Source: an optimization exercise on an open RTL-to-GDS flow (aim: small area). Production flows keep margins and buffers that such runs may drop.
RTL that was checked went through simulation tests only; none was proved equivalent to the original.
Not every run is shown, and edits may drop behaviour that the tests do not exercise.
Function not checked in run 9: the RTL went through the layout flow alone.
No driver is modelled on the clock port, so clocking that relies on it looks cheaper here than on a real chip.
Power is estimated from default activity; no workload was simulated.

$ cat flow/run.sh
#!/bin/bash
# synth_recipe.tcl (not shown) runs the flow's synth.tcl, then flattens the netlist and writes it again
# the make line also repeats each setting of config.mk as NAME=value (left out here)
make -C /OpenROAD-flow-scripts/flow DESIGN_CONFIG=/design/flow/config.mk WORK_HOME=/design/flow/orfs CLKGATE_MAP_FILE= SYNTH_SCRIPT=/design/flow/synth_recipe.tcl finish
$ cat flow/config.mk
export PLATFORM = sky130hd
export DESIGN_NAME = NERP_demo_top
export DESIGN_NICKNAME = NERP_demo_top
export VERILOG_FILES = /design/flow/design.v
export SDC_FILE = /design/flow/constraint.sdc
export NUM_CORES = 4
export LEC_CHECK = 0
export CAP_MARGIN = 20
export CORE_MARGIN = 2
export CORE_UTILIZATION = 40
export SLEW_MARGIN = 20
$ cat flow/constraint.sdc
create_clock -name core_clock -period 10.0 [get_ports {clk}]
set_input_delay 2.0000 -clock core_clock [delete_from_list [all_inputs] [get_ports {clk}]]
set_output_delay 2.0000 -clock core_clock [all_outputs]
set_load 0.01 [all_outputs]
$ cat flow/design.v
`timescale 1ns / 1ps
module clockdiv(
	input wire clk,		 
	input wire rst,		 
	output wire dclk,		 
	output wire segclk	 
	);
reg [17:0] q;
always @(posedge clk)
begin
	if (rst)
		q <= 0;
	else
		q <= q + 1;
end
assign segclk = (q == 18'h1ffff);
assign dclk = (q[1:0] == 2'b01);
endmodule
`timescale 1ns / 1ps
module segdisplay(
	input wire clk,			 
	input wire rst,			 
	input wire segclk,		 
	output reg [6:0] seg,	 
	output reg [3:0] an		 
	);
localparam N = 7'b1001000;
localparam E = 7'b0110000;
localparam R = 7'b1001100;
localparam P = 7'b0001010;
localparam left = 2'b00;
localparam midleft = 2'b01;
localparam midright = 2'b10;
localparam right = 2'b11;
reg [1:0] state;
always @(posedge clk)
begin
	if (rst) begin
		seg <= 7'b1111111;
		an <= 4'b1111;
		state <= left;
	end
	else if (segclk)
		case(state)
			left:
			begin
				seg <= N;
				an <= 4'b0111;
				state <= midleft;
			end
			midleft:
			begin
				seg <= E;
				an <= 4'b1011;
				state <= midright;
			end
			midright:
			begin
				seg <= R;
				an <= 4'b1101;
				state <= right;
			end
			right:
			begin
				seg <= P;
				an <= 4'b1110;
				state <= left;
			end
		endcase
end
endmodule
`timescale 1ns / 1ps
module vga640x480(
	input wire clk,			 
	input wire rst,			 
	input wire dclk,		 
	input wire btns,
	input wire btnu,
	input wire btnd,
	input wire btnl,
	input wire btnr,
	output wire hsync,		 
	output wire vsync,		 
	output reg [2:0] red,	 
	output reg [2:0] green,  
	output reg [1:0] blue	 
	);
localparam boardSize = 4;
reg [3:0] konami;
reg validMove;
reg [3:0] winner;  
reg [3:0] currentPlayer;
reg [3:0] cursor;
reg [1:0] board0;
reg [1:0] board1;
reg [1:0] board2;
reg [1:0] board3;
reg [1:0] board4;
reg [1:0] board5;
reg [1:0] board6;
reg [1:0] board7;
reg [1:0] board8;
reg [1:0] board9;
reg [1:0] board10;
reg [1:0] board11;
reg [1:0] board12;
reg [1:0] board13;
reg [1:0] board14;
reg [1:0] board15;
wire r0, r1, r2, r3;
assign r0 = board0  != 0 & board0  == board1  & board1  == board2  & board2  == board3;
assign r1 = board4  != 0 & board4  == board5  & board5  == board6  & board6  == board7;
assign r2 = board8  != 0 & board8  == board9  & board9  == board10 & board10 == board11;
assign r3 = board12 != 0 & board12 == board13 & board13 == board14 & board14 == board15;
wire c0, c1, c2, c3;
assign c0 = board0 != 0 & board0 == board4 & board4 == board8  & board8  == board12;
assign c1 = board1 != 0 & board1 == board5 & board5 == board9  & board9  == board13;
assign c2 = board2 != 0 & board2 == board6 & board6 == board10 & board10 == board14;
assign c3 = board3 != 0 & board3 == board7 & board7 == board11 & board11 == board15;
wire d0, d1;
assign d0 = board0 != 0 & board0 == board5 & board5 == board10 & board10 == board15;
assign d1 = board3 != 0 & board3 == board6 & board6 == board9  & board9  == board11;
localparam DEBOUNCE = 32'h3ff;
reg [31:0] selectCounter;
reg [31:0] upCounter;
reg [31:0] downCounter;
reg [31:0] leftCounter;
reg [31:0] rightCounter;
always @ (posedge clk) begin
  if (rst) begin
	konami <= 0;
	winner <= 0;
	currentPlayer <= 1;
	cursor <= 0;
	board0 <= 0;
	board1 <= 0;
	board2 <= 0;
	board3 <= 0;
	board4 <= 0;
	board5 <= 0;
	board6 <= 0;
	board7 <= 0;
	board8 <= 0;
	board9 <= 0;
	board10 <= 0;
	board11 <= 0;
	board12 <= 0;
	board13 <= 0;
	board14 <= 0;
	board15 <= 0;
	selectCounter <= 32'hfffffff;
	upCounter <= 32'hfffffff;
	downCounter <= 32'hfffffff;
	leftCounter <= 32'hfffffff;
	rightCounter <= 32'hfffffff;
  end
  else if (dclk) begin
    if (btns == 1) selectCounter <= 0;
    else if (selectCounter <= DEBOUNCE) selectCounter <= selectCounter + 1;
    if (selectCounter == DEBOUNCE) begin
    	if (winner != 0) begin
    		konami <= 0;
    		winner <= 0;
    		currentPlayer <= 1;
    		cursor <= 0;
    		board0 <= 0;
    		board1 <= 0;
    		board2 <= 0;
    		board3 <= 0;
    		board4 <= 0;
    		board5 <= 0;
    		board6 <= 0;
    		board7 <= 0;
    		board8 <= 0;
    		board9 <= 0;
    		board10 <= 0;
    		board11 <= 0;
    		board12 <= 0;
    		board13 <= 0;
    		board14 <= 0;
    		board15 <= 0;
    	end
    	else begin
    		if (konami == 8) begin
    			currentPlayer <= (currentPlayer<3) ? (currentPlayer+1) : 1;
    			winner <= currentPlayer;
    		end
    		else begin
	    		case (cursor)
					0: board0 <= (board0 == 0) ? currentPlayer : board0;
					1: board1 <= (board1 == 0) ? currentPlayer : board1;
					2: board2 <= (board2 == 0) ? currentPlayer : board2;
					3: board3 <= (board3 == 0) ? currentPlayer : board3;
					4: board4 <= (board4 == 0) ? currentPlayer : board4;
					5: board5 <= (board5 == 0) ? currentPlayer : board5;
					6: board6 <= (board6 == 0) ? currentPlayer : board6;
					7: board7 <= (board7 == 0) ? currentPlayer : board7;
					8: board8 <= (board8 == 0) ? currentPlayer : board8;
					9: board9 <= (board9 == 0) ? currentPlayer : board9;
					10: board10 <= (board10 == 0) ? currentPlayer : board10;
					11: board11 <= (board11 == 0) ? currentPlayer : board11;
					12: board12 <= (board12 == 0) ? currentPlayer : board12;
					13: board13 <= (board13 == 0) ? currentPlayer : board13;
					14: board14 <= (board14 == 0) ? currentPlayer : board14;
					15: board15 <= (board15 == 0) ? currentPlayer : board15;
				endcase
				if (r0 | r1 | r2 | r3 | c0 | c1 | c2 | c3 | d0 | d1) begin
					winner <= currentPlayer;
				end
				else if (winner == 0 & board0 != 0 & board1 != 0 & board2 != 0 & board3 != 0 & board4 != 0 & board5 != 0 
				 & board6 != 0 & board7 != 0 & board8 != 0 & board9 != 0 & board10 != 0 
				 & board11 != 0 & board12 != 0  & board13 != 0 & board14 != 0 & board15 != 0) begin
					winner <= 4;
				end
				if (winner == 0) currentPlayer <= (currentPlayer<3) ? (currentPlayer+1) : 1;
    		end
    	end
    end
    if (btnu == 1) upCounter <= 0;
    else if (upCounter <= DEBOUNCE) upCounter <= upCounter + 1;
    if (upCounter == DEBOUNCE) begin
    	if (cursor >= boardSize) cursor <= cursor - boardSize;
    	if (konami == 0 | konami == 1) konami <= konami + 1;
    	else konami <= 0;
    end
    if (btnd == 1) downCounter <= 0;
    else if (downCounter <= DEBOUNCE) downCounter <= downCounter + 1;
    if (downCounter == DEBOUNCE) begin
    	if (cursor < boardSize*boardSize - boardSize) cursor <= cursor + boardSize;
    	if (konami == 2 | konami == 3) konami <= konami + 1;
    	else konami <= 0;
    end
    if (btnl == 1) leftCounter <= 0;
    else if (leftCounter <= DEBOUNCE) leftCounter <= leftCounter + 1;
    if (leftCounter == DEBOUNCE) begin
    	if (cursor%boardSize > 0) cursor <= cursor - 1;
    	if (konami == 4 | konami == 6) konami <= konami + 1;
    	else konami <= 0;
    end
    if (btnr == 1) rightCounter <= 0;
    else if (rightCounter <= DEBOUNCE) rightCounter <= rightCounter + 1;
    if (rightCounter == DEBOUNCE) begin
    	if (cursor%boardSize < boardSize-1) cursor <= cursor + 1;
    	if (konami == 5 | konami == 7) konami <= konami + 1;
    	else konami <= 0;
    end
  end
end
localparam hpixels = 800; 
localparam vlines = 521;  
localparam hpulse = 96; 	 
localparam vpulse = 2; 	 
localparam hbp = 144; 	 
localparam hfp = 784; 	 
localparam vbp = 31; 		 
localparam vfp = 511; 	 
reg [9:0] hc;
reg [9:0] vc;
always @(posedge clk)
begin
	if (rst) begin
		hc <= 0;
		vc <= 0;
	end
	else if (dclk) begin
		if (hc < hpixels - 1)
			hc <= hc + 1;
		else
		begin
			hc <= 0;
			if (vc < vlines - 1)
				vc <= vc + 1;
			else
				vc <= 0;
		end
	end
end
assign hsync = (hc < hpulse) ? 0:1;
assign vsync = (vc < vpulse) ? 0:1;
localparam gLineW = 5;  
wire isGridV, isGridH;
assign isGridV = hc-(hbp+160) < gLineW | hc-(hbp+320) < gLineW | hc-(hbp+480) < gLineW;  
assign isGridH = vc-(vbp+120) < gLineW | vc-(vbp+240) < gLineW | vc-(vbp+360) < gLineW;  
wire col0, col1, col2, col3,
	 row0, row1, row2, row3;
assign col0 = hc >= hbp && hc < (hbp+160);
assign col1 = hc >= (hbp+160) && hc < (hbp+320);
assign col2 = hc >= (hbp+320) && hc < (hbp+480);
assign col3 = hc >= (hbp+480) && hc < (hbp+640);
assign row0 = vc >= (vbp) && vc < (vbp+120);
assign row1 = vc >= (vbp + 120) && vc < (vbp+240);
assign row2 = vc >= (vbp + 240) && vc < (vbp+360);
assign row3 = vc >= (vbp + 360) && vc < (vbp+480);
localparam curW = 10;  
wire isInCur0,  isInCur1,  isInCur2,  isInCur3,
	 isInCur4,  isInCur5,  isInCur6,  isInCur7,
	 isInCur8,  isInCur9,  isInCur10, isInCur11,
	 isInCur12, isInCur13, isInCur14, isInCur15;
assign isInCur0 = (hc-(hbp+80-curW/2) < curW)  & (vc-(vbp+60-curW/2) < curW);
assign isInCur1 = (hc-(hbp+240-curW/2) < curW)  & (vc-(vbp+60-curW/2) < curW);
assign isInCur2 = (hc-(hbp+400-curW/2) < curW)  & (vc-(vbp+60-curW/2) < curW);
assign isInCur3 = (hc-(hbp+560-curW/2) < curW)  & (vc-(vbp+60-curW/2) < curW);
assign isInCur4 = (hc-(hbp+80-curW/2) < curW)  & (vc-(vbp+180-curW/2) < curW);
assign isInCur5 = (hc-(hbp+240-curW/2) < curW)  & (vc-(vbp+180-curW/2) < curW);
assign isInCur6 = (hc-(hbp+400-curW/2) < curW)  & (vc-(vbp+180-curW/2) < curW);
assign isInCur7 = (hc-(hbp+560-curW/2) < curW)  & (vc-(vbp+180-curW/2) < curW);
assign isInCur8 = (hc-(hbp+80-curW/2) < curW)  & (vc-(vbp+300-curW/2) < curW);
assign isInCur9 = (hc-(hbp+240-curW/2) < curW)  & (vc-(vbp+300-curW/2) < curW);
assign isInCur10 = (hc-(hbp+400-curW/2) < curW)  & (vc-(vbp+300-curW/2) < curW);
assign isInCur11 = (hc-(hbp+560-curW/2) < curW)  & (vc-(vbp+300-curW/2) < curW);
assign isInCur12 = (hc-(hbp+80-curW/2) < curW)  & (vc-(vbp+420-curW/2) < curW);
assign isInCur13 = (hc-(hbp+240-curW/2) < curW)  & (vc-(vbp+420-curW/2) < curW);
assign isInCur14 = (hc-(hbp+400-curW/2) < curW)  & (vc-(vbp+420-curW/2) < curW);
assign isInCur15 = (hc-(hbp+560-curW/2) < curW)  & (vc-(vbp+420-curW/2) < curW);
always @(*)
begin
	if (vc >= vbp && vc < vfp)
	begin
		if (isGridV | isGridH)
		begin
			red = 3'b000;
			green = 3'b000;
			blue = 2'b00;
		end
		else if (winner != 0 & hc >= hbp & hc < hfp) begin
			red   = (winner == 2) ? 3'b111 : 3'b001;
			green = (winner == 3) ? 3'b111 : 3'b001;
			blue  = (winner == 1) ? 3'b111 : 3'b001;
		end
		else if ( isInCur0&cursor==0   | isInCur1&cursor==1   | isInCur2&cursor==2   | isInCur3&cursor==3   | 
				  isInCur4&cursor==4   | isInCur5&cursor==5   | isInCur6&cursor==6   | isInCur7&cursor==7   |
				  isInCur8&cursor==8   | isInCur9&cursor==9   | isInCur10&cursor==10 | isInCur11&cursor==11 | 
				  isInCur12&cursor==12 | isInCur13&cursor==13 | isInCur14&cursor==14 | isInCur15&cursor==15 )
		begin
			red = 3'b111;
			green = 3'b111;
			blue = 2'b11;
		end
		else if (row0 & col0) begin  
			red   = (board0 == 1) ? 3'b111 : 3'b001;
			green = (board0 == 2) ? 3'b111 : 3'b001;
			blue  = (board0 == 3) ? 3'b111 : 3'b001;
		end
		else if (row0 & col1) begin  
			red   = (board1 == 1) ? 3'b111 : 3'b001;
			green = (board1 == 2) ? 3'b111 : 3'b001;
			blue  = (board1 == 3) ? 3'b111 : 3'b001;
		end
		else if (row0 & col2) begin  
			red   = (board2 == 1) ? 3'b111 : 3'b001;
			green = (board2 == 2) ? 3'b111 : 3'b001;
			blue  = (board2 == 3) ? 3'b111 : 3'b001;
		end
		else if (row0 & col3) begin  
			red   = (board3 == 1) ? 3'b111 : 3'b001;
			green = (board3 == 2) ? 3'b111 : 3'b001;
			blue  = (board3 == 3) ? 3'b111 : 3'b001;
		end
		else if (row1 & col0) begin  
			red   = (board4 == 1) ? 3'b111 : 3'b001;
			green = (board4 == 2) ? 3'b111 : 3'b001;
			blue  = (board4 == 3) ? 3'b111 : 3'b001;
		end
		else if (row1 & col1) begin  
			red   = (board5 == 1) ? 3'b111 : 3'b001;
			green = (board5 == 2) ? 3'b111 : 3'b001;
			blue  = (board5 == 3) ? 3'b111 : 3'b001;
		end
		else if (row1 & col2) begin  
			red   = (board6 == 1) ? 3'b111 : 3'b001;
			green = (board6 == 2) ? 3'b111 : 3'b001;
			blue  = (board6 == 3) ? 3'b111 : 3'b001;
		end
		else if (row1 & col3) begin  
			red   = (board7 == 1) ? 3'b111 : 3'b001;
			green = (board7 == 2) ? 3'b111 : 3'b001;
			blue  = (board7 == 3) ? 3'b111 : 3'b001;
		end
		else if (row2 & col0) begin  
			red   = (board8 == 1) ? 3'b111 : 3'b001;
			green = (board8 == 2) ? 3'b111 : 3'b001;
			blue  = (board8 == 3) ? 3'b111 : 3'b001;
		end
		else if (row2 & col1) begin  
			red   = (board9 == 1) ? 3'b111 : 3'b001;
			green = (board9 == 2) ? 3'b111 : 3'b001;
			blue  = (board9 == 3) ? 3'b111 : 3'b001;
		end
		else if (row2 & col2) begin  
			red   = (board10 == 1) ? 3'b111 : 3'b001;
			green = (board10 == 2) ? 3'b111 : 3'b001;
			blue  = (board10 == 3) ? 3'b111 : 3'b001;
		end
		else if (row2 & col3) begin  
			red   = (board11 == 1) ? 3'b111 : 3'b001;
			green = (board11 == 2) ? 3'b111 : 3'b001;
			blue  = (board11 == 3) ? 3'b111 : 3'b001;
		end
		else if (row3 & col0) begin  
			red   = (board12 == 1) ? 3'b111 : 3'b001;
			green = (board12 == 2) ? 3'b111 : 3'b001;
			blue  = (board12 == 3) ? 3'b111 : 3'b001;
		end
		else if (row3 & col1) begin  
			red   = (board13 == 1) ? 3'b111 : 3'b001;
			green = (board13 == 2) ? 3'b111 : 3'b001;
			blue  = (board13 == 3) ? 3'b111 : 3'b001;
		end
		else if (row3 & col2) begin  
			red   = (board14 == 1) ? 3'b111 : 3'b001;
			green = (board14 == 2) ? 3'b111 : 3'b001;
			blue  = (board14 == 3) ? 3'b111 : 3'b001;
		end
		else if (row3 & col3) begin  
			red   = (board15 == 1) ? 3'b111 : 3'b001;
			green = (board15 == 2) ? 3'b111 : 3'b001;
			blue  = (board15 == 3) ? 3'b111 : 3'b001;
		end
		else
		begin
			red = 0;
			green = 0;
			blue = 0;
		end
	end
	else
	begin
		red = 0;
		green = 0;
		blue = 0;
	end
end
endmodule
`timescale 1ns / 1ps
module NERP_demo_top(
	input wire clk,			 
	input wire rst,			 
	input wire btns,
	input wire btnu,
	input wire btnd,
	input wire btnl,
	input wire btnr,
	output wire [6:0] seg,	 
	output wire [3:0] an,	 
	output wire dp,			 
	output wire [2:0] red,	 
	output wire [2:0] green, 
	output wire [1:0] blue,	 
	output wire hsync,		 
	output wire vsync			 
	);
wire segclk;
wire dclk;
assign dp = 1;
clockdiv U1(
	.clk(clk),
	.rst(rst),
	.segclk(segclk),
	.dclk(dclk)
	);
segdisplay U2(
	.clk(clk),
	.rst(rst),
	.segclk(segclk),
	.seg(seg),
	.an(an)
	);
vga640x480 U3(
	.clk(clk),
	.rst(rst),
	.dclk(dclk),
  .btns(btns),
  .btnu(btnu),
  .btnd(btnd),
  .btnl(btnl),
  .btnr(btnr),
	.hsync(hsync),
	.vsync(vsync),
	.red(red),
	.green(green),
	.blue(blue)
	);
endmodule
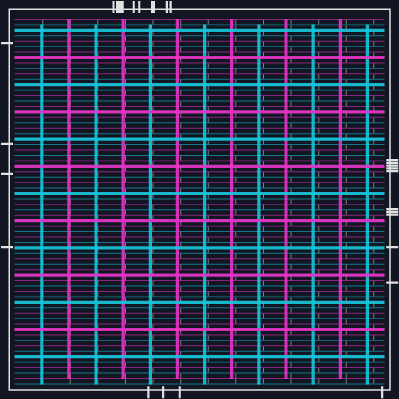
Fig. 1. Power grid (run 1).
Scale: 2 px per um. Pins as bars on the die edge. Tap cells in gray.
- magenta: VDD
- cyan: VSS
- tap cells: 448
- met1 rails: 68
- signal pins: 29
floorplan die width: 189.7 um
floorplan die height: 189.7 um
area of the placeable core: 0.03370 sq mm
worst ir drop on vdd: 0.1335 mV

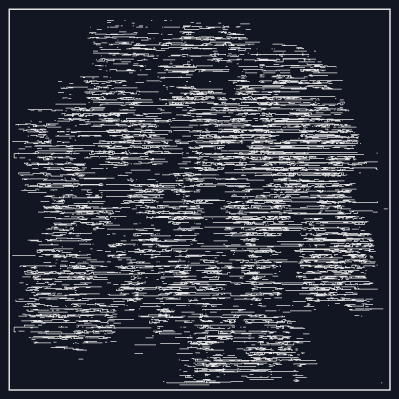
Fig. 2. The metal 1 layer (run 1).
Scale: 2 px per um.
- main direction: horizontal
- share of all routed wire: 50%
- longest straight run: 49.4 um
- nets with wire on the layer: 1,654

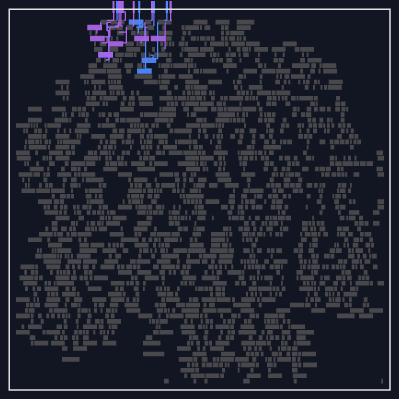
Fig. 3. Nets reached from selected ports (run 1).
Scale: 2 px per um.
- purple: seg (direction output; edge top; end cells 6; buffers 7; wire 146 um)
- blue: an (direction output; edge top; end cells 4; buffers 4; wire 111 um)
top-level I/O count: 29
count of port buffers added during placement: 27

[run 1: sequential cells by signal, summed over array words and instances (netlist names), 3 cells and up, named ones only]
register,flops
U3.vc,10
U3.currentPlayer,4
U3.winner,4
U2.an,4
U2.seg,5
U3.cursor,3
U3.leftCounter,32
U3.hc,10
U3.downCounter,32
U3.rightCounter,32
U3.upCounter,32
U3.konami,4
U1.q,18
U3.selectCounter,32
[run 1: worst register-to-register path: cells and delay by family, from the launching register on]
kind | cells | cell delay, ns
DFF | 1 | 0.39
buffers and inverters | 2 | 1.13
AOI/OAI and AO/OA | 1 | 0.14
and+or+nand+nor | 3 | 1.26
adders and majority gates | 1 | 0.17
[run 1: path summary, 6_finish.rpt]
| kind | end | slack [ns] | depth (start not counted) |
|---|---|---|---|
| worst max-delay path | green[2] | 3.67 | 8 |
| worst min-delay path | U2.seg[0] | 0.44 | 2 |
| worst max register to register | U3.upCounter[31] | 6.80 | 7 |
| worst min register to register | U2.seg[0] | 0.44 | 2 |
[run 1: cells by family after synthesis]
logic type,synth area share [%]
compound gates,21.62
xor+xnor,4.065
fa+ha+maj,3.085
buf+inv,5.326
flops,37.31
mux,0.5081
other cells,0.02719
simple gates,28.06
[run 1: layout make-up]
type,instances,share of cell area [%]
clock buffer,38,5.463
tap,448,3.736
sequential,257,34.30
inverter,49,1.243
clock inverter,8,0.4504
timing repair buffer,32,2.035
multi-input combinational,1313,52.78
[run 1: per-layer routing]
layer / global-route usage, % / vias up
met5: 0 / -
met4: 4.353 / 0
met3: 2.121 / 44
met2: 30.53 / 258
met1: 27.15 / 6002
li1: - / 6323
[run 1: layout by cell type (no fill, tap or decap), drive strengths merged, types with 17 or more instances in the layout]
cell | Yosys | final
o211ai | 17 | 17
xor2 | 38 | 38
nor2b | 17 | 17
nand4 | 71 | 71
ha | 34 | 34
nand2b | 22 | 22
and3 | 47 | 47
clkbuf | 109 | 38
nand2 | 179 | 179
a41oi | 18 | 18
o21ai | 153 | 153
and4 | 20 | 20
a22oi | 26 | 26
inv | 48 | 48
a31oi | 49 | 49
a21oi | 94 | 94
xnor2 | 26 | 26
nor2 | 130 | 130
nor3 | 67 | 67
nor4 | 39 | 39
and2 | 18 | 18
dfxtp | 257 | 257
nand3 | 58 | 58
clkdlybuf4s50 | 0 | 26
or4 | 21 | 21
[run 1: power groups by stage]
| stage | Clock (uW) | Combinational, uW | Sequential (uW) |
|---|---|---|---|
| global placement | 0 | 201 | 1140 |
| global route | 1070 | 233 | 1130 |
| finish | 994 | 204 | 1120 |
| floorplan | 0 | 165 | 1130 |
| CTS | 1030 | 205 | 1120 |
| detailed placement | 0 | 203 | 1140 |
[run 1: metrics by stage]
| stage | total power [uW] | setup WS, ns | std cells | area (sq um) | utilization (%) |
|---|---|---|---|---|---|
| 5_1_grt | 2431 | 3.355 | 2145 | 15000 | 44.52 |
| 3_5_place_dp | 1343 | 4.301 | 2099 | 14110 | 41.88 |
| 4_1_cts | 2347 | 3.713 | 2145 | 15000 | 44.51 |
| 3_3_place_gp | 1339 | 4.361 | 2099 | 14110 | 41.86 |
| 6_report | 2316 | 3.666 | 2145 | 15000 | 44.52 |
| 2_1_floorplan | 1293 | 5.132 | 1752 | 13790 | - |
==> impl_summary.log, run 1 <==
[metrics] total global routing track utilization: 18.93%
[metrics] vias in the first global route: 11.53k
[metrics] fraction of power spent switching nets: 24.78%
[metrics] buffer cell driving the clock tree root: sky130_fd_sc_hd__clkbuf_16
[metrics] slowest stage delay, CP: 0.72 ns
[metrics] number of pins exceeding their max-slew limit in the final report: 0
[metrics] number of clock buffers inserted by TritonCTS: 29
[metrics] data arrival time of the critical path: 4.33 ns
[metrics] synthesized area per cell: 7.871 sq um
[metrics] H-tree depth: 1
[metrics] final antenna diode count: 0
[metrics] # setup viols final: 0
[metrics] initial standard-cell utilization of the core: 40.92%
[metrics] Relative slew margins: 31.70%
[metrics] data required time at the worst endpoint: 8.00 ns
[metrics] WL met3: 1.468 mm
[metrics] status: timing/DRC/antenna clean
[metrics] Clock power frac: 42.9%
[metrics] Fin Hold WS: 0.4401 ns
[metrics] switching power: 574.0 uW
[metrics] type of origin of the critical path: flip-flop
[metrics] most numerous cell types in the synthesized netlist: sky130_fd_sc_hd__dfxtp_1, sky130_fd_sc_hd__nand2_1, sky130_fd_sc_hd__o21ai_0
[metrics] cell family contributing the most delay on the critical path: compound AO/OA/AOI/OAI gates
[metrics] final weighted congestion in routability-driven placement: 0.8735
[metrics] buffers and inverters on the worst path: 1
[metrics] fraction of final layout cells sized beyond drive strength 1: 4.243%
[metrics] wire length the detailed router placed on met1: 17.39 mm
[metrics] clock net sink count: 257
[metrics] clock-pin slew reported for the worst setup and hold paths after clock tree synthesis: 0.06 ns
[metrics] worst setup path class: reg2out
[metrics] portion of total power attributed to combinational logic: 8.8%
[metrics] crit path launch: U3.hc[8]
[metrics] transition time at the pin with the least slew margin: 1.017 ns
[metrics] setup repair after global routing missed its margin: false
--- run 2 (changed files replaced; the others as in run 1) ---
==> flow/design.v <==
`timescale 1ns / 1ps
module clockdiv(
	input wire clk,
	input wire rst,
	output wire dclk,
	output wire segclk,
	output wire [9:0] tick
	);
reg [17:0] q;
always @(posedge clk)
begin
	if (rst)
		q <= 0;
	else
		q <= q + 1;
end
assign segclk = (q == 18'h1ffff);
assign dclk = (q[1:0] == 2'b01);
assign tick = q[11:2];
endmodule
`timescale 1ns / 1ps
module segdisplay(
	input wire clk,
	input wire rst,
	input wire segclk,
	output reg [6:0] seg,
	output reg [3:0] an
	);
always @(posedge clk)
begin
	if (rst)
		an <= 4'b1111;
	else if (segclk)
		an <= {an[0] & ~(an[3] & an[2] & an[1]), an[3:1]};
end
always @(*)
begin
	case (an)
		4'b0111: seg = 7'b1001000;  
		4'b1011: seg = 7'b0110000;  
		4'b1101: seg = 7'b1001100;  
		4'b1110: seg = 7'b0001010;  
		default: seg = 7'b1111111;
	endcase
end
endmodule
`timescale 1ns / 1ps
module debounce(
	input wire clk,
	input wire rst,
	input wire dclk,
	input wire [9:0] tick,
	input wire btn,
	output wire fire
	);
reg pending;
reg [9:0] stamp;
assign fire = pending & (stamp == tick);
always @(posedge clk)
begin
	if (rst)
		pending <= 1'b0;
	else if (dclk) begin
		if (btn) pending <= 1'b1;
		else if (fire) pending <= 1'b0;
	end
end
always @(posedge clk)
begin
	if (dclk & btn)
		stamp <= tick;
end
endmodule
module vga640x480(
	input wire clk,			 
	input wire rst,			 
	input wire dclk,		 
	input wire [9:0] tick,	 
	input wire btns,
	input wire btnu,
	input wire btnd,
	input wire btnl,
	input wire btnr,
	output wire hsync,		 
	output wire vsync,		 
	output wire [2:0] red,	 
	output wire [2:0] green,  
	output wire [1:0] blue	 
	);
reg [3:0] konami;
reg [2:0] winner;         
reg [1:0] currentPlayer;  
reg [3:0] cursor;
reg [31:0] board;         
wire [1:0] b0  = board[1:0];
wire [1:0] b1  = board[3:2];
wire [1:0] b2  = board[5:4];
wire [1:0] b3  = board[7:6];
wire [1:0] b4  = board[9:8];
wire [1:0] b5  = board[11:10];
wire [1:0] b6  = board[13:12];
wire [1:0] b7  = board[15:14];
wire [1:0] b8  = board[17:16];
wire [1:0] b9  = board[19:18];
wire [1:0] b10 = board[21:20];
wire [1:0] b11 = board[23:22];
wire [1:0] b12 = board[25:24];
wire [1:0] b13 = board[27:26];
wire [1:0] b14 = board[29:28];
wire [1:0] b15 = board[31:30];
wire r0 = b0  != 0 & b0  == b1  & b1  == b2  & b2  == b3;
wire r1 = b4  != 0 & b4  == b5  & b5  == b6  & b6  == b7;
wire r2 = b8  != 0 & b8  == b9  & b9  == b10 & b10 == b11;
wire r3 = b12 != 0 & b12 == b13 & b13 == b14 & b14 == b15;
wire c0 = b0 != 0 & b0 == b4 & b4 == b8  & b8  == b12;
wire c1 = b1 != 0 & b1 == b5 & b5 == b9  & b9  == b13;
wire c2 = b2 != 0 & b2 == b6 & b6 == b10 & b10 == b14;
wire c3 = b3 != 0 & b3 == b7 & b7 == b11 & b11 == b15;
wire d0 = b0 != 0 & b0 == b5 & b5 == b10 & b10 == b15;
wire d1 = b3 != 0 & b3 == b6 & b6 == b9  & b9  == b11;
wire line = r0 | r1 | r2 | r3 | c0 | c1 | c2 | c3 | d0 | d1;
wire full = b0 != 0 & b1 != 0 & b2 != 0 & b3 != 0 & b4 != 0 & b5 != 0 & b6 != 0 & b7 != 0
          & b8 != 0 & b9 != 0 & b10 != 0 & b11 != 0 & b12 != 0 & b13 != 0 & b14 != 0 & b15 != 0;
wire [1:0] nextPlayer = (currentPlayer == 2'd3) ? 2'd1 : currentPlayer + 2'd1;
wire fs, fu, fd, fl, fr;
debounce DS(.clk(clk), .rst(rst), .dclk(dclk), .tick(tick), .btn(btns), .fire(fs));
debounce DU(.clk(clk), .rst(rst), .dclk(dclk), .tick(tick), .btn(btnu), .fire(fu));
debounce DD(.clk(clk), .rst(rst), .dclk(dclk), .tick(tick), .btn(btnd), .fire(fd));
debounce DL(.clk(clk), .rst(rst), .dclk(dclk), .tick(tick), .btn(btnl), .fire(fl));
debounce DR(.clk(clk), .rst(rst), .dclk(dclk), .tick(tick), .btn(btnr), .fire(fr));
integer i;
always @(posedge clk) begin
	if (rst) begin
		konami <= 0;
		winner <= 0;
		currentPlayer <= 1;
		cursor <= 0;
		board <= 0;
	end
	else if (dclk) begin
		if (fs) begin
			if (winner != 0) begin
				konami <= 0;
				winner <= 0;
				currentPlayer <= 1;
				cursor <= 0;
				board <= 0;
			end
			else begin
				currentPlayer <= nextPlayer;
				if (konami == 8)
					winner <= {1'b0, currentPlayer};
				else begin
					for (i = 0; i < 16; i = i + 1)
						if (cursor == i && board[2*i +: 2] == 2'd0)
							board[2*i +: 2] <= currentPlayer;
					if (line)
						winner <= {1'b0, currentPlayer};
					else if (full)
						winner <= 3'd4;
				end
			end
		end
		if (fu) begin
			if (cursor[3:2] != 2'd0) cursor <= cursor - 4'd4;
			konami <= (konami == 0 | konami == 1) ? konami + 4'd1 : 4'd0;
		end
		if (fd) begin
			if (cursor[3:2] != 2'd3) cursor <= cursor + 4'd4;
			konami <= (konami == 2 | konami == 3) ? konami + 4'd1 : 4'd0;
		end
		if (fl) begin
			if (cursor[1:0] != 2'd0) cursor <= cursor - 4'd1;
			konami <= (konami == 4 | konami == 6) ? konami + 4'd1 : 4'd0;
		end
		if (fr) begin
			if (cursor[1:0] != 2'd3) cursor <= cursor + 4'd1;
			konami <= (konami == 5 | konami == 7) ? konami + 4'd1 : 4'd0;
		end
	end
end
reg [2:0] hcol;
reg [7:0] hpos;
reg [2:0] vrow;
reg [6:0] vpos;
wire hEnd = (hpos == 8'd159);
wire lineEnd = hcol[2] & (hpos == 8'd15);            
wire vEnd = vrow[2] ? (vpos == 7'd40) : (vpos == 7'd119);
always @(posedge clk)
begin
	if (rst) begin
		hcol <= 3'd4;
		hpos <= 8'd16;
		vrow <= 3'd4;
		vpos <= 7'd10;
	end
	else if (dclk) begin
		if (hEnd) begin
			hpos <= 0;
			hcol <= hcol[2] ? 3'd0 : hcol + 3'd1;
		end
		else
			hpos <= hpos + 8'd1;
		if (lineEnd) begin
			if (vEnd) begin
				vpos <= 0;
				vrow <= vrow[2] ? 3'd0 : vrow + 3'd1;
			end
			else
				vpos <= vpos + 7'd1;
		end
	end
end
assign hsync = ~(hcol[2] & hpos >= 8'd16 & hpos < 8'd112);
assign vsync = ~(vrow[2] & (vpos == 7'd10 | vpos == 7'd11));
wire grid = (hcol[1:0] != 2'd0 & hpos < 8'd5) | (vrow[1:0] != 2'd0 & vpos < 7'd5);
wire lit = ~hcol[2] & ~vrow[2] & ~grid;
wire curHit = hcol[1:0] == cursor[1:0] & vrow[1:0] == cursor[3:2]
            & hpos >= 8'd75 & hpos < 8'd85 & vpos >= 7'd55 & vpos < 7'd65;
wire [1:0] cellv = board[{vrow[1:0], hcol[1:0], 1'b0} +: 2];
reg R, G, B;
always @(*)
begin
	if (winner != 0) begin
		R = winner == 3'd2;
		G = winner == 3'd3;
		B = winner == 3'd1;
	end
	else if (curHit) begin
		R = 1'b1;
		G = 1'b1;
		B = 1'b1;
	end
	else begin
		R = cellv == 2'd1;
		G = cellv == 2'd2;
		B = cellv == 2'd3;
	end
end
assign red   = {R & lit, R & lit, lit};
assign green = {G & lit, G & lit, lit};
assign blue  = {B & lit, lit};
endmodule
`timescale 1ns / 1ps
module NERP_demo_top(
	input wire clk,			 
	input wire rst,			 
	input wire btns,
	input wire btnu,
	input wire btnd,
	input wire btnl,
	input wire btnr,
	output wire [6:0] seg,	 
	output wire [3:0] an,	 
	output wire dp,			 
	output wire [2:0] red,	 
	output wire [2:0] green, 
	output wire [1:0] blue,	 
	output wire hsync,		 
	output wire vsync			 
	);
wire segclk;
wire dclk;
wire [9:0] tick;
assign dp = 1;
clockdiv U1(
	.clk(clk),
	.rst(rst),
	.segclk(segclk),
	.dclk(dclk),
	.tick(tick)
	);
segdisplay U2(
	.clk(clk),
	.rst(rst),
	.segclk(segclk),
	.seg(seg),
	.an(an)
	);
vga640x480 U3(
	.clk(clk),
	.rst(rst),
	.dclk(dclk),
	.tick(tick),
	.btns(btns),
	.btnu(btnu),
	.btnd(btnd),
	.btnl(btnl),
	.btnr(btnr),
	.hsync(hsync),
	.vsync(vsync),
	.red(red),
	.green(green),
	.blue(blue)
	);
endmodule
==> impl_summary.log, run 2 <==
[metrics] number of flip-flops in the largest register: 32
[metrics] Synth Area in Simple Gates: 25.48%
[metrics] dpl cell area: 0.008204 sq mm
[metrics] data arrival time of the critical path: 3.29 ns
[metrics] most numerous cell types in the synthesized netlist: sky130_fd_sc_hd__nor2_1, sky130_fd_sc_hd__dfxtp_1, sky130_fd_sc_hd__a21oi_1
[metrics] floorplan die width: 144.4 um
[metrics] clock-pin slew reported for the worst setup and hold paths after clock tree synthesis: 0.07 ns
[metrics] xor/xnor cell area share of the yosys netlist: 9.111%
[metrics] final antenna diode count: 0
[metrics] final weighted congestion in routability-driven placement: 0.9042
[metrics] floorplan die height: 144.4 um
[metrics] type of origin of the critical path: flip-flop
[metrics] synthesized area per cell: 9.230 sq um
[metrics] worst setup path class: reg2out
[metrics] leading cell type in the layout, fill and taps excluded: sky130_fd_sc_hd__nor2_1
[metrics] initial standard-cell utilization of the core: 40.63%
[metrics] H-tree depth: 4
[metrics] Yosys warning count: 4
[metrics] mux share of post-synthesis cell area: 3.492%
[metrics] status: timing/DRC/antenna clean
[metrics] Fin Hold WS: 0.4747 ns
[metrics] number of clock buffers inserted by TritonCTS: 17
[metrics] vias in the first global route: 5,595
[metrics] final core utilization: 45.31%
[metrics] data required time at the worst endpoint: 8.00 ns
[metrics] remaining antenna violation count after routing: 0
[metrics] top-level I/O count: 29
[metrics] # setup viols final: 0
[metrics] cells on worst reg2reg path: 7
[metrics] Min-Delay Path Class: reg2reg
[metrics] hold-critical path depth: 1
[metrics] Vias/cell: 5.404
[metrics] Relative slew margins: 30.54%
[metrics] count of port buffers added during placement: 27
[metrics] highest-count cells in the layout ignoring fill and taps: sky130_fd_sc_hd__nor2_1, sky130_fd_sc_hd__dfxtp_1, sky130_fd_sc_hd__a21oi_1, sky130_fd_sc_hd__nand2_1, sky130_fd_sc_hd__edfxtp_1
[metrics] registers with the most flip-flops: U3.board x32, U1.q x18
[metrics] max-cap check violation count: 0
[metrics] share of synthesized cell area in full adder, half adder and majority cells: 4.127%
[metrics] area of the placeable core: 0.01940 sq mm
[metrics] setup repair after global routing missed its margin: false
[metrics] slowest stage delay, CP: 0.74 ns
[metrics] number of pins exceeding their max-slew limit in the final report: 0
[metrics] transition time at the pin with the least slew margin: 1.039 ns
[metrics] clock net sink count: 143
[metrics] post-route cell area: 0.008790 sq mm
[metrics] global-route wire length before repair: 29.73 mm
[metrics] fraction of the mapped netlist area in compound gates: 9.730%
[metrics] antenna violations before repair: 0
[metrics] Most flops, register: U3.board
[metrics] worst ir drop on vdd: 0.1043 mV
[metrics] fraction of final layout cells sized beyond drive strength 1: 8.488%
[metrics] WL met3: 919 um
## run 2: changes by cell type in the layout (fill, tap and decap cells not counted), sizes merged, moves of 18 or more
cell / previous run / this run
nand3: 58 / 36
edfxtp: 0 / 50
nor3: 67 / 17
a21oi: 94 / 57
nor4: 39 / 21
clkbuf: 38 / 17
a31oi: 49 / 1
dfxtp: 257 / 93
and3: 47 / 8
nand2: 179 / 54
nand4: 71 / 40
o21ai: 153 / 20
## run 2: report_power, final
part           total, uW  switching, uW  internal, uW
sequential           619           7.90           611
clock                637            281           356
combinational       47.4           30.8          16.6
total               1300            320           984
## run 2: worst paths after layout
| path | from | endpoint | slack (ns) |
|---|---|---|---|
| worst max-delay path | U3.hcol[0] | red[1] | 4.71 |
| worst min-delay path | U1.q[0] | U1.q[0] | 0.47 |
| worst max register to register | U1.q[9] | U3.board[19] | 6.93 |
| worst min register to register | U1.q[0] | U1.q[0] | 0.47 |
## run 2: cells by family after synthesis
| logic type | Yosys count |
|---|---|
| XOR/XNOR | 82 |
| multiplexers | 15 |
| AO/OA/AOI/OAI | 121 |
| other | 1 |
| flip-flops | 143 |
| AND/OR/NAND/NOR | 381 |
| buffers and inverters | 85 |
| adder cells (fa/ha/maj) | 26 |
## run 2: critical path: cells and delay by family (launching register included)
kind            cells  cell delay [ns]
mux                 2             1.11
flops               1             0.74
buf+inv             1             0.58
compound gates      1             0.27
simple gates        1             0.16
## run 2: through the flow
| stage | total power (uW) | worst slack (ns) | std cells |
|---|---|---|---|
| 3_3_place_gp | 679.6 | 5.178 | 1093 |
| 3_5_place_dp | 680.2 | 5.109 | 1093 |
| 4_1_cts | 1316 | 4.651 | 1125 |
| 5_1_grt | 1349 | 4.542 | 1125 |
| 6_report | 1303 | 4.705 | 1125 |
| 2_1_floorplan | 666.9 | 5.669 | 854 |
## run 2: final cells by class
cell class / count / area [sq um]
well taps: 265 / 331.6
clock buffers: 17 / 425.4
flip-flops and latches: 143 / 3363
inverters: 25 / 93.84
fillers: 1898 / 10610
repair buffers: 34 / 317.8
clock inverters: 15 / 160.2
multi-input cells: 626 / 4098
## run 2: routing by layer
layer  track usage, %  vias up
met1            25.02     2873
met3            3.444       24
met2            29.01      152
met4            6.081        0
met5                0        -
li1                 -     3031
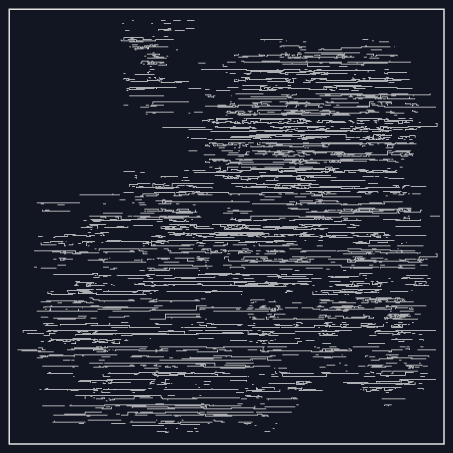
Fig. 4. The metal 1 layer (run 2).
Scale: 3 px per um.
- main direction: horizontal
- longest straight run: 37.3 um
- nets with wire on the layer: 815
- share of all routed wire: 48%
total via count after detailed routing: 6,080
fraction of met1 tracks used by global routing: 25.02%
wirelength, routed: 18.04 mm

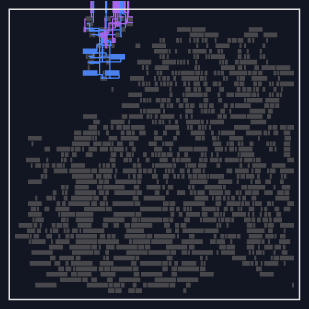
Fig. 5. Nets reached from selected ports (run 2).
Scale: 2 px per um.
- purple: seg (direction output; edge top; end cells 6; buffers 7; wire 101 um)
- blue: an (direction output; edge top; end cells 4; buffers 4; wire 251 um)

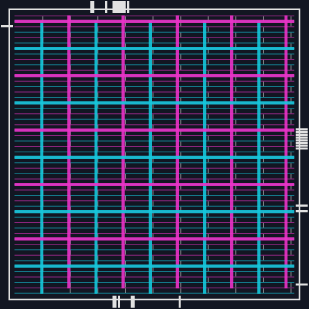
Fig. 6. Power grid (run 2).
Scale: 2 px per um. Pins as bars on the die edge. Tap cells in gray.
- magenta: VDD
- cyan: VSS
- signal pins: 29
- met1 rails: 52
- met4 straps: 10

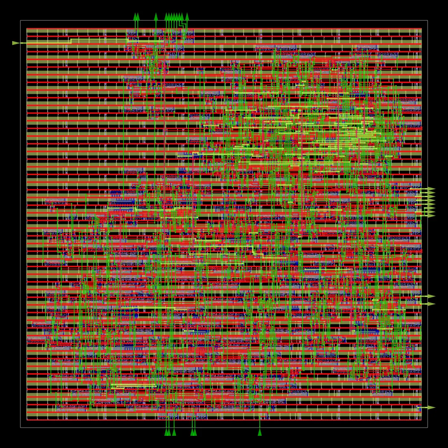
Fig. 7. Signal routing as the flow saved it (run 2).
met2 wire length: 8.240 mm
total global routing track utilization: 18.24%
wire length the detailed router placed on met1: 8.605 mm
DR top layer: met4

==> run 3: changes to the inputs <==
--- a/flow/design.v
+++ b/flow/design.v
@@ -5,4 +5,3 @@
 	output wire dclk,
-	output wire segclk,
-	output wire [9:0] tick
+	output wire segclk
 	);
@@ -18,3 +17,2 @@
 assign dclk = (q[1:0] == 2'b01);
-assign tick = q[11:2];
 endmodule
@@ -51,3 +49,2 @@
 	input wire dclk,
-	input wire [9:0] tick,
 	input wire btn,
@@ -55,5 +52,5 @@
 	);
-reg pending;
-reg [9:0] stamp;
-assign fire = pending & (stamp == tick);
+localparam [12:0] SEED = 13'h1378;
+reg [12:0] lfsr;
+assign fire = &lfsr;
 always @(posedge clk)
@@ -61,12 +58,9 @@
 	if (rst)
-		pending <= 1'b0;
-	else if (dclk) begin
-		if (btn) pending <= 1'b1;
-		else if (fire) pending <= 1'b0;
-	end
-end
-always @(posedge clk)
-begin
-	if (dclk & btn)
-		stamp <= tick;
+		lfsr <= 13'd0;
+	else if (dclk & btn)
+		lfsr <= SEED;
+	else if (fire)
+		lfsr <= 13'd0;
+	else
+		lfsr <= {lfsr[11:0], lfsr[12] ^ lfsr[2]};
 end
@@ -77,3 +71,2 @@
 	input wire dclk,		 
-	input wire [9:0] tick,	 
 	input wire btns,
@@ -125,7 +118,7 @@
 wire fs, fu, fd, fl, fr;
-debounce DS(.clk(clk), .rst(rst), .dclk(dclk), .tick(tick), .btn(btns), .fire(fs));
-debounce DU(.clk(clk), .rst(rst), .dclk(dclk), .tick(tick), .btn(btnu), .fire(fu));
-debounce DD(.clk(clk), .rst(rst), .dclk(dclk), .tick(tick), .btn(btnd), .fire(fd));
-debounce DL(.clk(clk), .rst(rst), .dclk(dclk), .tick(tick), .btn(btnl), .fire(fl));
-debounce DR(.clk(clk), .rst(rst), .dclk(dclk), .tick(tick), .btn(btnr), .fire(fr));
+debounce DS(.clk(clk), .rst(rst), .dclk(dclk), .btn(btns), .fire(fs));
+debounce DU(.clk(clk), .rst(rst), .dclk(dclk), .btn(btnu), .fire(fu));
+debounce DD(.clk(clk), .rst(rst), .dclk(dclk), .btn(btnd), .fire(fd));
+debounce DL(.clk(clk), .rst(rst), .dclk(dclk), .btn(btnl), .fire(fl));
+debounce DR(.clk(clk), .rst(rst), .dclk(dclk), .btn(btnr), .fire(fr));
 integer i;
@@ -139,3 +132,3 @@
 	end
-	else if (dclk) begin
+	else begin
 		if (fs) begin
@@ -263,3 +256,2 @@
 wire dclk;
-wire [9:0] tick;
 assign dp = 1;
@@ -269,4 +261,3 @@
 	.segclk(segclk),
-	.dclk(dclk),
-	.tick(tick)
+	.dclk(dclk)
 	);
@@ -283,3 +274,2 @@
 	.dclk(dclk),
-	.tick(tick),
 	.btns(btns),
--- a/flow/config.mk
+++ b/flow/config.mk
@@ -10,2 +10,3 @@
 export CORE_UTILIZATION = 40
+export CTS_BUF_LIST = sky130_fd_sc_hd__clkbuf_8
 export SLEW_MARGIN = 20
==> impl_summary.log, run 3 <==
[metrics] H-tree depth: 4
[metrics] flip-flop cell with the highest count after synthesis: sky130_fd_sc_hd__dfxtp_1
[metrics] max-cap check violation count: 0
[metrics] number of pins exceeding their max-slew limit in the final report: 0
[metrics] CP endpoint: green[2]
[metrics] Crit Reg-Reg Startpoint: U3.DS.lfsr[2]
[metrics] clock period minus worst slack: 5.359 ns
[metrics] final antenna diode count: 0
[metrics] cell internal pwr: 912.4 uW
[metrics] Yosys warning count: 4
[metrics] floorplan die width: 140.1 um
[metrics] total via count after detailed routing: 6,055
[metrics] Clock power frac: 44.2%
[metrics] area used by multi-input combinational logic: 0.004015 sq mm
[metrics] count of distinct cell types in the synthesized netlist: 56
[metrics] Relative slew margins: 31.49%
[metrics] Vias/cell: 5.440
[metrics] transition time at the pin with the least slew margin: 1.028 ns
[metrics] count of port buffers added during placement: 27
[metrics] final weighted congestion in routability-driven placement: 0.8880
[metrics] crit path launch: U3.hcol[0]
[metrics] Clock Latency Late Sink: 0.46 ns
[metrics] highest-count cells in the layout ignoring fill and taps: sky130_fd_sc_hd__dfxtp_1, sky130_fd_sc_hd__nand2_1, sky130_fd_sc_hd__nor2_1, sky130_fd_sc_hd__a21oi_1, sky130_fd_sc_hd__nand4_1
[metrics] fraction of power spent switching nets: 22.87%
[metrics] setup repair after global routing missed its margin: false
[metrics] Filler Cells Inserted: 1,736
[metrics] # setup viols final: 0
[metrics] worst setup path class: reg2out
[metrics] buffer cell driving the clock tree root: sky130_fd_sc_hd__clkbuf_8
[metrics] sequential share of power: 53.2%
[metrics] fraction of final layout cells sized beyond drive strength 1: 6.109%
[metrics] antenna violations before repair: 0
[metrics] Register-to-Register Setup Slack: 7.31 ns
[metrics] leading cell type in the layout, fill and taps excluded: sky130_fd_sc_hd__dfxtp_1
[metrics] registers with the most flip-flops: U3.board x32, U1.q x18
[metrics] vias in the first global route: 5,529
[metrics] status: timing/DRC/antenna clean
[metrics] Min-Delay Path Class: reg2reg
[metrics] number of flip-flops in the largest register: 32
[metrics] switching power: 270.6 uW
[metrics] Most flops, register: U3.board
[metrics] type of origin of the critical path: flip-flop
[metrics] synthesized area per cell: 8.397 sq um
[metrics] data required time at the worst endpoint: 8.00 ns
[metrics] global-route wire length before repair: 27.14 mm
[metrics] total global routing track utilization: 16.74%
[metrics] wirelength, routed: 15.87 mm
[metrics] remaining antenna violation count after routing: 0
[run 3: cell count changes after synthesis, moves of 8 or more]
cell / previous run / this run
sky130_fd_sc_hd__nand2_1: 54 / 129
sky130_fd_sc_hd__dfxtp_1: 93 / 153
sky130_fd_sc_hd__edfxtp_1: 50 / 0
sky130_fd_sc_hd__nor2_1: 134 / 100
sky130_fd_sc_hd__xnor2_1: 41 / 16
sky130_fd_sc_hd__clkbuf_1: 27 / 45
sky130_fd_sc_hd__xor2_1: 41 / 23
sky130_fd_sc_hd__and2_1: 15 / 32
sky130_fd_sc_hd__a21oi_1: 56 / 40
sky130_fd_sc_hd__and4_1: 2 / 15
sky130_fd_sc_hd__buf_2: 14 / 3
sky130_fd_sc_hd__a22oi_1: 11 / 19
[run 3: how the worst min path moves through the flow]
stage	from	to	slack, ns	depth (start not counted)
global placement	U3.DU.lfsr[4]	U3.DU.lfsr[5]	0.43	2
floorplan	U3.DD.lfsr[3]	U3.DD.lfsr[4]	0.42	2
CTS	U3.DU.lfsr[4]	U3.DU.lfsr[5]	0.45	2
finish	U3.DR.lfsr[5]	U3.DR.lfsr[6]	0.44	2
global route	U3.DR.lfsr[8]	U3.DR.lfsr[9]	0.46	2
detailed placement	U3.DU.lfsr[4]	U3.DU.lfsr[5]	0.43	2
[run 3: power groups by stage]
stage / Sequential, uW / Clock [uW] / Combinational, uW
after floorplan: 642 / 0 / 23.1
after global placement: 644 / 0 / 30.8
after global routing: 632 / 561 / 35.5
after detailed placement: 644 / 0 / 31.5
after CTS: 630 / 536 / 31.5
final: 630 / 523 / 30.8
[run 3: kinds of logic after synthesis]
logic type / Yosys count / synth area share, %
AOI/OAI and AO/OA: 109 / 9.833
xor gates and xnor gates: 39 / 4.612
buffers and inverters: 78 / 4.460
muxes: 12 / 3.007
DFF: 153 / 41.36
other: 1 / 0.05064
and+or+nand+nor: 465 / 32.45
adders and majority gates: 25 / 4.224
[run 3: layout make-up]
| cell class | instances | area share (%) |
|---|---|---|
| Clock buffer | 18 | 3.037 |
| Inverter | 21 | 0.9663 |
| Clock inverter | 13 | 2.347 |
| Sequential cell | 153 | 37.55 |
| Timing Repair Buffer | 28 | 3.374 |
| Multi-Input combinational cell | 651 | 49.22 |
| Tap cell | 229 | 3.512 |
[run 3: layer usage]
metal | global-route usage [%] | wire length [um]
met4 | 5.582 | 288
met2 | 25.75 | 7014
met1 | 23.10 | 7804
met5 | 0 | 0
met3 | 4.137 | 761
[run 3: worst max-delay path, stage by stage (launching register included)]
cell and delay [ns]:
sky130_fd_sc_hd__dfxtp_1 0.74, sky130_fd_sc_hd__mux4_2 0.58, sky130_fd_sc_hd__a22oi_1 0.18, sky130_fd_sc_hd__nand3_1 0.14
sky130_fd_sc_hd__or2_1 0.23, sky130_fd_sc_hd__a211o_1 0.30, sky130_fd_sc_hd__a21oi_1 0.18, sky130_fd_sc_hd__clkdlybuf4s50_1 0.56
[run 3: stage by stage]
step / hold WS (ns) / instance area (sq um) / setup slack, ns / total power, uW / instances
2_1_floorplan: 0.4223 / 7406 / 5.742 / 665.0 / 882
3_3_place_gp: 0.4303 / 7716 / 5.106 / 674.7 / 1082
3_5_place_dp: 0.4328 / 7719 / 5.109 / 675.5 / 1082
4_1_cts: 0.4461 / 8158 / 4.601 / 1197 / 1113
5_1_grt: 0.4572 / 8158 / 4.398 / 1228 / 1113
6_report: 0.4444 / 8158 / 4.641 / 1183 / 1113
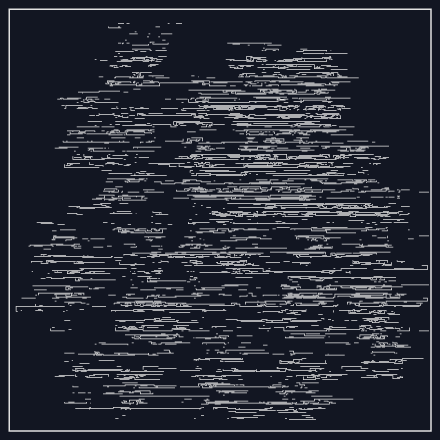
Fig. 8. The metal 1 layer (run 3).
Scale: 3 px per um.
- longest straight run: 32.2 um
- main direction: horizontal
- nets with wire on the layer: 838
- wire length on this layer: 7,800 um
- share of all routed wire: 49%

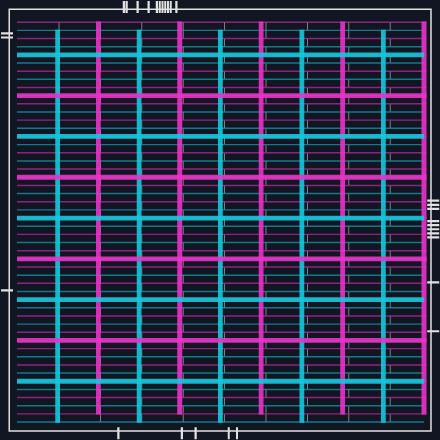
Fig. 9. Power grid (run 3).
Scale: 3 px per um. Pins as bars on the die edge. Tap cells in gray.
- magenta: VDD
- cyan: VSS
- met5 straps: 9
- signal pins: 29
- tap cells: 229
- met4 straps: 10
- met1 rails: 50
worst ir drop on vdd: 0.08230 mV
area of the placeable core: 0.01809 sq mm
floorplan die height: 140.1 um

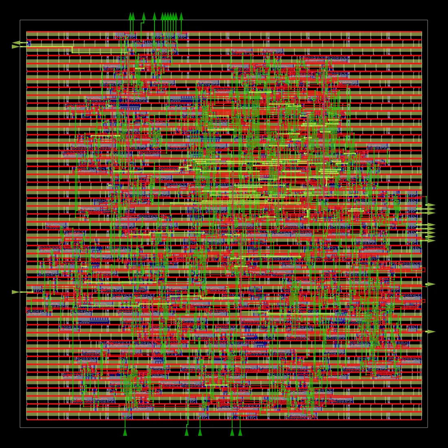
Fig. 10. Signal routing as the flow saved it (run 3).
wire length the detailed router placed on met1: 7.804 mm
wire length per cell: 14.26 um
WL met3: 761 um

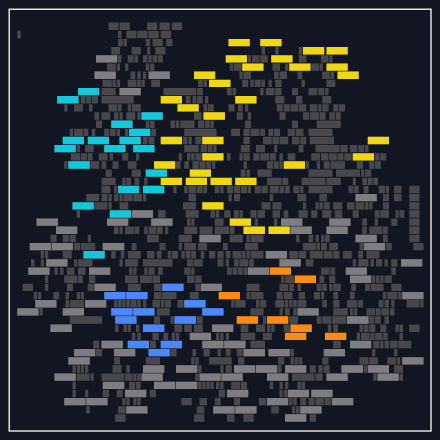
Fig. 11. Where the registers sit (run 3).
Scale: 3 px per um.
- orange: U3.hpos (placed flops 8)
- yellow: U3.board (placed flops 32)
- blue: U3.DU.lfsr (placed flops 13)
- cyan: U1.q (placed flops 18)
final core utilization: 45.11%
footprint of the flip-flops and latches: 0.003063 sq mm
Power Sequential: 630 uW
flip-flop and latch share of the layout cell area: 37.55%

==> run 4: changes to the inputs <==
--- a/flow/config.mk
+++ b/flow/config.mk
@@ -10,3 +10,2 @@
 export CORE_UTILIZATION = 40
-export CTS_BUF_LIST = sky130_fd_sc_hd__clkbuf_8
 export SLEW_MARGIN = 20
==> impl_summary.log, run 4 <==
[metrics] buffer cell driving the clock tree root: sky130_fd_sc_hd__clkbuf_16
[metrics] synthesized area per cell: 8.397 sq um
[metrics] Vias/cell: 5.455
[metrics] Most flops, register: U3.board
[metrics] status: timing/DRC/antenna clean
[metrics] WL met3: 638 um
[metrics] final weighted congestion in routability-driven placement: 0.8880
[metrics] setup repair after global routing missed its margin: false
[metrics] registers with the most flip-flops: U3.board x32, U1.q x18
[metrics] wire length per cell: 14.32 um
[metrics] leading cell type in the layout, fill and taps excluded: sky130_fd_sc_hd__dfxtp_1
[metrics] buffers and inverters on the worst path: 1
[metrics] total via count after detailed routing: 6,071
[metrics] count of port buffers added during placement: 27
[metrics] type of origin of the critical path: flip-flop
[metrics] slowest stage delay, CP: 0.73 ns
[metrics] final antenna diode count: 0
[metrics] remaining antenna violation count after routing: 0
[metrics] worst ir drop on vdd: 0.1037 mV
[metrics] H-tree depth: 4
[metrics] flip-flop cell with the highest count after synthesis: sky130_fd_sc_hd__dfxtp_1
[metrics] fraction of final layout cells sized beyond drive strength 1: 6.109%
[metrics] antenna violations before repair: 0
[metrics] Relative slew margins: 32.37%
[metrics] critical-path cell with the highest stage delay: sky130_fd_sc_hd__dfxtp_1
[metrics] clock-pin slew reported for the worst setup and hold paths after clock tree synthesis: 0.06 ns
[metrics] Clock Latency Late Sink: 0.42 ns
[metrics] clock net sink count: 153
-- run 4: cell counts after synthesis --
No cell type changed its count.
-- run 4: path summary, 6_finish.rpt --
| kind | slack (ns) | from | cells past startpoint | to |
|---|---|---|---|---|
| max reg2reg | 7.32 | U3.DS.lfsr[2] | 6 | U3.konami[0] |
| min | 0.44 | U3.DR.lfsr[5] | 2 | U3.DR.lfsr[6] |
| max | 4.69 | U3.hcol[0] | 7 | green[2] |
| min reg2reg | 0.44 | U3.DR.lfsr[5] | 2 | U3.DR.lfsr[6] |
-- run 4: routing by layer --
metal	track usage (%)	vias to the layer above
met2	25.88	124
met3	4.068	25
li1	-	3081
met5	0	-
met1	23.38	2841
met4	5.688	0
-- run 4: worst min-delay path, stage by stage (launching register included) --
cell and delay [ns]:
sky130_fd_sc_hd__dfxtp_1 0.31, sky130_fd_sc_hd__nand2_1 0.05, sky130_fd_sc_hd__nand2_1 0.04
-- run 4: where the power goes --
group	total [uW]	leakage, uW	internal [uW]	switching [uW]
Clock	684	0.000299	425	258
Combinational	30.7	0.00171	10.8	19.9
Sequential	631	0.00124	623	7.68
-- run 4: cell type report --
class / instances / area, sq um / share of cell area (%)
clock buffers: 18 / 439.2 / 5.260
repair buffers: 28 / 275.3 / 3.297
flip-flops and latches: 153 / 3063 / 36.69
clock inverters: 13 / 191.4 / 2.293
inverters: 21 / 78.83 / 0.9441
well taps: 229 / 286.5 / 3.432
multi-input cells: 651 / 4015 / 48.09
-- run 4: kinds of logic (layout without fill, tap and decap cells) --
logic type | Yosys count | in the layout | synth area share [%]
flip-flops | 153 | 153 | 41.36
adder cells (fa/ha/maj) | 25 | 25 | 4.224
AND/OR/NAND/NOR | 465 | 465 | 32.45
buffers and inverters | 78 | 80 | 4.460
AO/OA/AOI/OAI | 109 | 109 | 9.833
XOR/XNOR | 39 | 39 | 4.612
multiplexers | 12 | 12 | 3.007
other | 1 | 1 | 0.05064
-- run 4: stage by stage --
step	hold slack (ns)	setup WS (ns)	std cells	total power, uW	cell area, sq um
after floorplan	0.4223	5.742	882	665.0	7406
after global placement	0.4303	5.106	1082	674.7	7716
after detailed placement	0.4328	5.109	1082	675.5	7719
after CTS	0.4392	4.647	1113	1365	8349
after global routing	0.4537	4.425	1113	1397	8349
final	0.4405	4.688	1113	1345	8349
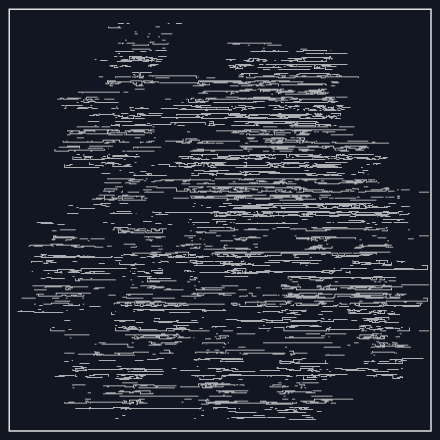
Fig. 12. The metal 1 layer (run 4).
Scale: 3 px per um.
- longest straight run: 33.1 um
- share of all routed wire: 49%

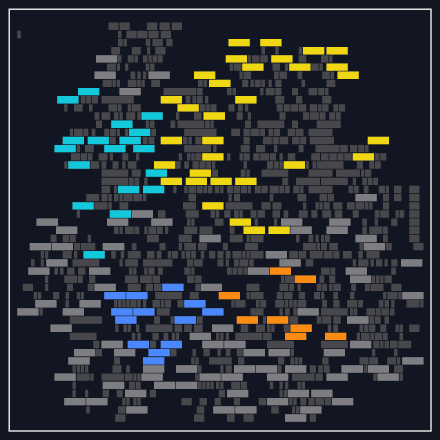
Fig. 13. Where the registers sit (run 4).
Scale: 3 px per um.
- orange: U3.hpos (placed flops 8)
- cyan: U1.q (placed flops 18)
- yellow: U3.board (placed flops 32)
- blue: U3.DU.lfsr (placed flops 13)
- not colored: 82

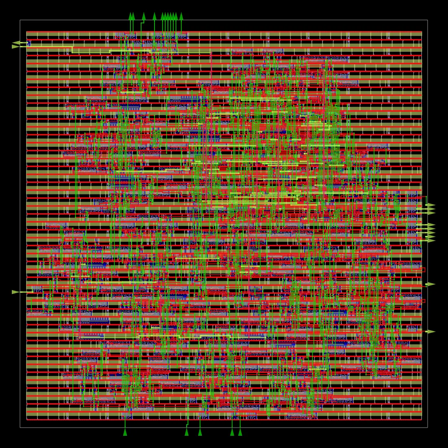
Fig. 14. Signal routing as the flow saved it (run 4).
wire length the detailed router placed on met1: 7.815 mm
wirelength, routed: 15.94 mm
total global routing track utilization: 16.87%

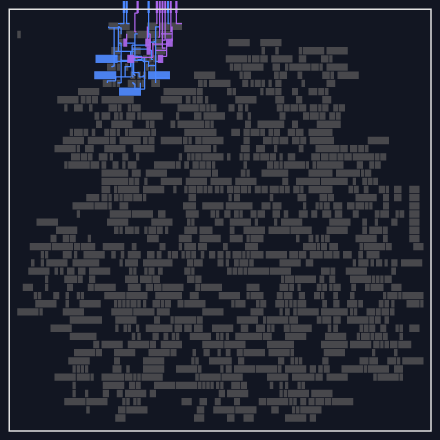
Fig. 15. Nets reached from selected ports (run 4).
Scale: 3 px per um.
- blue: an (direction output; edge top; end cells 4; buffers 4; wire 224 um)
- purple: seg (direction output; edge top; end cells 6; buffers 7; wire 108 um)

==> run 5: changes to the inputs <==
==> flow/flow/run.sh (new file) <==
#!/bin/bash
set -euo pipefail
bash standard.sh \
  "CTS_ARGS=-sink_clustering_enable -repair_clock_nets -dont_use_dummy_load -buf_list sky130_fd_sc_hd__clkbuf_8" \
  finish > standard.log 2>&1
==> flow/standard.sh (new file) <==
#!/bin/bash
# synth_recipe.tcl (not shown) runs the flow's synth.tcl, then flattens the netlist and writes it again
# the make line also repeats each setting of config.mk as NAME=value (left out here)
make -C /OpenROAD-flow-scripts/flow DESIGN_CONFIG=/design/flow/config.mk WORK_HOME=/design/flow/orfs CLKGATE_MAP_FILE= SYNTH_SCRIPT=/design/flow/synth_recipe.tcl "${@:-finish}"
removed: flow/run.sh
==> impl_summary.log, run 5 <==
[metrics] status: timing/DRC/antenna clean
[metrics] number of clock buffers inserted by TritonCTS: 17
[metrics] worst setup path class: reg2out
[metrics] Yosys warning count: 4
[metrics] H-tree depth: 4
[metrics] total global routing track utilization: 16.69%
[metrics] busiest layer in global routing: met2
[metrics] initial standard-cell utilization of the core: 40.95%
[metrics] flip-flop cell with the highest count after synthesis: sky130_fd_sc_hd__dfxtp_1
[metrics] most numerous cell types in the synthesized netlist: sky130_fd_sc_hd__dfxtp_1, sky130_fd_sc_hd__nand2_1, sky130_fd_sc_hd__nor2_1
[metrics] fraction of met1 tracks used by global routing: 22.88%
[metrics] critical-path cell with the highest stage delay: sky130_fd_sc_hd__dfxtp_1
[metrics] buffer cell driving the clock tree root: sky130_fd_sc_hd__clkbuf_8
[metrics] leading cell type in the layout, fill and taps excluded: sky130_fd_sc_hd__dfxtp_1
[metrics] Vias/cell: 5.502
[metrics] Relative slew margins: 31.96%
[metrics] registers with the most flip-flops: U3.board x32, U1.q x18
[metrics] Crit Reg-Reg Startpoint: U3.DS.lfsr[2]
[metrics] area of the placeable core: 0.01809 sq mm
[metrics] worst ir drop on vdd: 0.08167 mV
[metrics] Min-Delay Path Class: reg2reg
[metrics] clock period minus worst slack: 5.325 ns
[metrics] cell breakdown of the critical path: mux4_2 -> a22oi_1 -> nand3_1 -> or2_1 -> a211o_1 -> a21oi_1 -> clkdlybuf4s50_1
[metrics] data required time at the worst endpoint: 8.00 ns
[metrics] highest-count cells in the layout ignoring fill and taps: sky130_fd_sc_hd__dfxtp_1, sky130_fd_sc_hd__nand2_1, sky130_fd_sc_hd__nor2_1, sky130_fd_sc_hd__a21oi_1, sky130_fd_sc_hd__nand4_1
[metrics] Most flops, register: U3.board
[metrics] endpoint of the lowest-slack register-to-register path: U3.konami[0]
[metrics] Register-to-Register Setup Slack: 7.31 ns
[metrics] top-level I/O count: 29
[metrics] final antenna diode count: 0
[metrics] post-route total power: 1007 uW
[metrics] post-route cell area: 0.007953 sq mm
[metrics] clock-pin slew reported for the worst setup and hold paths after clock tree synthesis: 0.08 ns
run 5: cell counts after synthesis:
No cell type changed its count.
run 5: worst register-to-register path, stage by stage (launching register included):
cell	delay [ns]
sky130_fd_sc_hd__dfxtp_1	0.37
sky130_fd_sc_hd__nand4_1	0.18
sky130_fd_sc_hd__nor4_4	0.60
sky130_fd_sc_hd__nand2_2	0.53
sky130_fd_sc_hd__and3_1	0.42
sky130_fd_sc_hd__or3b_1	0.37
sky130_fd_sc_hd__a21oi_1	0.14
run 5: worst min-delay path by stage:
stage,start,to,slack [ns],cells after the start
6_report,U3.DU.lfsr[3],U3.DU.lfsr[4],0.43,2
5_1_grt,U3.DR.lfsr[8],U3.DR.lfsr[9],0.45,2
4_1_cts,U3.DU.lfsr[8],U3.DU.lfsr[9],0.44,2
3_5_place_dp,U3.DU.lfsr[4],U3.DU.lfsr[5],0.43,2
3_3_place_gp,U3.DU.lfsr[4],U3.DU.lfsr[5],0.43,2
2_1_floorplan,U3.DD.lfsr[3],U3.DD.lfsr[4],0.42,2
run 5: layout make-up:
cell class              count  area share, %
well taps                 229          3.603
clock buffers              17          2.942
flip-flops and latches    153          38.51
inverters                  21         0.9912
repair buffers             28          3.461
multi-input cells         651          50.49
run 5: logic make-up after synthesis:
| kind of cell | after synthesis | share of synthesized area, % |
|---|---|---|
| adders and majority gates | 25 | 4.224 |
| and+or+nand+nor | 465 | 32.45 |
| AOI/OAI and AO/OA | 109 | 9.833 |
| other | 1 | 0.05064 |
| xor gates and xnor gates | 39 | 4.612 |
| DFF | 153 | 41.36 |
| buffers and inverters | 78 | 4.460 |
| muxes | 12 | 3.007 |
run 5: per-layer routing:
metal  up-vias  wire (um)
met2       154       7001
met3        24        767
met5         -          0
met4         0        310
li1       3068          -
met1      2801       7729
run 5: per-stage QoR:
step / std cells / worst slack, ns / hold WS, ns
floorplan: 882 / 5.742 / 0.4223
global placement: 1082 / 5.106 / 0.4303
detailed placement: 1082 / 5.109 / 0.4328
CTS: 1099 / 4.629 / 0.4361
global route: 1099 / 4.421 / 0.4549
finish: 1099 / 4.675 / 0.4337
run 5: report_power, final:
group | total, uW | internal, uW | leakage (uW) | switching [uW]
Combinational | 30.8 | 10.8 | 0.00171 | 20.0
Clock | 346 | 150 | 0.000122 | 196
Sequential | 630 | 623 | 0.00124 | 7.68
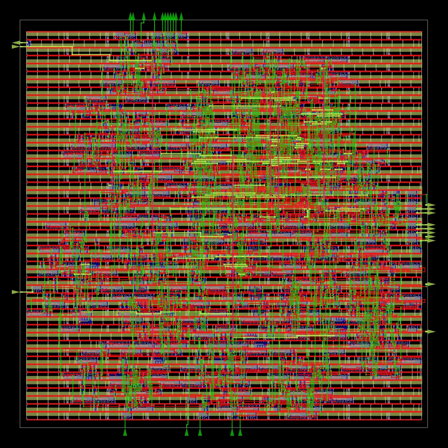
Fig. 16. Signal routing as the flow saved it (run 5).
wirelength, routed: 15.81 mm
total via count after detailed routing: 6,047
met2 wire length: 7.001 mm
wire length per cell: 14.39 um

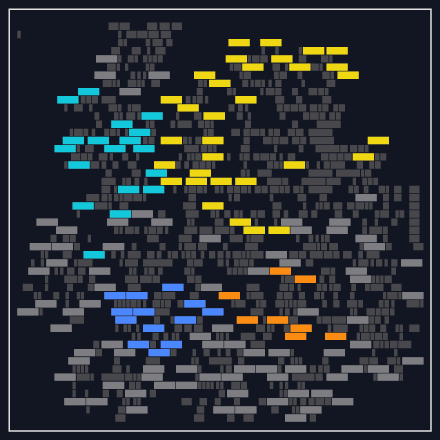
Fig. 17. Where the registers sit (run 5).
Scale: 3 px per um.
- yellow: U3.board (placed flops 32)
- blue: U3.DU.lfsr (placed flops 13)
- cyan: U1.q (placed flops 18)
- orange: U3.hpos (placed flops 8)

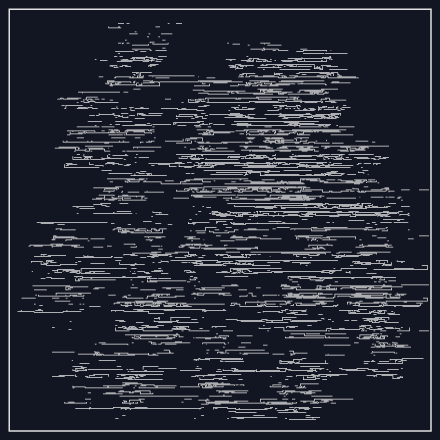
Fig. 18. The metal 1 layer (run 5).
Scale: 3 px per um.
- share of all routed wire: 49%
- wire length on this layer: 7,730 um
- longest straight run: 34.0 um
- main direction: horizontal

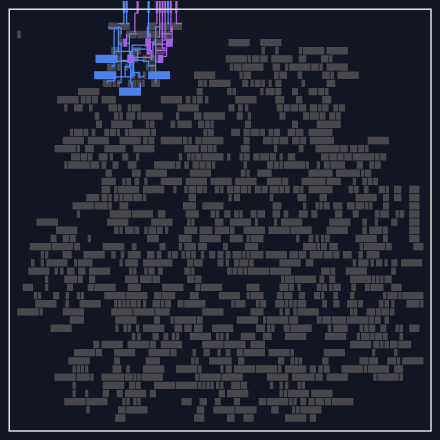
Fig. 19. Nets reached from selected ports (run 5).
Scale: 3 px per um.
- blue: an (direction output; edge top; end cells 4; buffers 4; wire 220 um)
- purple: seg (direction output; edge top; end cells 6; buffers 7; wire 108 um)

==> run 6: changes to the inputs <==
==> flow/flow/run.sh (replaced) <==
#!/bin/bash
# Standard layout, with the clock tree built from clkbuf_8 without dummy loads
# and the port buffers made with buf_1.
set -euo pipefail
bash standard.sh \
  "CTS_ARGS=-sink_clustering_enable -repair_clock_nets -dont_use_dummy_load -buf_list sky130_fd_sc_hd__clkbuf_8" \
  "BUFFER_PORTS_ARGS=-buffer_cell sky130_fd_sc_hd__buf_1" \
  finish > standard.log 2>&1
==> impl_summary.log, run 6 <==
[metrics] leading cell type in the layout, fill and taps excluded: sky130_fd_sc_hd__dfxtp_1
[metrics] reported leakage power: 0.003010 uW
[metrics] buffer cell driving the clock tree root: sky130_fd_sc_hd__clkbuf_8
[metrics] transition time at the pin with the least slew margin: 1.035 ns
[metrics] net count of the mapped netlist: 914
[metrics] area of the placeable core: 0.01809 sq mm
[metrics] data arrival time of the critical path: 2.97 ns
[metrics] fraction of final layout cells sized beyond drive strength 1: 4.702%
[metrics] worst setup path class: reg2out
[metrics] critical-path cell with the highest stage delay: sky130_fd_sc_hd__dfxtp_1
[metrics] slowest stage delay, CP: 0.74 ns
[metrics] dpl cell area: 0.007569 sq mm
[metrics] number of flip-flops in the largest register: 32
[metrics] data required time at the worst endpoint: 8.00 ns
[metrics] buffers and inverters on the worst path: 1
[metrics] cell breakdown of the critical path: mux4_2 -> a22oi_1 -> nand3_1 -> or2_1 -> a211o_1 -> a21oi_1 -> buf_1
[metrics] status: timing/DRC/antenna clean
[metrics] clock-pin slew reported for the worst setup and hold paths after clock tree synthesis: 0.09 ns
[metrics] final antenna diode count: 0
[metrics] cell family contributing the most delay on the critical path: flip-flops
[metrics] post-route cell area: 0.007802 sq mm
[metrics] Worst Hold Launch: U3.DD.lfsr[8]
[metrics] floorplan die height: 140.1 um
[metrics] flip-flop cell with the highest count after synthesis: sky130_fd_sc_hd__dfxtp_1
[metrics] # setup viols final: 0
[metrics] count of port buffers added during placement: 27
[metrics] global-route wire length before repair: 26.80 mm
[metrics] floorplan die width: 140.1 um
[metrics] Yosys warning count: 4
[metrics] count of distinct cell types in the synthesized netlist: 56
[metrics] number of pins exceeding their max-slew limit in the final report: 0
[metrics] setup repair after global routing missed its margin: false
[metrics] max-cap check violation count: 0
[metrics] Clock Latency Late Sink: 0.46 ns
[metrics] type of origin of the critical path: flip-flop
[metrics] initial standard-cell utilization of the core: 40.95%
[metrics] Register-to-Register Setup Slack: 7.22 ns
[metrics] remaining antenna violation count after routing: 0
[metrics] highest-count cells in the layout ignoring fill and taps: sky130_fd_sc_hd__dfxtp_1, sky130_fd_sc_hd__nand2_1, sky130_fd_sc_hd__nor2_1, sky130_fd_sc_hd__a21oi_1, sky130_fd_sc_hd__nand4_1
[metrics] Most flops, register: U3.board
[metrics] worst ir drop on vdd: 0.07016 mV
[metrics] H-tree depth: 4
[metrics] Relative slew margins: 31.00%
[metrics] number of clock buffers inserted by TritonCTS: 17
[metrics] final weighted congestion in routability-driven placement: 0.8705
[metrics] WHS Endpoint: U3.DD.lfsr[9]
[metrics] most numerous cell types in the synthesized netlist: sky130_fd_sc_hd__dfxtp_1, sky130_fd_sc_hd__nand2_1, sky130_fd_sc_hd__nor2_1
[metrics] vias in the first global route: 5,461
[metrics] top-level I/O count: 29
-- run 6: worst max path at each step --
| stage | to | cells past startpoint | slack (ns) | startpoint |
|---|---|---|---|---|
| floorplan | green[2] | 8 | 5.74 | U3.hcol[0] |
| global placement | green[2] | 7 | 5.49 | U3.hcol[0] |
| detailed placement | green[1] | 7 | 5.48 | U3.hcol[0] |
| CTS | green[1] | 7 | 4.98 | U3.hcol[0] |
| global route | green[2] | 7 | 4.77 | U3.hcol[0] |
| finish | green[1] | 7 | 5.03 | U3.hcol[0] |
-- run 6: tightest hold or removal path, stage by stage (launching register included) --
cell,delay [ns]
sky130_fd_sc_hd__dfxtp_1,0.31
sky130_fd_sc_hd__nand2_1,0.05
sky130_fd_sc_hd__nand2_1,0.04
-- run 6: logic make-up (layout without fill, tap and decap cells) --
group | count (synthesis) | count (layout) | synth area share [%]
and+or+nand+nor | 465 | 465 | 32.45
DFF | 153 | 153 | 41.36
AOI/OAI and AO/OA | 109 | 109 | 9.833
buffers and inverters | 78 | 68 | 4.460
xor gates and xnor gates | 39 | 39 | 4.612
adders and majority gates | 25 | 25 | 4.224
muxes | 12 | 12 | 3.007
other | 1 | 1 | 0.05064
-- run 6: layer usage --
layer / global-route usage [%] / wire (um)
met1: 22.14 / 7826
met4: 5.476 / 278
met5: 0 / 0
met3: 3.966 / 661
met2: 26.58 / 6979
-- run 6: final cells by class --
class | instances | area (sq um)
clock buffer | 17 | 234.0
fill | 1800 | 10280
inverter | 21 | 78.83
multi-input combinational | 651 | 4013
sequential | 153 | 3063
tap | 229 | 286.5
timing repair buffer | 30 | 127.6
-- run 6: stage by stage --
step / util (%) / cells / worst slack (ns) / power, uW / hold slack, ns
2_1_floorplan: - / 882 / 5.742 / 665.0 / 0.4223
3_3_place_gp: 41.85 / 1084 / 5.491 / 673.7 / 0.4295
3_5_place_dp: 41.85 / 1084 / 5.484 / 674.3 / 0.4314
4_1_cts: 43.14 / 1101 / 4.984 / 1022 / 0.4235
5_1_grt: 43.14 / 1101 / 4.766 / 1049 / 0.4227
6_report: 43.14 / 1101 / 5.028 / 1007 / 0.4137
-- run 6: power by group --
part / switching, uW / internal (uW)
logic: 20.0 / 9.81
registers: 7.50 / 623
clock network: 198 / 150
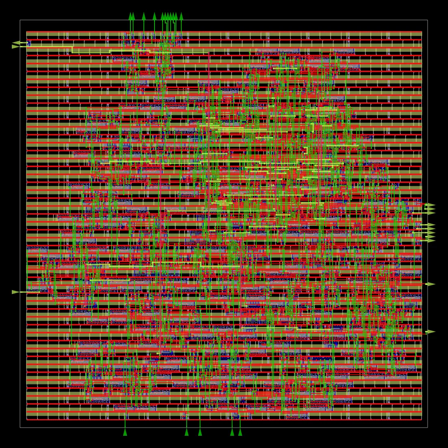
Fig. 20. Signal routing as the flow saved it (run 6).
wirelength, routed: 15.75 mm
met2 wire length: 6.979 mm
total via count after detailed routing: 5,968
wire length the detailed router placed on met1: 7.826 mm
wire length per cell: 14.30 um

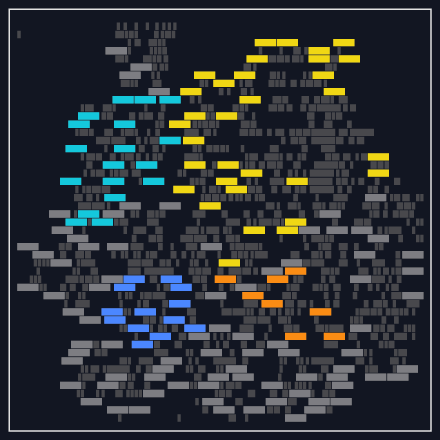
Fig. 21. Where the registers sit (run 6).
Scale: 3 px per um.
- cyan: U1.q (placed flops 18)
- blue: U3.DU.lfsr (placed flops 13)
- orange: U3.hpos (placed flops 8)
- yellow: U3.board (placed flops 32)
- not colored: 82

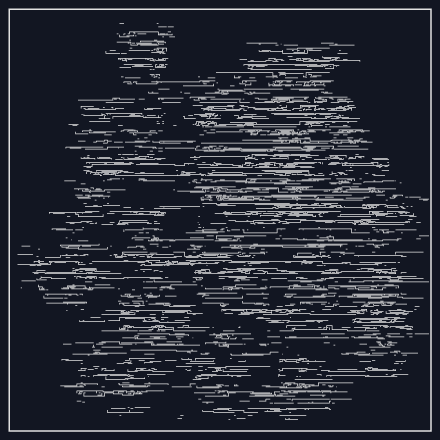
Fig. 22. The metal 1 layer (run 6).
Scale: 3 px per um.
- longest straight run: 36.8 um
- main direction: horizontal
- nets with wire on the layer: 843
fraction of met1 tracks used by global routing: 22.14%

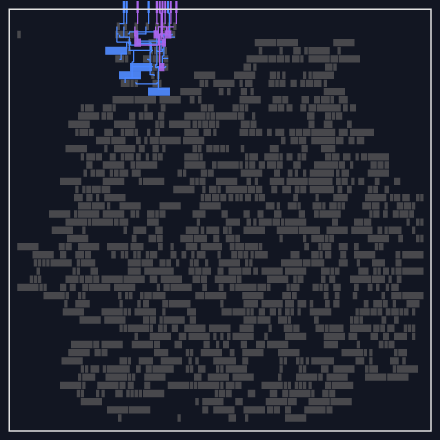
Fig. 23. Nets reached from selected ports (run 6).
Scale: 3 px per um.
- purple: seg (direction output; edge top; end cells 6; buffers 7; wire 84.9 um)
- blue: an (direction output; edge top; end cells 4; buffers 4; wire 209 um)

==> run 7: changes to the inputs <==
--- a/flow/design.v
+++ b/flow/design.v
@@ -7,12 +7,17 @@
 	);
-reg [17:0] q;
-always @(posedge clk)
-begin
-	if (rst)
-		q <= 0;
-	else
-		q <= q + 1;
-end
-assign segclk = (q == 18'h1ffff);
-assign dclk = (q[1:0] == 2'b01);
+reg [1:0] phase;
+reg [17:0] sr;
+always @(posedge clk)
+begin
+	if (rst) begin
+		phase <= 2'd0;
+		sr <= 18'd0;
+	end
+	else begin
+		phase <= phase + 2'd1;
+		sr <= {sr[16:0], sr[17] ^ sr[10] ^ (sr[16:0] == 17'd0)};
+	end
+end
+assign segclk = (sr == 18'h02010);
+assign dclk = (phase == 2'b01);
 endmodule
@@ -52,5 +57,5 @@
 	);
-localparam [12:0] SEED = 13'h1378;
-reg [12:0] lfsr;
-assign fire = &lfsr;
+localparam [10:0] SEED = 11'h3ff;
+reg [10:0] lfsr;
+assign fire = dclk & (&lfsr);
 always @(posedge clk)
@@ -58,3 +63,3 @@
 	if (rst)
-		lfsr <= 13'd0;
+		lfsr <= 11'd0;
 	else if (dclk & btn)
@@ -62,5 +67,5 @@
 	else if (fire)
-		lfsr <= 13'd0;
+		lfsr <= 11'd0;
 	else
-		lfsr <= {lfsr[11:0], lfsr[12] ^ lfsr[2]};
+		lfsr <= {lfsr[9:0], lfsr[10] ^ lfsr[8]};
 end
@@ -181,2 +186,6 @@
 wire vEnd = vrow[2] ? (vpos == 7'd40) : (vpos == 7'd119);
+wire hStep = dclk;
+wire hWrap = dclk & hEnd;
+wire vStep = dclk & lineEnd;
+wire vWrap = vStep & vEnd;
 always @(posedge clk)
@@ -189,17 +198,7 @@
 	end
-	else if (dclk) begin
-		if (hEnd) begin
-			hpos <= 0;
-			hcol <= hcol[2] ? 3'd0 : hcol + 3'd1;
-		end
-		else
-			hpos <= hpos + 8'd1;
-		if (lineEnd) begin
-			if (vEnd) begin
-				vpos <= 0;
-				vrow <= vrow[2] ? 3'd0 : vrow + 3'd1;
-			end
-			else
-				vpos <= vpos + 7'd1;
-		end
+	else begin
+		hpos <= hWrap ? 8'd0 : hpos + {7'd0, hStep};
+		hcol <= (hWrap & hcol[2]) ? 3'd0 : hcol + {2'd0, hWrap};
+		vpos <= vWrap ? 7'd0 : vpos + {6'd0, vStep};
+		vrow <= (vWrap & vrow[2]) ? 3'd0 : vrow + {2'd0, vWrap};
 	end
--- a/flow/config.mk
+++ b/flow/config.mk
@@ -9,3 +9,3 @@
 export CORE_MARGIN = 2
-export CORE_UTILIZATION = 40
+export CORE_UTILIZATION = 65
 export SLEW_MARGIN = 20
==> impl_summary.log, run 7 <==
[metrics] status: timing/DRC/antenna clean
[metrics] most numerous cell types in the synthesized netlist: sky130_fd_sc_hd__dfxtp_1, sky130_fd_sc_hd__nand2_1, sky130_fd_sc_hd__a21oi_1
[metrics] layout net count: 816
[metrics] crit path launch: U3.hcol[0]
[metrics] sequential share of power: 62.4%
[metrics] count of distinct cell types in the synthesized netlist: 59
[metrics] type of origin of the critical path: flip-flop
[metrics] Register-to-Register Setup Slack: 7.24 ns
[metrics] data required time at the worst endpoint: 8.00 ns
[metrics] flip-flop cell with the highest count after synthesis: sky130_fd_sc_hd__dfxtp_1
[metrics] reported leakage power: 0.002878 uW
[metrics] global-route wire length before repair: 26.14 mm
[metrics] data arrival time of the critical path: 2.69 ns
[metrics] final antenna diode count: 0
[metrics] initial standard-cell utilization of the core: 66.73%
[metrics] Clock power frac: 33.7%
[metrics] synthesized area per cell: 8.655 sq um
[metrics] endpoint of the lowest-slack register-to-register path: U3.board[7]
[metrics] count of port buffers added during placement: 27
[metrics] vias in the first global route: 5,516
[metrics] max-cap check violation count: 0
[metrics] switching power: 214.7 uW
[metrics] fraction of power spent switching nets: 21.96%
[metrics] wirelength, routed: 15.77 mm
[metrics] clock period minus worst slack: 4.694 ns
[metrics] number of clock buffers inserted by TritonCTS: 17
[metrics] Filler Cells Inserted: 850
[metrics] setup repair after global routing missed its margin: false
[metrics] net count of the mapped netlist: 826
[metrics] fraction of final layout cells sized beyond drive strength 1: 4.974%
[metrics] antenna violations before repair: 0
[metrics] number of pins exceeding their max-slew limit in the final report: 0
[metrics] area overhead of the layout relative to synthesis: 3.887%
[metrics] Yosys warning count: 4
[metrics] leading cell type in the layout, fill and taps excluded: sky130_fd_sc_hd__dfxtp_1
[metrics] remaining antenna violation count after routing: 0
[metrics] Clock Latency Late Sink: 0.45 ns
[metrics] worst setup path class: reg2out
[metrics] highest-count cells in the layout ignoring fill and taps: sky130_fd_sc_hd__dfxtp_1, sky130_fd_sc_hd__nand2_1, sky130_fd_sc_hd__a21oi_1, sky130_fd_sc_hd__nor2_1, sky130_fd_sc_hd__nand3_1
[metrics] final weighted congestion in routability-driven placement: 0.9423
[metrics] Most flops, register: U3.board
[metrics] top-level I/O count: 29
[metrics] clock net sink count: 145
[metrics] CP endpoint: red[2]
[metrics] clock-pin slew reported for the worst setup and hold paths after clock tree synthesis: 0.07 ns
[metrics] Vias/cell: 6.407
[metrics] post-route total power: 977.5 uW
[metrics] Relative slew margins: 41.42%
[metrics] registers with the most flip-flops: U3.board x32, U1.sr x18
[metrics] # setup viols final: 0
[metrics] transition time at the pin with the least slew margin: 0.8720 ns
-- run 7: worst min-delay path by stage --
stage,start,endpoint,slack [ns],cells past startpoint
floorplan,U1.phase[0],U1.phase[0],0.40,1
global placement,U1.phase[0],U1.phase[0],0.41,1
detailed placement,U1.phase[0],U1.phase[0],0.42,1
CTS,U1.phase[0],U1.phase[0],0.43,1
global route,U1.phase[0],U1.phase[0],0.47,1
finish,U1.phase[0],U1.phase[0],0.43,1
-- run 7: cell families after synthesis --
| family | synth area share, % |
|---|---|
| fa+ha+maj | 4.177 |
| buf+inv | 4.795 |
| simple gates | 27.39 |
| xor+xnor | 3.051 |
| compound gates | 15.20 |
| mux | 3.196 |
| flops | 42.14 |
| other cells | 0.05443 |
-- run 7: critical path, cell delays in order, from the launching register on --
cell                        delay, ns
sky130_fd_sc_hd__dfxtp_1         0.68
sky130_fd_sc_hd__xor2_1          0.13
sky130_fd_sc_hd__nor3_1          0.19
sky130_fd_sc_hd__nand3_1         0.09
sky130_fd_sc_hd__a2111oi_0       0.54
sky130_fd_sc_hd__nor2_1          0.13
sky130_fd_sc_hd__a211oi_1        0.30
sky130_fd_sc_hd__buf_1           0.19
-- run 7: stage by stage --
stage	worst slack, ns	hold slack [ns]	instance area [sq um]	util (%)	cells
6_report	5.306	0.4258	7157	69.32	920
2_1_floorplan	5.884	0.3992	6889	-	796
3_5_place_dp	5.804	0.4229	6918	67.01	903
5_1_grt	4.910	0.4672	7157	69.32	920
4_1_cts	5.335	0.4324	7152	69.28	920
3_3_place_gp	5.881	0.4062	6918	67.01	903
-- run 7: cell type report --
cell class              count  area (sq um)  area share (%)
well taps                 136         170.2           2.378
flip-flops and latches    145          2903           40.56
inverters                  17         63.81          0.8916
clock buffers              17         234.0           3.269
repair buffers             30         125.1           1.748
multi-input cells         575          3661           51.15
-- run 7: power groups by stage --
stage	logic [uW]	clock network, uW	registers [uW]
finish	38.4	330	609
global route	43.8	360	612
CTS	38.8	335	609
detailed placement	38.6	0	622
global placement	36.7	0	621
floorplan	32.0	0	619
-- run 7: layer usage --
layer	global-route usage, %	share of wire (%)	up-vias
met2	45.40	47	247
met3	6.748	7.2	52
met5	0	0	-
met4	14.19	2.9	0
met1	37.48	43	2749
li1	-	-	2846
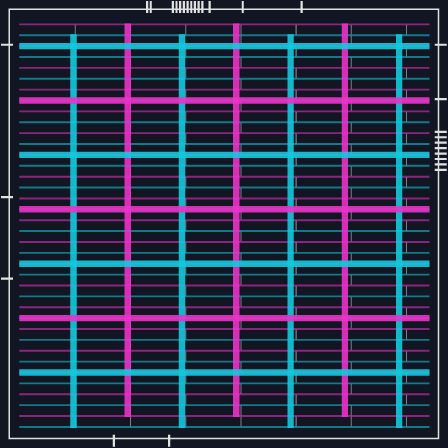
Fig. 24. Power grid (run 7).
Scale: 4 px per um. Pins as bars on the die edge. Tap cells in gray.
- magenta: VDD
- cyan: VSS
- met1 rails: 38
- met5 straps: 7
floorplan die width: 107.0 um
worst ir drop on vdd: 0.1743 mV
floorplan die height: 107.0 um
area of the placeable core: 0.01032 sq mm

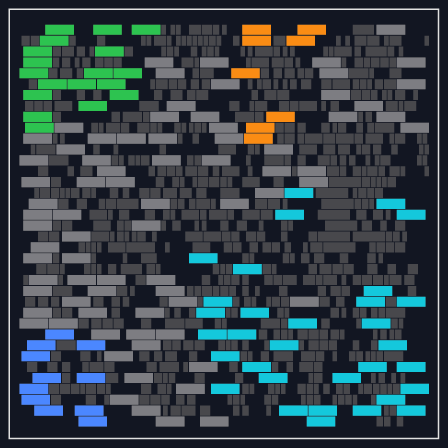
Fig. 25. Where the registers sit (run 7).
Scale: 4 px per um.
- green: U1.sr (placed flops 18; where top left)
- cyan: U3.board (placed flops 32)
- blue: U3.DU.lfsr (placed flops 11; where bottom left)
- orange: U3.hpos (placed flops 8; where top middle)
flip-flop and latch share of the layout cell area: 40.56%
Power Sequential: 609 uW
footprint of the flip-flops and latches: 0.002903 sq mm
final core utilization: 69.32%

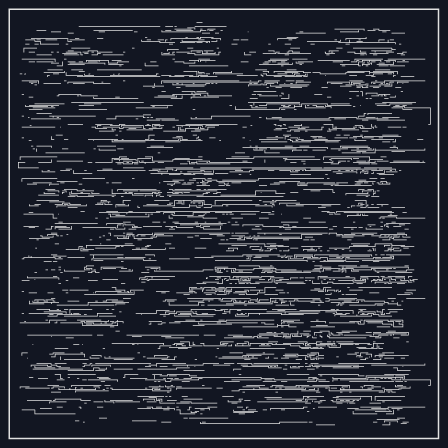
Fig. 26. The metal 1 layer (run 7).
Scale: 4 px per um.
- longest straight run: 30.4 um
- main direction: horizontal
- share of all routed wire: 43%
- wire length on this layer: 6,710 um
fraction of met1 tracks used by global routing: 37.48%
total via count after detailed routing: 5,894

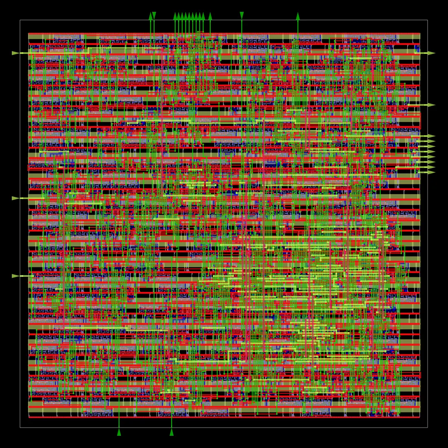
Fig. 27. Signal routing as the flow saved it (run 7).
total global routing track utilization: 28.89%
wire length per cell: 17.14 um
WL met3: 1.132 mm
met2 wire length: 7.468 mm
wire length the detailed router placed on met1: 6.706 mm

==> run 8: changes to the inputs <==
--- a/flow/config.mk
+++ b/flow/config.mk
@@ -9,3 +9,3 @@
 export CORE_MARGIN = 2
-export CORE_UTILIZATION = 65
+export CORE_UTILIZATION = 40
 export SLEW_MARGIN = 20
==> impl_summary.log, run 8 <==
[metrics] type of origin of the critical path: flip-flop
[metrics] status: timing/DRC/antenna clean
[metrics] final weighted congestion in routability-driven placement: 0.8907
[metrics] transition time at the pin with the least slew margin: 0.8434 ns
[metrics] layout net count: 815
[metrics] top-level I/O count: 29
[metrics] area of the placeable core: 0.01670 sq mm
[metrics] footprint of the flip-flops and latches: 0.002903 sq mm
[metrics] synthesized area per cell: 8.655 sq um
[metrics] max-cap check violation count: 0
[metrics] Worst Hold Launch: U1.phase[0]
[metrics] highest-count cells in the layout ignoring fill and taps: sky130_fd_sc_hd__dfxtp_1, sky130_fd_sc_hd__nand2_1, sky130_fd_sc_hd__a21oi_1, sky130_fd_sc_hd__nor2_1, sky130_fd_sc_hd__nand3_1
[metrics] initial standard-cell utilization of the core: 41.25%
[metrics] reported leakage power: 0.002874 uW
[metrics] total global routing track utilization: 18.16%
[metrics] clock period minus worst slack: 4.683 ns
[metrics] Yosys warning count: 4
[metrics] data arrival time of the critical path: 2.68 ns
[metrics] count of distinct cell types in the synthesized netlist: 59
[metrics] H-tree depth: 4
[metrics] Crit Reg-Reg Startpoint: U1.phase[0]
[metrics] Vias/cell: 5.791
[metrics] sequential share of power: 62.1%
[metrics] data required time at the worst endpoint: 8.00 ns
[metrics] post-route total power: 981.3 uW
[metrics] fraction of final layout cells sized beyond drive strength 1: 4.981%
[metrics] Clock power frac: 34.0%
[run 8: cell counts after synthesis]
No cell type changed its count.
[run 8: critical path, cell delays in order (launching register included)]
cell and delay [ns]:
sky130_fd_sc_hd__dfxtp_1 0.70, sky130_fd_sc_hd__xor2_1 0.13, sky130_fd_sc_hd__nor3_1 0.20, sky130_fd_sc_hd__nand3_1 0.08, sky130_fd_sc_hd__a2111oi_0 0.52, sky130_fd_sc_hd__nor2_1 0.13
sky130_fd_sc_hd__a211oi_1 0.30, sky130_fd_sc_hd__buf_1 0.19
[run 8: cell type report]
| type | count | area share, % |
|---|---|---|
| multi-input cells | 575 | 50.47 |
| flip-flops and latches | 145 | 40.01 |
| well taps | 220 | 3.794 |
| clock buffers | 17 | 3.225 |
| repair buffers | 29 | 1.621 |
| inverters | 17 | 0.8795 |
[run 8: power by group through the flow]
| stage | Clock (uW) | Combinational (uW) | Sequential [uW] |
|---|---|---|---|
| 2_1_floorplan | 0 | 32.0 | 619 |
| 3_3_place_gp | 0 | 37.3 | 621 |
| 3_5_place_dp | 0 | 38.8 | 622 |
| 4_1_cts | 346 | 38.8 | 609 |
| 5_1_grt | 368 | 43.4 | 612 |
| 6_report | 334 | 38.3 | 609 |
[run 8: routing by layer]
layer  track usage (%)  routed length [um]  part of all wire, %  vias up
li1                  -                   -                    -     2839
met1             24.94                7490                   47     2778
met2             28.14                7309                   46      175
met3             4.265                 983                  6.2       16
met4             6.134                 199                  1.2        0
met5                 0                   0                    0        -
[run 8: worst max-delay path by stage]
stage	depth (start not counted)	to	slack (ns)	startpoint
6_report	7	red[2]	5.32	U3.hcol[0]
5_1_grt	7	green[2]	5.02	U3.hcol[0]
4_1_cts	7	red[2]	5.25	U3.hcol[0]
3_5_place_dp	7	red[2]	5.72	U3.hcol[0]
3_3_place_gp	7	red[1]	5.83	U3.hcol[0]
2_1_floorplan	7	red[2]	5.88	U3.hcol[0]
[run 8: logic make-up (layout without fill, tap and decap cells)]
group	count (synthesis)	count (layout)	synth area share, %
buf+inv	76	63	4.795
simple gates	355	355	27.39
mux	11	11	3.196
fa+ha+maj	23	23	4.177
xor+xnor	24	24	3.051
other cells	1	1	0.05443
flops	145	145	42.14
compound gates	161	161	15.20
[run 8: per-stage QoR]
stage	utilization (%)	cells	instance area, sq um	hold WS [ns]
floorplan	-	796	6889	0.3992
global placement	42.01	986	7015	0.4079
detailed placement	42.01	986	7015	0.4117
CTS	43.41	1003	7249	0.4304
global route	43.44	1003	7256	0.4416
finish	43.44	1003	7256	0.4272
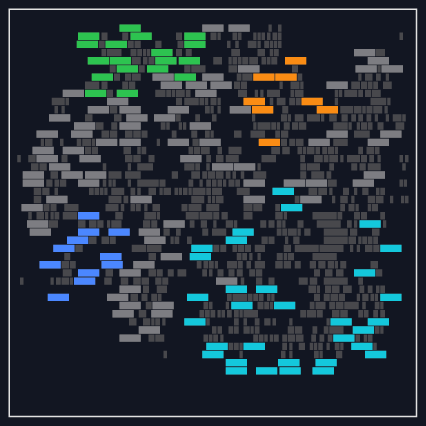
Fig. 28. Where the registers sit (run 8).
Scale: 3 px per um.
- cyan: U3.board (placed flops 32)
- green: U1.sr (placed flops 18)
- orange: U3.hpos (placed flops 8)
- blue: U3.DU.lfsr (placed flops 11; where left middle)
- not colored: 76
flip-flop and latch share of the layout cell area: 40.01%
final core utilization: 43.44%

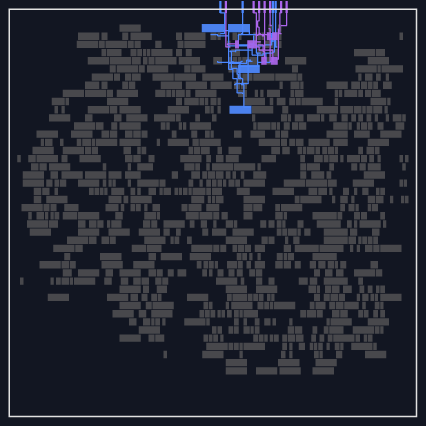
Fig. 29. Nets reached from selected ports (run 8).
Scale: 3 px per um.
- blue: an (direction output; edge top; end cells 4; buffers 4; wire 236 um)
- purple: seg (direction output; edge top; end cells 6; buffers 7; wire 118 um)

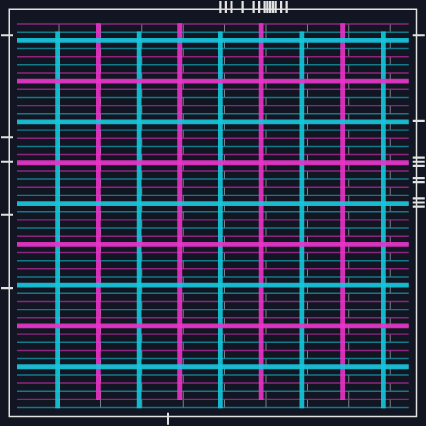
Fig. 30. Power grid (run 8).
Scale: 3 px per um. Pins as bars on the die edge. Tap cells in gray.
- cyan: VSS
- magenta: VDD
- met4 straps: 9
- signal pins: 29
- met1 rails: 48
- met5 straps: 9
- tap cells: 220
floorplan die height: 135.2 um
worst ir drop on vdd: 0.08219 mV

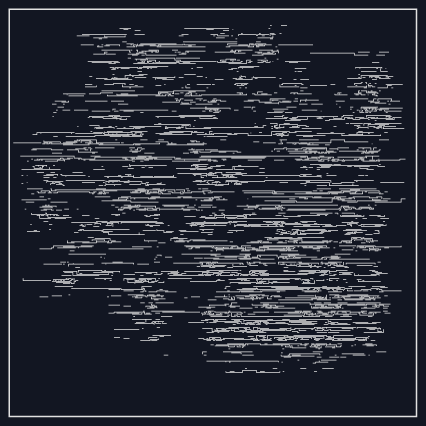
Fig. 31. The metal 1 layer (run 8).
Scale: 3 px per um.
- longest straight run: 35.4 um
- wire length on this layer: 7,490 um
- nets with wire on the layer: 762

==> run 9: changes to the inputs <==
--- a/flow/design.v
+++ b/flow/design.v
@@ -8,13 +8,13 @@
 reg [1:0] phase;
-reg [17:0] sr;
-always @(posedge clk)
-begin
-	if (rst) begin
+localparam [17:0] INV = 18'h15555;
+reg [17:0] st;
+wire [17:0] sr = st ^ INV;
+wire [17:0] sr_next = rst ? 18'd0 : {sr[16:0], sr[17] ^ sr[10] ^ (sr[16:0] == 17'd0)};
+always @(posedge clk)
+begin
+	if (rst)
 		phase <= 2'd0;
-		sr <= 18'd0;
-	end
-	else begin
+	else
 		phase <= phase + 2'd1;
-		sr <= {sr[16:0], sr[17] ^ sr[10] ^ (sr[16:0] == 17'd0)};
-	end
+	st <= sr_next ^ INV;
 end
@@ -58,15 +58,20 @@
 localparam [10:0] SEED = 11'h3ff;
-reg [10:0] lfsr;
+localparam [10:0] INV = 11'h555;
+reg [10:0] st;
+wire [10:0] lfsr = st ^ INV;
 assign fire = dclk & (&lfsr);
-always @(posedge clk)
+reg [10:0] nxt;
+always @(*)
 begin
 	if (rst)
-		lfsr <= 11'd0;
+		nxt = 11'd0;
 	else if (dclk & btn)
-		lfsr <= SEED;
+		nxt = SEED;
 	else if (fire)
-		lfsr <= 11'd0;
+		nxt = 11'd0;
 	else
-		lfsr <= {lfsr[9:0], lfsr[10] ^ lfsr[8]};
-end
+		nxt = {lfsr[9:0], lfsr[10] ^ lfsr[8]};
+end
+always @(posedge clk)
+	st <= nxt ^ INV;
 endmodule
==> flow/flow/run.sh (replaced) <==
#!/bin/bash
# The standard layout (standard.sh), with these changes:
# - synthesis: synth_recipe.tcl unchanged, but its final ABC mapping is
#   replaced by the smallest of several area-oriented ABC runs
#   (flow/abc_pick.tcl, flow/area_s*.abc);
# - clock tree: TritonCTS with clkbuf_8 only and no dummy loads;
# - port buffers: buf_1.
# Each tool's output goes to standard.log here and to ORFS's own logs
# under orfs/logs.
set -euo pipefail
HERE=$(pwd)
printf 'source %s\nsource %s\n' "$HERE/flow/abc_pick.tcl" "$HERE/synth_recipe.tcl" > "$HERE/synth_area.tcl"
export ABC_SCRIPTS="$HERE/flow/area_s0.abc $HERE/flow/area_s2.abc $HERE/flow/area_s5.abc $HERE/flow/area_s10.abc"
bash standard.sh \
  "SYNTH_SCRIPT=$HERE/synth_area.tcl" \
  "CTS_ARGS=-sink_clustering_enable -repair_clock_nets -dont_use_dummy_load -buf_list sky130_fd_sc_hd__clkbuf_8" \
  "BUFFER_PORTS_ARGS=-buffer_cell sky130_fd_sc_hd__buf_1" \
  finish > standard.log 2>&1
==> flow/flow/abc_pick.tcl (new file) <==
# Sourced before synth_recipe.tcl: the final technology mapping runs ABC once
# with each script in ABC_SCRIPTS (area-oriented: deep AIG restructuring
# with different random seeds, then area-first mapping) and keeps the
# smallest result. Only the combinational logic changes; the flip-flops are
# mapped before this step and keep their cells and names.
proc abc {args} {
  set i [lsearch $args -script]
  set j [lsearch $args -liberty]
  set lib [lindex $args [expr {$j + 1}]]
  yosys design -save pre_abc
  set best 1e18
  set k 0
  foreach script $::env(ABC_SCRIPTS) {
    yosys design -load pre_abc
    lset args [expr {$i + 1}] $script
    yosys abc {*}$args
    set rpt [yosys tee -q -s result.string stat -liberty $lib]
    set area 1e18
    regexp {Chip area for module [^:]*:\s*([0-9.eE+-]+)} $rpt -> area
    puts "ABC candidate $k ($script): area $area"
    if {$area < $best} {
      set best $area
      yosys design -save best_abc
    }
    incr k
  }
  yosys design -load best_abc
  puts "ABC best area $best"
}
==> flow/flow/area_s0.abc (new file) <==
strash
&get -n
&deepsyn -T 15 -S 0
&dch -f
&nf -R 1000
&put
topo
stime -c
==> flow/flow/area_s10.abc (new file) <==
strash
&get -n
&deepsyn -T 15 -S 10
&dch -f
&nf -R 1000
&put
topo
stime -c
==> flow/flow/area_s2.abc (new file) <==
strash
&get -n
&deepsyn -T 15 -S 2
&dch -f
&nf -R 1000
&put
topo
stime -c
==> flow/flow/area_s5.abc (new file) <==
strash
&get -n
&deepsyn -T 15 -S 5
&dch -f
&nf -R 1000
&put
topo
stime -c
--- a/flow/config.mk
+++ b/flow/config.mk
@@ -9,3 +9,3 @@
 export CORE_MARGIN = 2
-export CORE_UTILIZATION = 40
+export CORE_UTILIZATION = 65
 export SLEW_MARGIN = 20
==> impl_summary.log, run 9 <==
[metrics] Min-Delay Path Class: reg2reg
[metrics] status: timing/DRC/antenna clean
[metrics] final weighted congestion in routability-driven placement: 0.9515
[metrics] CTS tree: done
[metrics] clock period minus worst slack: 4.696 ns
[metrics] global-route wire length before repair: 23.74 mm
[metrics] data required time at the worst endpoint: 8.00 ns
[metrics] number of pins exceeding their max-slew limit in the final report: 0
[metrics] layout net count: 795
[metrics] Worst Slack Setup Final: 5.304 ns
[metrics] buffer cell driving the clock tree root: sky130_fd_sc_hd__clkbuf_8
[metrics] post-route total power: 977.8 uW
[metrics] post-route cell area: 0.006585 sq mm
[metrics] number of flip-flops in the largest register: 32
[metrics] top-level I/O count: 29
[metrics] wirelength, routed: 14.56 mm
[metrics] wire length per cell: 16.66 um
[metrics] area overhead of the layout relative to synthesis: 7.102%
[metrics] count of distinct cell types in the synthesized netlist: 47
[metrics] final core utilization: 71.61%
[metrics] area of the placeable core: 0.009196 sq mm
[metrics] reported leakage power: 0.002465 uW
[metrics] net count of the mapped netlist: 754
[metrics] synthesized area per cell: 8.492 sq um
[metrics] count of port buffers added during placement: 27
[metrics] flip-flop cell with the highest count after synthesis: sky130_fd_sc_hd__dfxtp_1
[metrics] most numerous cell types in the synthesized netlist: sky130_fd_sc_hd__dfxtp_1, sky130_fd_sc_hd__nand2_1, sky130_fd_sc_hd__nor2_1, sky130_fd_sc_hd__o21ai_0, sky130_fd_sc_hd__a21oi_1
[metrics] Vias/cell: 6.359
[metrics] initial standard-cell utilization of the core: 66.86%
[metrics] worst ir drop on vdd: 0.1206 mV
[metrics] Clock Latency Late Sink: 0.45 ns
[metrics] worst setup path class: reg2out
[metrics] Relative slew margins: 51.50%
[metrics] combined area of all synthesized cells: 0.006148 sq mm
[metrics] leading cell type in the layout, fill and taps excluded: sky130_fd_sc_hd__dfxtp_1
[metrics] fraction of final layout cells sized beyond drive strength 1: 2.490%
[metrics] worst setup slack before clock tree synthesis: 5.831 ns
[metrics] setup repair after global routing missed its margin: false
[metrics] dpl cell area: 0.006351 sq mm
[metrics] final antenna diode count: 0
[metrics] cells taking the most area after synthesis: sky130_fd_sc_hd__dfxtp_1, sky130_fd_sc_hd__nand2_1, sky130_fd_sc_hd__o21ai_0
[metrics] transition time at the pin with the least slew margin: 0.7208 ns
[metrics] clock-pin slew reported for the worst setup and hold paths after clock tree synthesis: 0.07 ns
[metrics] registers with the most flip-flops: U3.board x32, U1.st x18
[metrics] vias in the first global route: 4,958
[metrics] clock net sink count: 145
[metrics] Yosys warning count: 4
[metrics] remaining antenna violation count after routing: 0
[metrics] # setup viols final: 0
[metrics] maximum number of pins on one net before global-route repair: 35
[metrics] max-cap check violation count: 0
==> run 9: cell types whose count changed after synthesis, sizes merged, moves of 8 or more <==
cell and delta:
nor2b -20, clkbuf -42, nor2 +19, inv -17, and3 -14, nand4 -22
o21ai +60, nand3 -23, mux4 -8, clkinv +24, a21o -38, a21oi -8
buf -10, nand2 +32
==> run 9: per-stage QoR <==
| step | hold WS (ns) | std cells |
|---|---|---|
| 2_1_floorplan | 0.3640 | 724 |
| 3_3_place_gp | 0.3736 | 857 |
| 3_5_place_dp | 0.3761 | 857 |
| 4_1_cts | 0.3933 | 874 |
| 5_1_grt | 0.4202 | 874 |
| 6_report | 0.3952 | 874 |
==> run 9: layer usage <==
layer  GRT usage (%)  vias up  part of all wire [%]
met2           46.87      246                    45
met1           39.14     2564                    44
li1                -     2703                     -
met4           11.43        0                   2.9
met3           5.590       45                   7.2
met5               0        -                     0
==> run 9: worst paths after layout <==
kind / start / end / slack [ns] / cells past startpoint
max: U3.hcol[1] / green[1] / 5.30 / 10
min reg2reg: U3.DS.st[9] / U3.DS.st[10] / 0.40 / 1
max reg2reg: U1.phase[1] / U3.board[26] / 7.22 / 9
min: U3.DS.st[9] / U3.DS.st[10] / 0.40 / 1
==> run 9: power breakdown <==
group	internal, uW	switching [uW]	leakage, uW	total, uW
Clock	150	184	0.000122	334
Combinational	12.0	23.2	0.00116	35.2
Sequential	598	11.0	0.00118	609
Total	760	218	0.00247	978
==> run 9: final cells by class <==
type                    count  area, sq um
flip-flops and latches    145         2903
well taps                 111        138.9
clock buffers              17        234.0
repair buffers             29        116.4
multi-input cells         548         3103
fillers                   732         2611
inverters                  24        90.09
==> run 9: logic make-up after synthesis <==
logic type | Yosys count | share of synthesized area [%]
buf+inv | 31 | 2.320
flops | 145 | 47.21
simple gates | 327 | 26.05
mux | 2 | 0.3459
compound gates | 182 | 17.46
other cells | 1 | 0.06099
fa+ha+maj | 24 | 4.843
xor+xnor | 12 | 1.709
==> run 9: critical path: stages, from the launching register on <==
cell	delay (ns)
sky130_fd_sc_hd__dfxtp_1	0.42
sky130_fd_sc_hd__clkinv_1	0.14
sky130_fd_sc_hd__nor2_1	0.42
sky130_fd_sc_hd__a222oi_1	0.20
sky130_fd_sc_hd__and3_1	0.23
sky130_fd_sc_hd__a211oi_1	0.18
sky130_fd_sc_hd__a31oi_1	0.11
sky130_fd_sc_hd__nor2_1	0.13
sky130_fd_sc_hd__o21ai_0	0.08
sky130_fd_sc_hd__a21oi_1	0.20
sky130_fd_sc_hd__buf_1	0.17
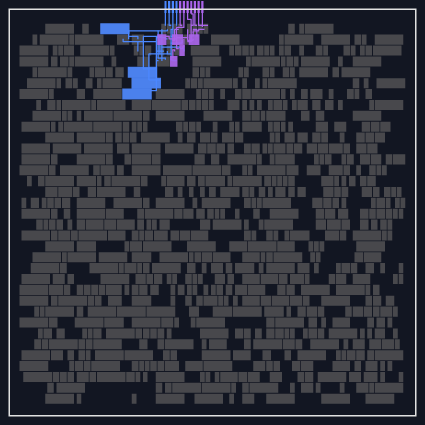
Fig. 32. Nets reached from selected ports (run 9).
Scale: 4 px per um.
- blue: an (direction output; edge top; end cells 4; buffers 4; wire 136 um)
- purple: seg (direction output; edge top; end cells 6; buffers 7; wire 71.0 um)

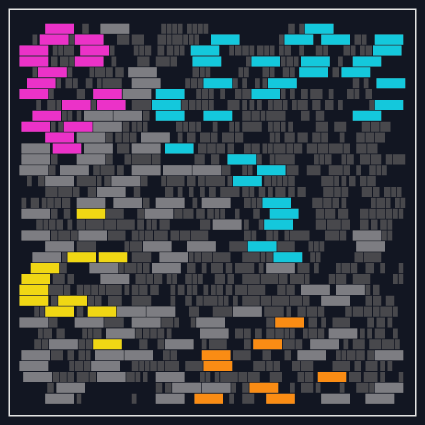
Fig. 33. Where the registers sit (run 9).
Scale: 4 px per um.
- orange: U3.hpos (placed flops 8)
- magenta: U1.st (placed flops 18; where top left)
- cyan: U3.board (placed flops 32)
- yellow: U3.DD.st (placed flops 11)
- not colored: 76

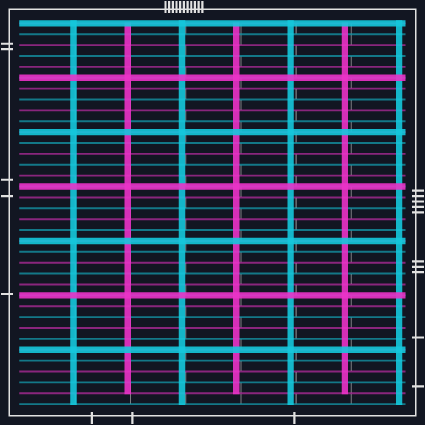
Fig. 34. Power grid (run 9).
Scale: 4 px per um. Pins as bars on the die edge. Tap cells in gray.
- cyan: VSS
- magenta: VDD
- rows: 35
- met1 rails: 36

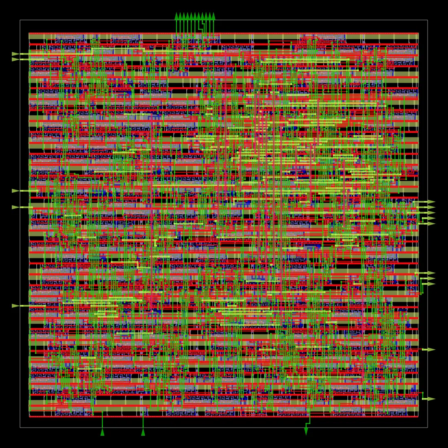
Fig. 35. Signal routing as the flow saved it (run 9).
total via count after detailed routing: 5,558
met2 wire length: 6.612 mm
WL met3: 1.050 mm
total global routing track utilization: 29.19%

==> run 10: changes to the inputs <==
--- a/flow/design.v
+++ b/flow/design.v
@@ -126,3 +126,3 @@
           & b8 != 0 & b9 != 0 & b10 != 0 & b11 != 0 & b12 != 0 & b13 != 0 & b14 != 0 & b15 != 0;
-wire [1:0] nextPlayer = (currentPlayer == 2'd3) ? 2'd1 : currentPlayer + 2'd1;
+wire [1:0] nextPlayer = {~(currentPlayer[1] & currentPlayer[0]), currentPlayer[1]};
 wire fs, fu, fd, fl, fr;
@@ -153,3 +153,3 @@
 				currentPlayer <= nextPlayer;
-				if (konami == 8)
+				if (konami[3])   
 					winner <= {1'b0, currentPlayer};
@@ -167,16 +167,28 @@
 		if (fu) begin
-			if (cursor[3:2] != 2'd0) cursor <= cursor - 4'd4;
-			konami <= (konami == 0 | konami == 1) ? konami + 4'd1 : 4'd0;
+			if (cursor[3:2] != 2'd0) begin
+				cursor[3:2] <= cursor[3:2] - 2'd1;
+				cursor[1:0] <= cursor[1:0];
+			end
+			konami <= (konami[3:1] == 3'd0) ? konami + 4'd1 : 4'd0;
 		end
 		if (fd) begin
-			if (cursor[3:2] != 2'd3) cursor <= cursor + 4'd4;
-			konami <= (konami == 2 | konami == 3) ? konami + 4'd1 : 4'd0;
+			if (cursor[3:2] != 2'd3) begin
+				cursor[3:2] <= cursor[3:2] + 2'd1;
+				cursor[1:0] <= cursor[1:0];
+			end
+			konami <= (konami[3:1] == 3'd1) ? konami + 4'd1 : 4'd0;
 		end
 		if (fl) begin
-			if (cursor[1:0] != 2'd0) cursor <= cursor - 4'd1;
-			konami <= (konami == 4 | konami == 6) ? konami + 4'd1 : 4'd0;
+			if (cursor[1:0] != 2'd0) begin
+				cursor[1:0] <= cursor[1:0] - 2'd1;
+				cursor[3:2] <= cursor[3:2];
+			end
+			konami <= (konami[2] & ~konami[0]) ? konami + 4'd1 : 4'd0;
 		end
 		if (fr) begin
-			if (cursor[1:0] != 2'd3) cursor <= cursor + 4'd1;
-			konami <= (konami == 5 | konami == 7) ? konami + 4'd1 : 4'd0;
+			if (cursor[1:0] != 2'd3) begin
+				cursor[1:0] <= cursor[1:0] + 2'd1;
+				cursor[3:2] <= cursor[3:2];
+			end
+			konami <= (konami[2] & konami[0]) ? konami + 4'd1 : 4'd0;
 		end
@@ -188,5 +200,5 @@
 reg [6:0] vpos;
-wire hEnd = (hpos == 8'd159);
+wire hEnd = hpos[7] & (&hpos[4:0]);                 
 wire lineEnd = hcol[2] & (hpos == 8'd15);            
-wire vEnd = vrow[2] ? (vpos == 7'd40) : (vpos == 7'd119);
+wire vEnd = vrow[2] ? (vpos[5] & vpos[3]) : (vpos[6] & vpos[5] & vpos[4] & vpos[2] & vpos[1] & vpos[0]);
 wire hStep = dclk;
@@ -211,3 +223,3 @@
 assign hsync = ~(hcol[2] & hpos >= 8'd16 & hpos < 8'd112);
-assign vsync = ~(vrow[2] & (vpos == 7'd10 | vpos == 7'd11));
+assign vsync = ~(vrow[2] & (vpos[5:1] == 5'd5));   
 wire grid = (hcol[1:0] != 2'd0 & hpos < 8'd5) | (vrow[1:0] != 2'd0 & vpos < 7'd5);
@@ -221,5 +233,5 @@
 	if (winner != 0) begin
-		R = winner == 3'd2;
-		G = winner == 3'd3;
-		B = winner == 3'd1;
+		R = winner[1] & ~winner[0];
+		G = winner[1] & winner[0];
+		B = ~winner[1] & winner[0];
 	end
==> impl_summary.log, run 10 <==
[metrics] final weighted congestion in routability-driven placement: 0.9514
[metrics] combined area of all synthesized cells: 0.006065 sq mm
[metrics] registers with the most flip-flops: U3.board x32, U1.st x18
[metrics] clock net sink count: 145
[metrics] Yosys warning count: 4
[metrics] maximum number of pins on one net before global-route repair: 54
[metrics] initial standard-cell utilization of the core: 66.26%
[metrics] vias in the first global route: 4,951
[metrics] met3 capacity usage during global routing: 6.241%
[metrics] number of pins exceeding their max-slew limit in the final report: 0
[metrics] number of clock buffers inserted by TritonCTS: 17
[metrics] Clock Latency Late Sink: 0.43 ns
[metrics] clock period minus worst slack: 4.702 ns
[metrics] CTS tree: done
[metrics] cells on worst reg2reg path: 7
[metrics] top-level I/O count: 29
[metrics] Crit Reg-Reg Startpoint: U1.phase[0]
[metrics] remaining antenna violation count after routing: 0
[metrics] # setup viols final: 0
[metrics] count of port buffers added during placement: 27
[metrics] type of origin of the critical path: flip-flop
[metrics] leading cell type in the layout, fill and taps excluded: sky130_fd_sc_hd__dfxtp_1
[metrics] status: timing/DRC/antenna clean
[metrics] fraction of final layout cells sized beyond drive strength 1: 2.703%
[metrics] clock-pin slew reported for the worst setup and hold paths after clock tree synthesis: 0.08 ns
[metrics] Most flops, register: U3.board
[metrics] fraction of met1 tracks used by global routing: 38.11%
[metrics] number of flip-flops in the largest register: 32
[metrics] cells taking the most area after synthesis: sky130_fd_sc_hd__dfxtp_1, sky130_fd_sc_hd__nand2_1, sky130_fd_sc_hd__o21ai_0
[metrics] met2 Use GR: 44.67%
[metrics] flip-flop cell with the highest count after synthesis: sky130_fd_sc_hd__dfxtp_1
[metrics] antenna violations before repair: 0
[metrics] footprint of the flip-flops and latches: 0.002903 sq mm
[metrics] transition time at the pin with the least slew margin: 0.8265 ns
[metrics] data arrival time of the critical path: 2.70 ns
[metrics] H-tree depth: 4
[metrics] Vias/cell: 6.358
[metrics] highest-count cells in the layout ignoring fill and taps: sky130_fd_sc_hd__dfxtp_1, sky130_fd_sc_hd__nand2_1, sky130_fd_sc_hd__o21ai_0, sky130_fd_sc_hd__nor2_1, sky130_fd_sc_hd__a21oi_1
[metrics] global-route wire length before repair: 23.06 mm
[metrics] most numerous cell types in the synthesized netlist: sky130_fd_sc_hd__dfxtp_1, sky130_fd_sc_hd__nand2_1, sky130_fd_sc_hd__o21ai_0
[metrics] WHS Endpoint: U3.DD.st[10]
[metrics] critical-path cell with the highest stage delay: sky130_fd_sc_hd__nor2b_1
[metrics] worst setup path class: reg2out
[metrics] data required time at the worst endpoint: 8.00 ns
[metrics] Crit path top cell by count: sky130_fd_sc_hd__a21oi_1
[metrics] Filler Cells Inserted: 738
[metrics] net count of the mapped netlist: 728
[metrics] Worst Hold Launch: U3.DD.st[9]
[metrics] max-cap check violation count: 0
[metrics] Fin Hold WS: 0.3798 ns
[metrics] busiest layer in global routing: met2
[metrics] Min-Delay Path Class: reg2reg
==> run 10: cell types whose count changed in the layout (fill, tap and decap cells not counted), moves of 3 or more <==
cell,before,now
sky130_fd_sc_hd__nand2b_1,5,21
sky130_fd_sc_hd__nand2_1,110,95
sky130_fd_sc_hd__clkinv_1,24,14
sky130_fd_sc_hd__nor4_1,17,11
sky130_fd_sc_hd__and3_1,7,2
sky130_fd_sc_hd__nor2_1,73,68
sky130_fd_sc_hd__nor3b_1,0,5
sky130_fd_sc_hd__a31oi_1,7,3
sky130_fd_sc_hd__ha_1,23,19
sky130_fd_sc_hd__nand3_1,22,26
sky130_fd_sc_hd__o21bai_1,0,4
sky130_fd_sc_hd__o21ai_0,73,70
==> run 10: kinds of logic (layout without fill, tap and decap cells) <==
kind of cell | after synthesis | in the layout | share of synthesized area [%]
buf+inv | 21 | 59 | 1.733
other cells | 1 | 1 | 0.06183
mux | 1 | 1 | 0.1857
xor+xnor | 12 | 12 | 1.733
flops | 145 | 145 | 47.86
simple gates | 321 | 321 | 26.57
fa+ha+maj | 20 | 20 | 4.085
compound gates | 181 | 181 | 17.76
==> run 10: where the power goes <==
group          switching, uW  internal [uW]  total [uW]
logic                   21.8           12.8        34.6
registers               10.7            598         609
clock network            176            150         326
==> run 10: cell type report <==
cell class / instances / share of cell area, %
clock buffer: 17 / 3.596
tap: 111 / 2.135
sequential: 145 / 44.62
inverter: 14 / 0.8077
timing repair buffer: 28 / 1.692
multi-input combinational: 536 / 47.15
==> run 10: worst register-to-register path: cells and delay by family (launching register included) <==
family	cells	cell delay [ns]
and+or+nand+nor	5	2.39
AOI/OAI and AO/OA	1	0.22
DFF	1	0.34
adders and majority gates	1	0.37
==> run 10: worst max-delay path by stage <==
stage | from | to | slack, ns | cells past startpoint
5_1_grt | U3.vrow[0] | red[2] | 4.96 | 11
3_5_place_dp | rst | U3.board[1] | 5.53 | 7
3_3_place_gp | rst | U3.board[10] | 5.21 | 7
2_1_floorplan | rst | U3.board[0] | 5.73 | 5
6_report | U3.vrow[0] | green[2] | 5.30 | 12
4_1_cts | U3.vrow[0] | green[2] | 5.30 | 12
==> run 10: per-layer routing <==
| metal | routed length [um] | up-vias |
|---|---|---|
| met5 | 0 | - |
| met4 | 354 | 0 |
| met3 | 1079 | 39 |
| met2 | 6485 | 237 |
| met1 | 6003 | 2499 |
| li1 | - | 2636 |
==> run 10: stage by stage <==
| step | worst slack (ns) | total power (uW) | std cells | cell area [sq um] |
|---|---|---|---|---|
| after floorplan | 5.729 | 642.1 | 702 | 6065 |
| after CTS | 5.298 | 974.8 | 851 | 6506 |
| after detailed placement | 5.527 | 655.7 | 834 | 6272 |
| after global routing | 4.956 | 1005 | 851 | 6506 |
| final | 5.298 | 968.8 | 851 | 6506 |
| after global placement | 5.208 | 653.4 | 834 | 6265 |
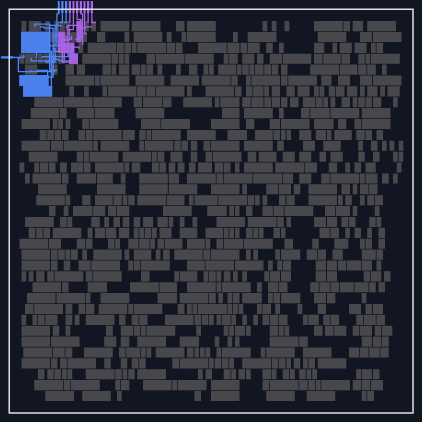
Fig. 36. Nets reached from selected ports (run 10).
Scale: 4 px per um.
- purple: seg (direction output; edge top; end cells 6; buffers 7; wire 76.6 um)
- blue: an (direction output; edge 3 top, 1 left; end cells 4; buffers 4; wire 138 um)

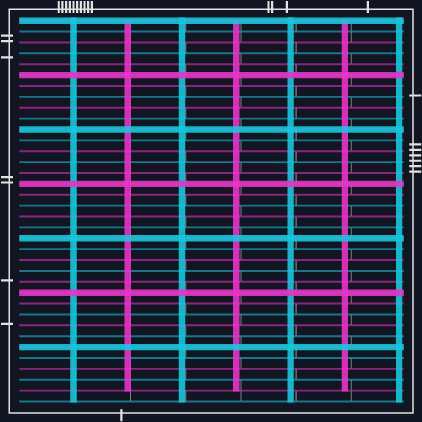
Fig. 37. Power grid (run 10).
Scale: 4 px per um. Pins as bars on the die edge. Tap cells in gray.
- magenta: VDD
- cyan: VSS
- met5 straps: 7
- tap cells: 111
- met1 rails: 36
floorplan die width: 100.6 um
floorplan die height: 100.6 um
worst ir drop on vdd: 0.1150 mV
area of the placeable core: 0.009153 sq mm

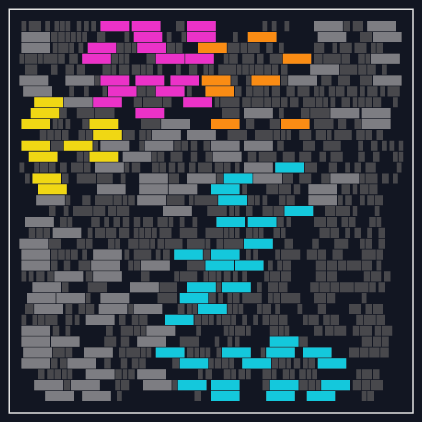
Fig. 38. Where the registers sit (run 10).
Scale: 4 px per um.
- magenta: U1.st (placed flops 18)
- cyan: U3.board (placed flops 32)
- yellow: U3.DD.st (placed flops 11)
- orange: U3.hpos (placed flops 8; where top middle)
- not colored: 76
final core utilization: 71.09%
flip-flop and latch share of the layout cell area: 44.62%

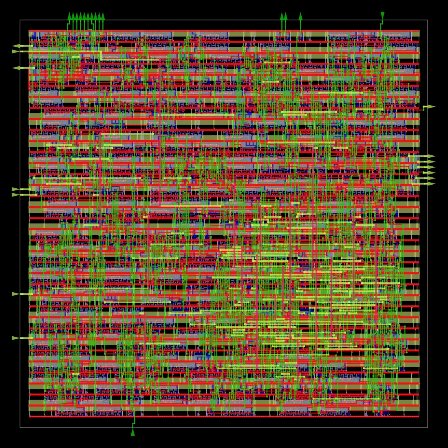
Fig. 39. Signal routing as the flow saved it (run 10).
total via count after detailed routing: 5,411
total global routing track utilization: 28.53%
met2 wire length: 6.485 mm

==> run 11: changes to the inputs <==
--- a/flow/flow/run.sh
+++ b/flow/flow/run.sh
@@ -5,3 +5,5 @@
 #   (flow/abc_pick.tcl, flow/area_s*.abc);
-# - clock tree: TritonCTS with clkbuf_8 only and no dummy loads;
+# - clock tree: TritonCTS with clkbuf_4 and no dummy loads; clock buffers
+#   whose sinks would see too slow a clock edge become clkbuf_8
+#   (flow/cts_post.tcl);
 # - port buffers: buf_1.
@@ -15,3 +17,4 @@
   "SYNTH_SCRIPT=$HERE/synth_area.tcl" \
-  "CTS_ARGS=-sink_clustering_enable -repair_clock_nets -dont_use_dummy_load -buf_list sky130_fd_sc_hd__clkbuf_8" \
+  "CTS_ARGS=-sink_clustering_enable -repair_clock_nets -dont_use_dummy_load -buf_list sky130_fd_sc_hd__clkbuf_4" \
+  "POST_CTS_TCL=$HERE/flow/cts_post.tcl" \
   "BUFFER_PORTS_ARGS=-buffer_cell sky130_fd_sc_hd__buf_1" \
==> flow/flow/cts_post.tcl (new file) <==
# POST_CTS_TCL hook: the clock tree is built from clkbuf_4. Here, one at a
# time, the clkbuf_4 whose sinks would see the slowest clock edge
# (estimated from the placement) is swapped for a clkbuf_8, until no sink of
# a clkbuf_4 sees a slew above slew_up (flip-flop clock pins only: the
# limit is on them); then the placement is legalized.
set slew_up 0.105
proc clkbuf4_worst {} {
  set worst 0.0
  set worst_inst ""
  foreach inst [get_cells *] {
    if {[get_property $inst ref_name] ne "sky130_fd_sc_hd__clkbuf_4"} { continue }
    set out [get_pins -of_objects $inst -filter "direction == output"]
    set net [get_nets -of_objects $out]
    foreach pin [get_pins -of_objects $net -filter "direction == input"] {
      if {![string match */CLK [get_full_name $pin]]} { continue }
      set s [get_property $pin slew_max]
      if {$s > $worst} { set worst $s; set worst_inst $inst }
    }
  }
  return [list $worst_inst $worst]
}
set swapped 0
for {set n 0} {$n < 100} {incr n} {
  estimate_parasitics -placement
  lassign [clkbuf4_worst] inst worst
  if {$inst eq "" || $worst <= $slew_up} { break }
  puts "upsizing clock buffer [get_full_name $inst]: sink slew [format %.3f $worst] ns"
  replace_cell $inst sky130_fd_sc_hd__clkbuf_8
  incr swapped
}
puts "clock buffers upsized: $swapped"
if {$swapped > 0} {
  detailed_placement
  check_placement -verbose
  estimate_parasitics -placement
}
==> impl_summary.log, run 11 <==
[metrics] vias in the first global route: 5,102
[metrics] Min-Delay Path Class: reg2reg
[metrics] DR top layer: met4
[metrics] Relative slew margins: 46.91%
[metrics] cells taking the most area after synthesis: sky130_fd_sc_hd__dfxtp_1, sky130_fd_sc_hd__nand2_1, sky130_fd_sc_hd__o21ai_0
[metrics] transition time at the pin with the least slew margin: 0.7946 ns
[metrics] number of flip-flops in the largest register: 32
[metrics] Vias/cell: 6.373
[metrics] area used by multi-input combinational logic: 0.003065 sq mm
[metrics] # setup viols final: 0
[metrics] floorplan die width: 100.6 um
[metrics] top-level I/O count: 29
[metrics] remaining antenna violation count after routing: 0
[metrics] maximum number of pins on one net before global-route repair: 34
[metrics] clock net sink count: 145
[metrics] count of port buffers added during placement: 27
[metrics] type of origin of the critical path: flip-flop
[metrics] flip-flop cell with the highest count after synthesis: sky130_fd_sc_hd__dfxtp_1
[metrics] antenna violations before repair: 0
[metrics] status: timing/DRC/antenna clean
[metrics] highest-count cells in the layout ignoring fill and taps: sky130_fd_sc_hd__dfxtp_1, sky130_fd_sc_hd__nand2_1, sky130_fd_sc_hd__o21ai_0, sky130_fd_sc_hd__nor2_1, sky130_fd_sc_hd__a21oi_1
[metrics] final antenna diode count: 0
[metrics] hold-critical path depth: 1
[metrics] Clock Latency Late Sink: 0.52 ns
[metrics] initial standard-cell utilization of the core: 66.23%
[metrics] final weighted congestion in routability-driven placement: 0.9747
[metrics] fraction of final layout cells sized beyond drive strength 1: 2.540%
[metrics] cells on worst reg2reg path: 8
[metrics] Most flops, register: U3.board
[metrics] max-cap check violation count: 0
[metrics] leading cell type in the layout, fill and taps excluded: sky130_fd_sc_hd__dfxtp_1
[metrics] most numerous cell types in the synthesized netlist: sky130_fd_sc_hd__dfxtp_1, sky130_fd_sc_hd__nand2_1, sky130_fd_sc_hd__o21ai_0
[metrics] synthesized area per cell: 8.538 sq um
[metrics] floorplan die height: 100.6 um
[metrics] worst ir drop on vdd: 0.1306 mV
[metrics] Worst Slack Setup Final: 5.220 ns
[metrics] Yosys warning count: 4
[metrics] data required time at the worst endpoint: 8.00 ns
[metrics] clock-pin slew reported for the worst setup and hold paths after clock tree synthesis: 0.09 ns
[metrics] worst setup slack before clock tree synthesis: 5.205 ns
run 11: changes by cell type after synthesis, moves of 4 or more:
cell,delta
sky130_fd_sc_hd__nand2_1,+18
sky130_fd_sc_hd__nand2b_1,-13
sky130_fd_sc_hd__a21oi_1,-9
sky130_fd_sc_hd__and3_1,+8
sky130_fd_sc_hd__nor3_1,+6
sky130_fd_sc_hd__o21bai_1,-4
run 11: final cells by class:
class	count	area share, %
Clock buffer	17	2.567
Inverter	14	0.8168
Multi-Input combinational cell	544	47.65
Sequential cell	145	45.12
Tap cell	111	2.159
Timing Repair Buffer	28	1.692
run 11: cells by family (layout without fill, tap and decap cells):
logic type / count (synthesis) / count (layout) / synth area share [%]
flops: 145 / 145 / 47.88
simple gates: 341 / 341 / 27.76
fa+ha+maj: 20 / 20 / 4.087
mux: 2 / 2 / 0.3509
xor+xnor: 12 / 12 / 1.734
compound gates: 168 / 168 / 16.39
buf+inv: 21 / 59 / 1.734
other cells: 1 / 1 / 0.06186
run 11: path summary, 6_finish.rpt:
check | slack (ns) | endpoint | startpoint
worst max-delay path | 5.22 | green[1] | U3.vrow[0]
worst min-delay path | 0.37 | U1.st[2] | U1.st[1]
worst max register to register | 6.67 | U3.board[31] | U1.phase[1]
worst min register to register | 0.37 | U1.st[2] | U1.st[1]
run 11: power breakdown:
group	internal [uW]	switching, uW	leakage (uW)
combinational	11.8	23.2	0.00116
clock	103	174	0.0000937
sequential	597	10.3	0.00118
run 11: worst max-delay path: stages (launching register included):
cell and delay [ns]:
sky130_fd_sc_hd__dfxtp_1 0.55, sky130_fd_sc_hd__nor2b_1 0.45, sky130_fd_sc_hd__a22oi_1 0.17, sky130_fd_sc_hd__nand3_1 0.11, sky130_fd_sc_hd__a21oi_1 0.05, sky130_fd_sc_hd__a21oi_1 0.14, sky130_fd_sc_hd__nand2_1 0.06, sky130_fd_sc_hd__o21ai_0 0.17
sky130_fd_sc_hd__nand2_1 0.10, sky130_fd_sc_hd__a21oi_1 0.15, sky130_fd_sc_hd__a21oi_1 0.05, sky130_fd_sc_hd__nor2_1 0.11, sky130_fd_sc_hd__buf_1 0.16
run 11: routing by layer:
| metal | vias to the layer above | track usage (%) |
|---|---|---|
| met2 | 255 | 49.15 |
| li1 | 2656 | - |
| met1 | 2510 | 36.84 |
| met5 | - | 0 |
| met3 | 53 | 7.767 |
| met4 | 0 | 10.85 |
run 11: metrics by stage:
stage,utilization [%],hold WS [ns]
3_3_place_gp,68.41,0.3680
5_1_grt,70.29,0.3707
3_5_place_dp,68.41,0.3807
2_1_floorplan,-,0.3640
6_report,70.29,0.3661
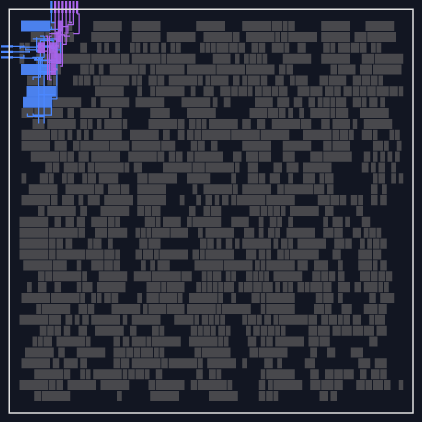
Fig. 40. Nets reached from selected ports (run 11).
Scale: 4 px per um.
- blue: an (direction output; edge 3 left, 1 top; end cells 4; buffers 4; wire 173 um)
- purple: seg (direction output; edge top; end cells 6; buffers 7; wire 92.8 um)

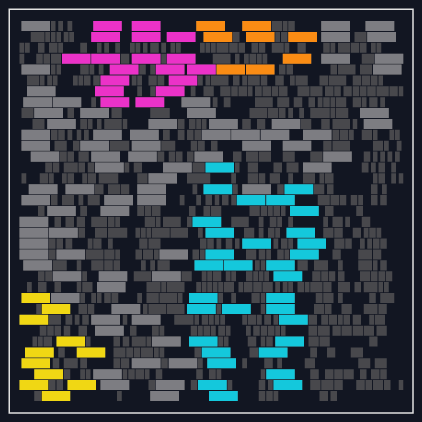
Fig. 41. Where the registers sit (run 11).
Scale: 4 px per um.
- magenta: U1.st (placed flops 18)
- yellow: U3.DD.st (placed flops 11; where bottom left)
- cyan: U3.board (placed flops 32)
- orange: U3.hpos (placed flops 8)
- not colored: 76
flip-flop and latch share of the layout cell area: 45.12%
final core utilization: 70.29%
Power Sequential: 608 uW

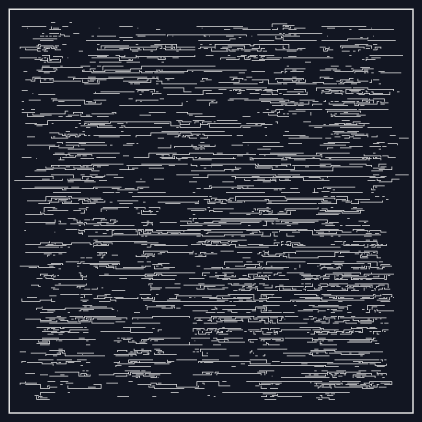
Fig. 42. The metal 1 layer (run 11).
Scale: 4 px per um.
- share of all routed wire: 43%
- nets with wire on the layer: 740
- longest straight run: 31.7 um
fraction of met1 tracks used by global routing: 36.84%
total via count after detailed routing: 5,474
wirelength, routed: 14.37 mm

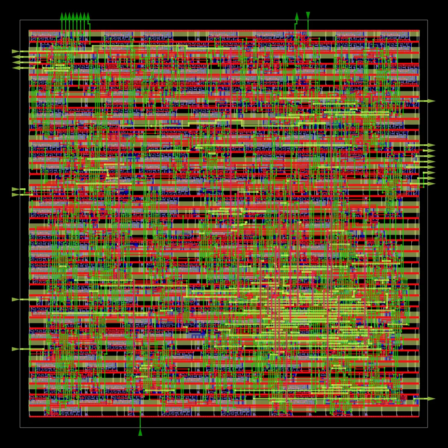
Fig. 43. Signal routing as the flow saved it (run 11).
wire length the detailed router placed on met1: 6.122 mm
WL met3: 1.141 mm
total global routing track utilization: 29.48%
wire length per cell: 16.73 um
met2 wire length: 6.659 mm

[what the ideal ports hide]
No port has a modelled driver above. Below, the same layouts with a new extraction and two added sets of constraints.
Step 1 (the two cells are an assumption about what drives the block):
set clk [get_ports {clk}]
set_driving_cell -lib_cell sky130_fd_sc_hd__clkbuf_16 $clk
set_driving_cell -lib_cell sky130_fd_sc_hd__buf_2 [delete_from_list [all_inputs] $clk]
Step 2 also shifts input and output timing later by t, the mid clock arrival at the registers, as if the neighbouring blocks saw the same clock.
Slacks: ideal ports / drivers / drivers and shift; pairs: ideal ports / drivers.
run	t (ns)	setup WS [ns]	worst setup path after step 2	clock arrival spread, ns	slew at the worst register clock pin (ns)
run 1	0.579	3.666 / 3.618 / 4.197	register to output	0.023 / 0.023	0.06 / 0.06
run 2	0.471	4.705 / 4.660 / 5.131	register to output	0.012 / 0.012	0.07 / 0.07
run 3	0.491	4.641 / 4.601 / 5.092	register to output	0.014 / 0.014	0.09 / 0.09
run 4	0.456	4.688 / 4.646 / 5.101	register to output	0.009 / 0.009	0.06 / 0.06
run 5	0.481	4.675 / 4.635 / 5.115	register to output	0.030 / 0.031	0.09 / 0.09
run 6	0.491	5.028 / 4.987 / 5.478	register to output	0.028 / 0.029	0.09 / 0.09
run 7	0.474	5.306 / 5.272 / 5.746	register to output	0.027 / 0.028	0.08 / 0.08
run 8	0.480	5.317 / 5.275 / 5.755	register to output	0.035 / 0.035	0.09 / 0.09
run 9	0.463	5.304 / 5.270 / 5.733	register to output	0.039 / 0.039	0.10 / 0.10
run 10	0.445	5.298 / 5.265 / 5.364	input to register	0.038 / 0.038	0.08 / 0.08
run 11	0.540	5.220 / 5.187 / 5.471	input to register	0.040 / 0.041	0.10 / 0.10
After both steps setup and hold are still met in every run listed.
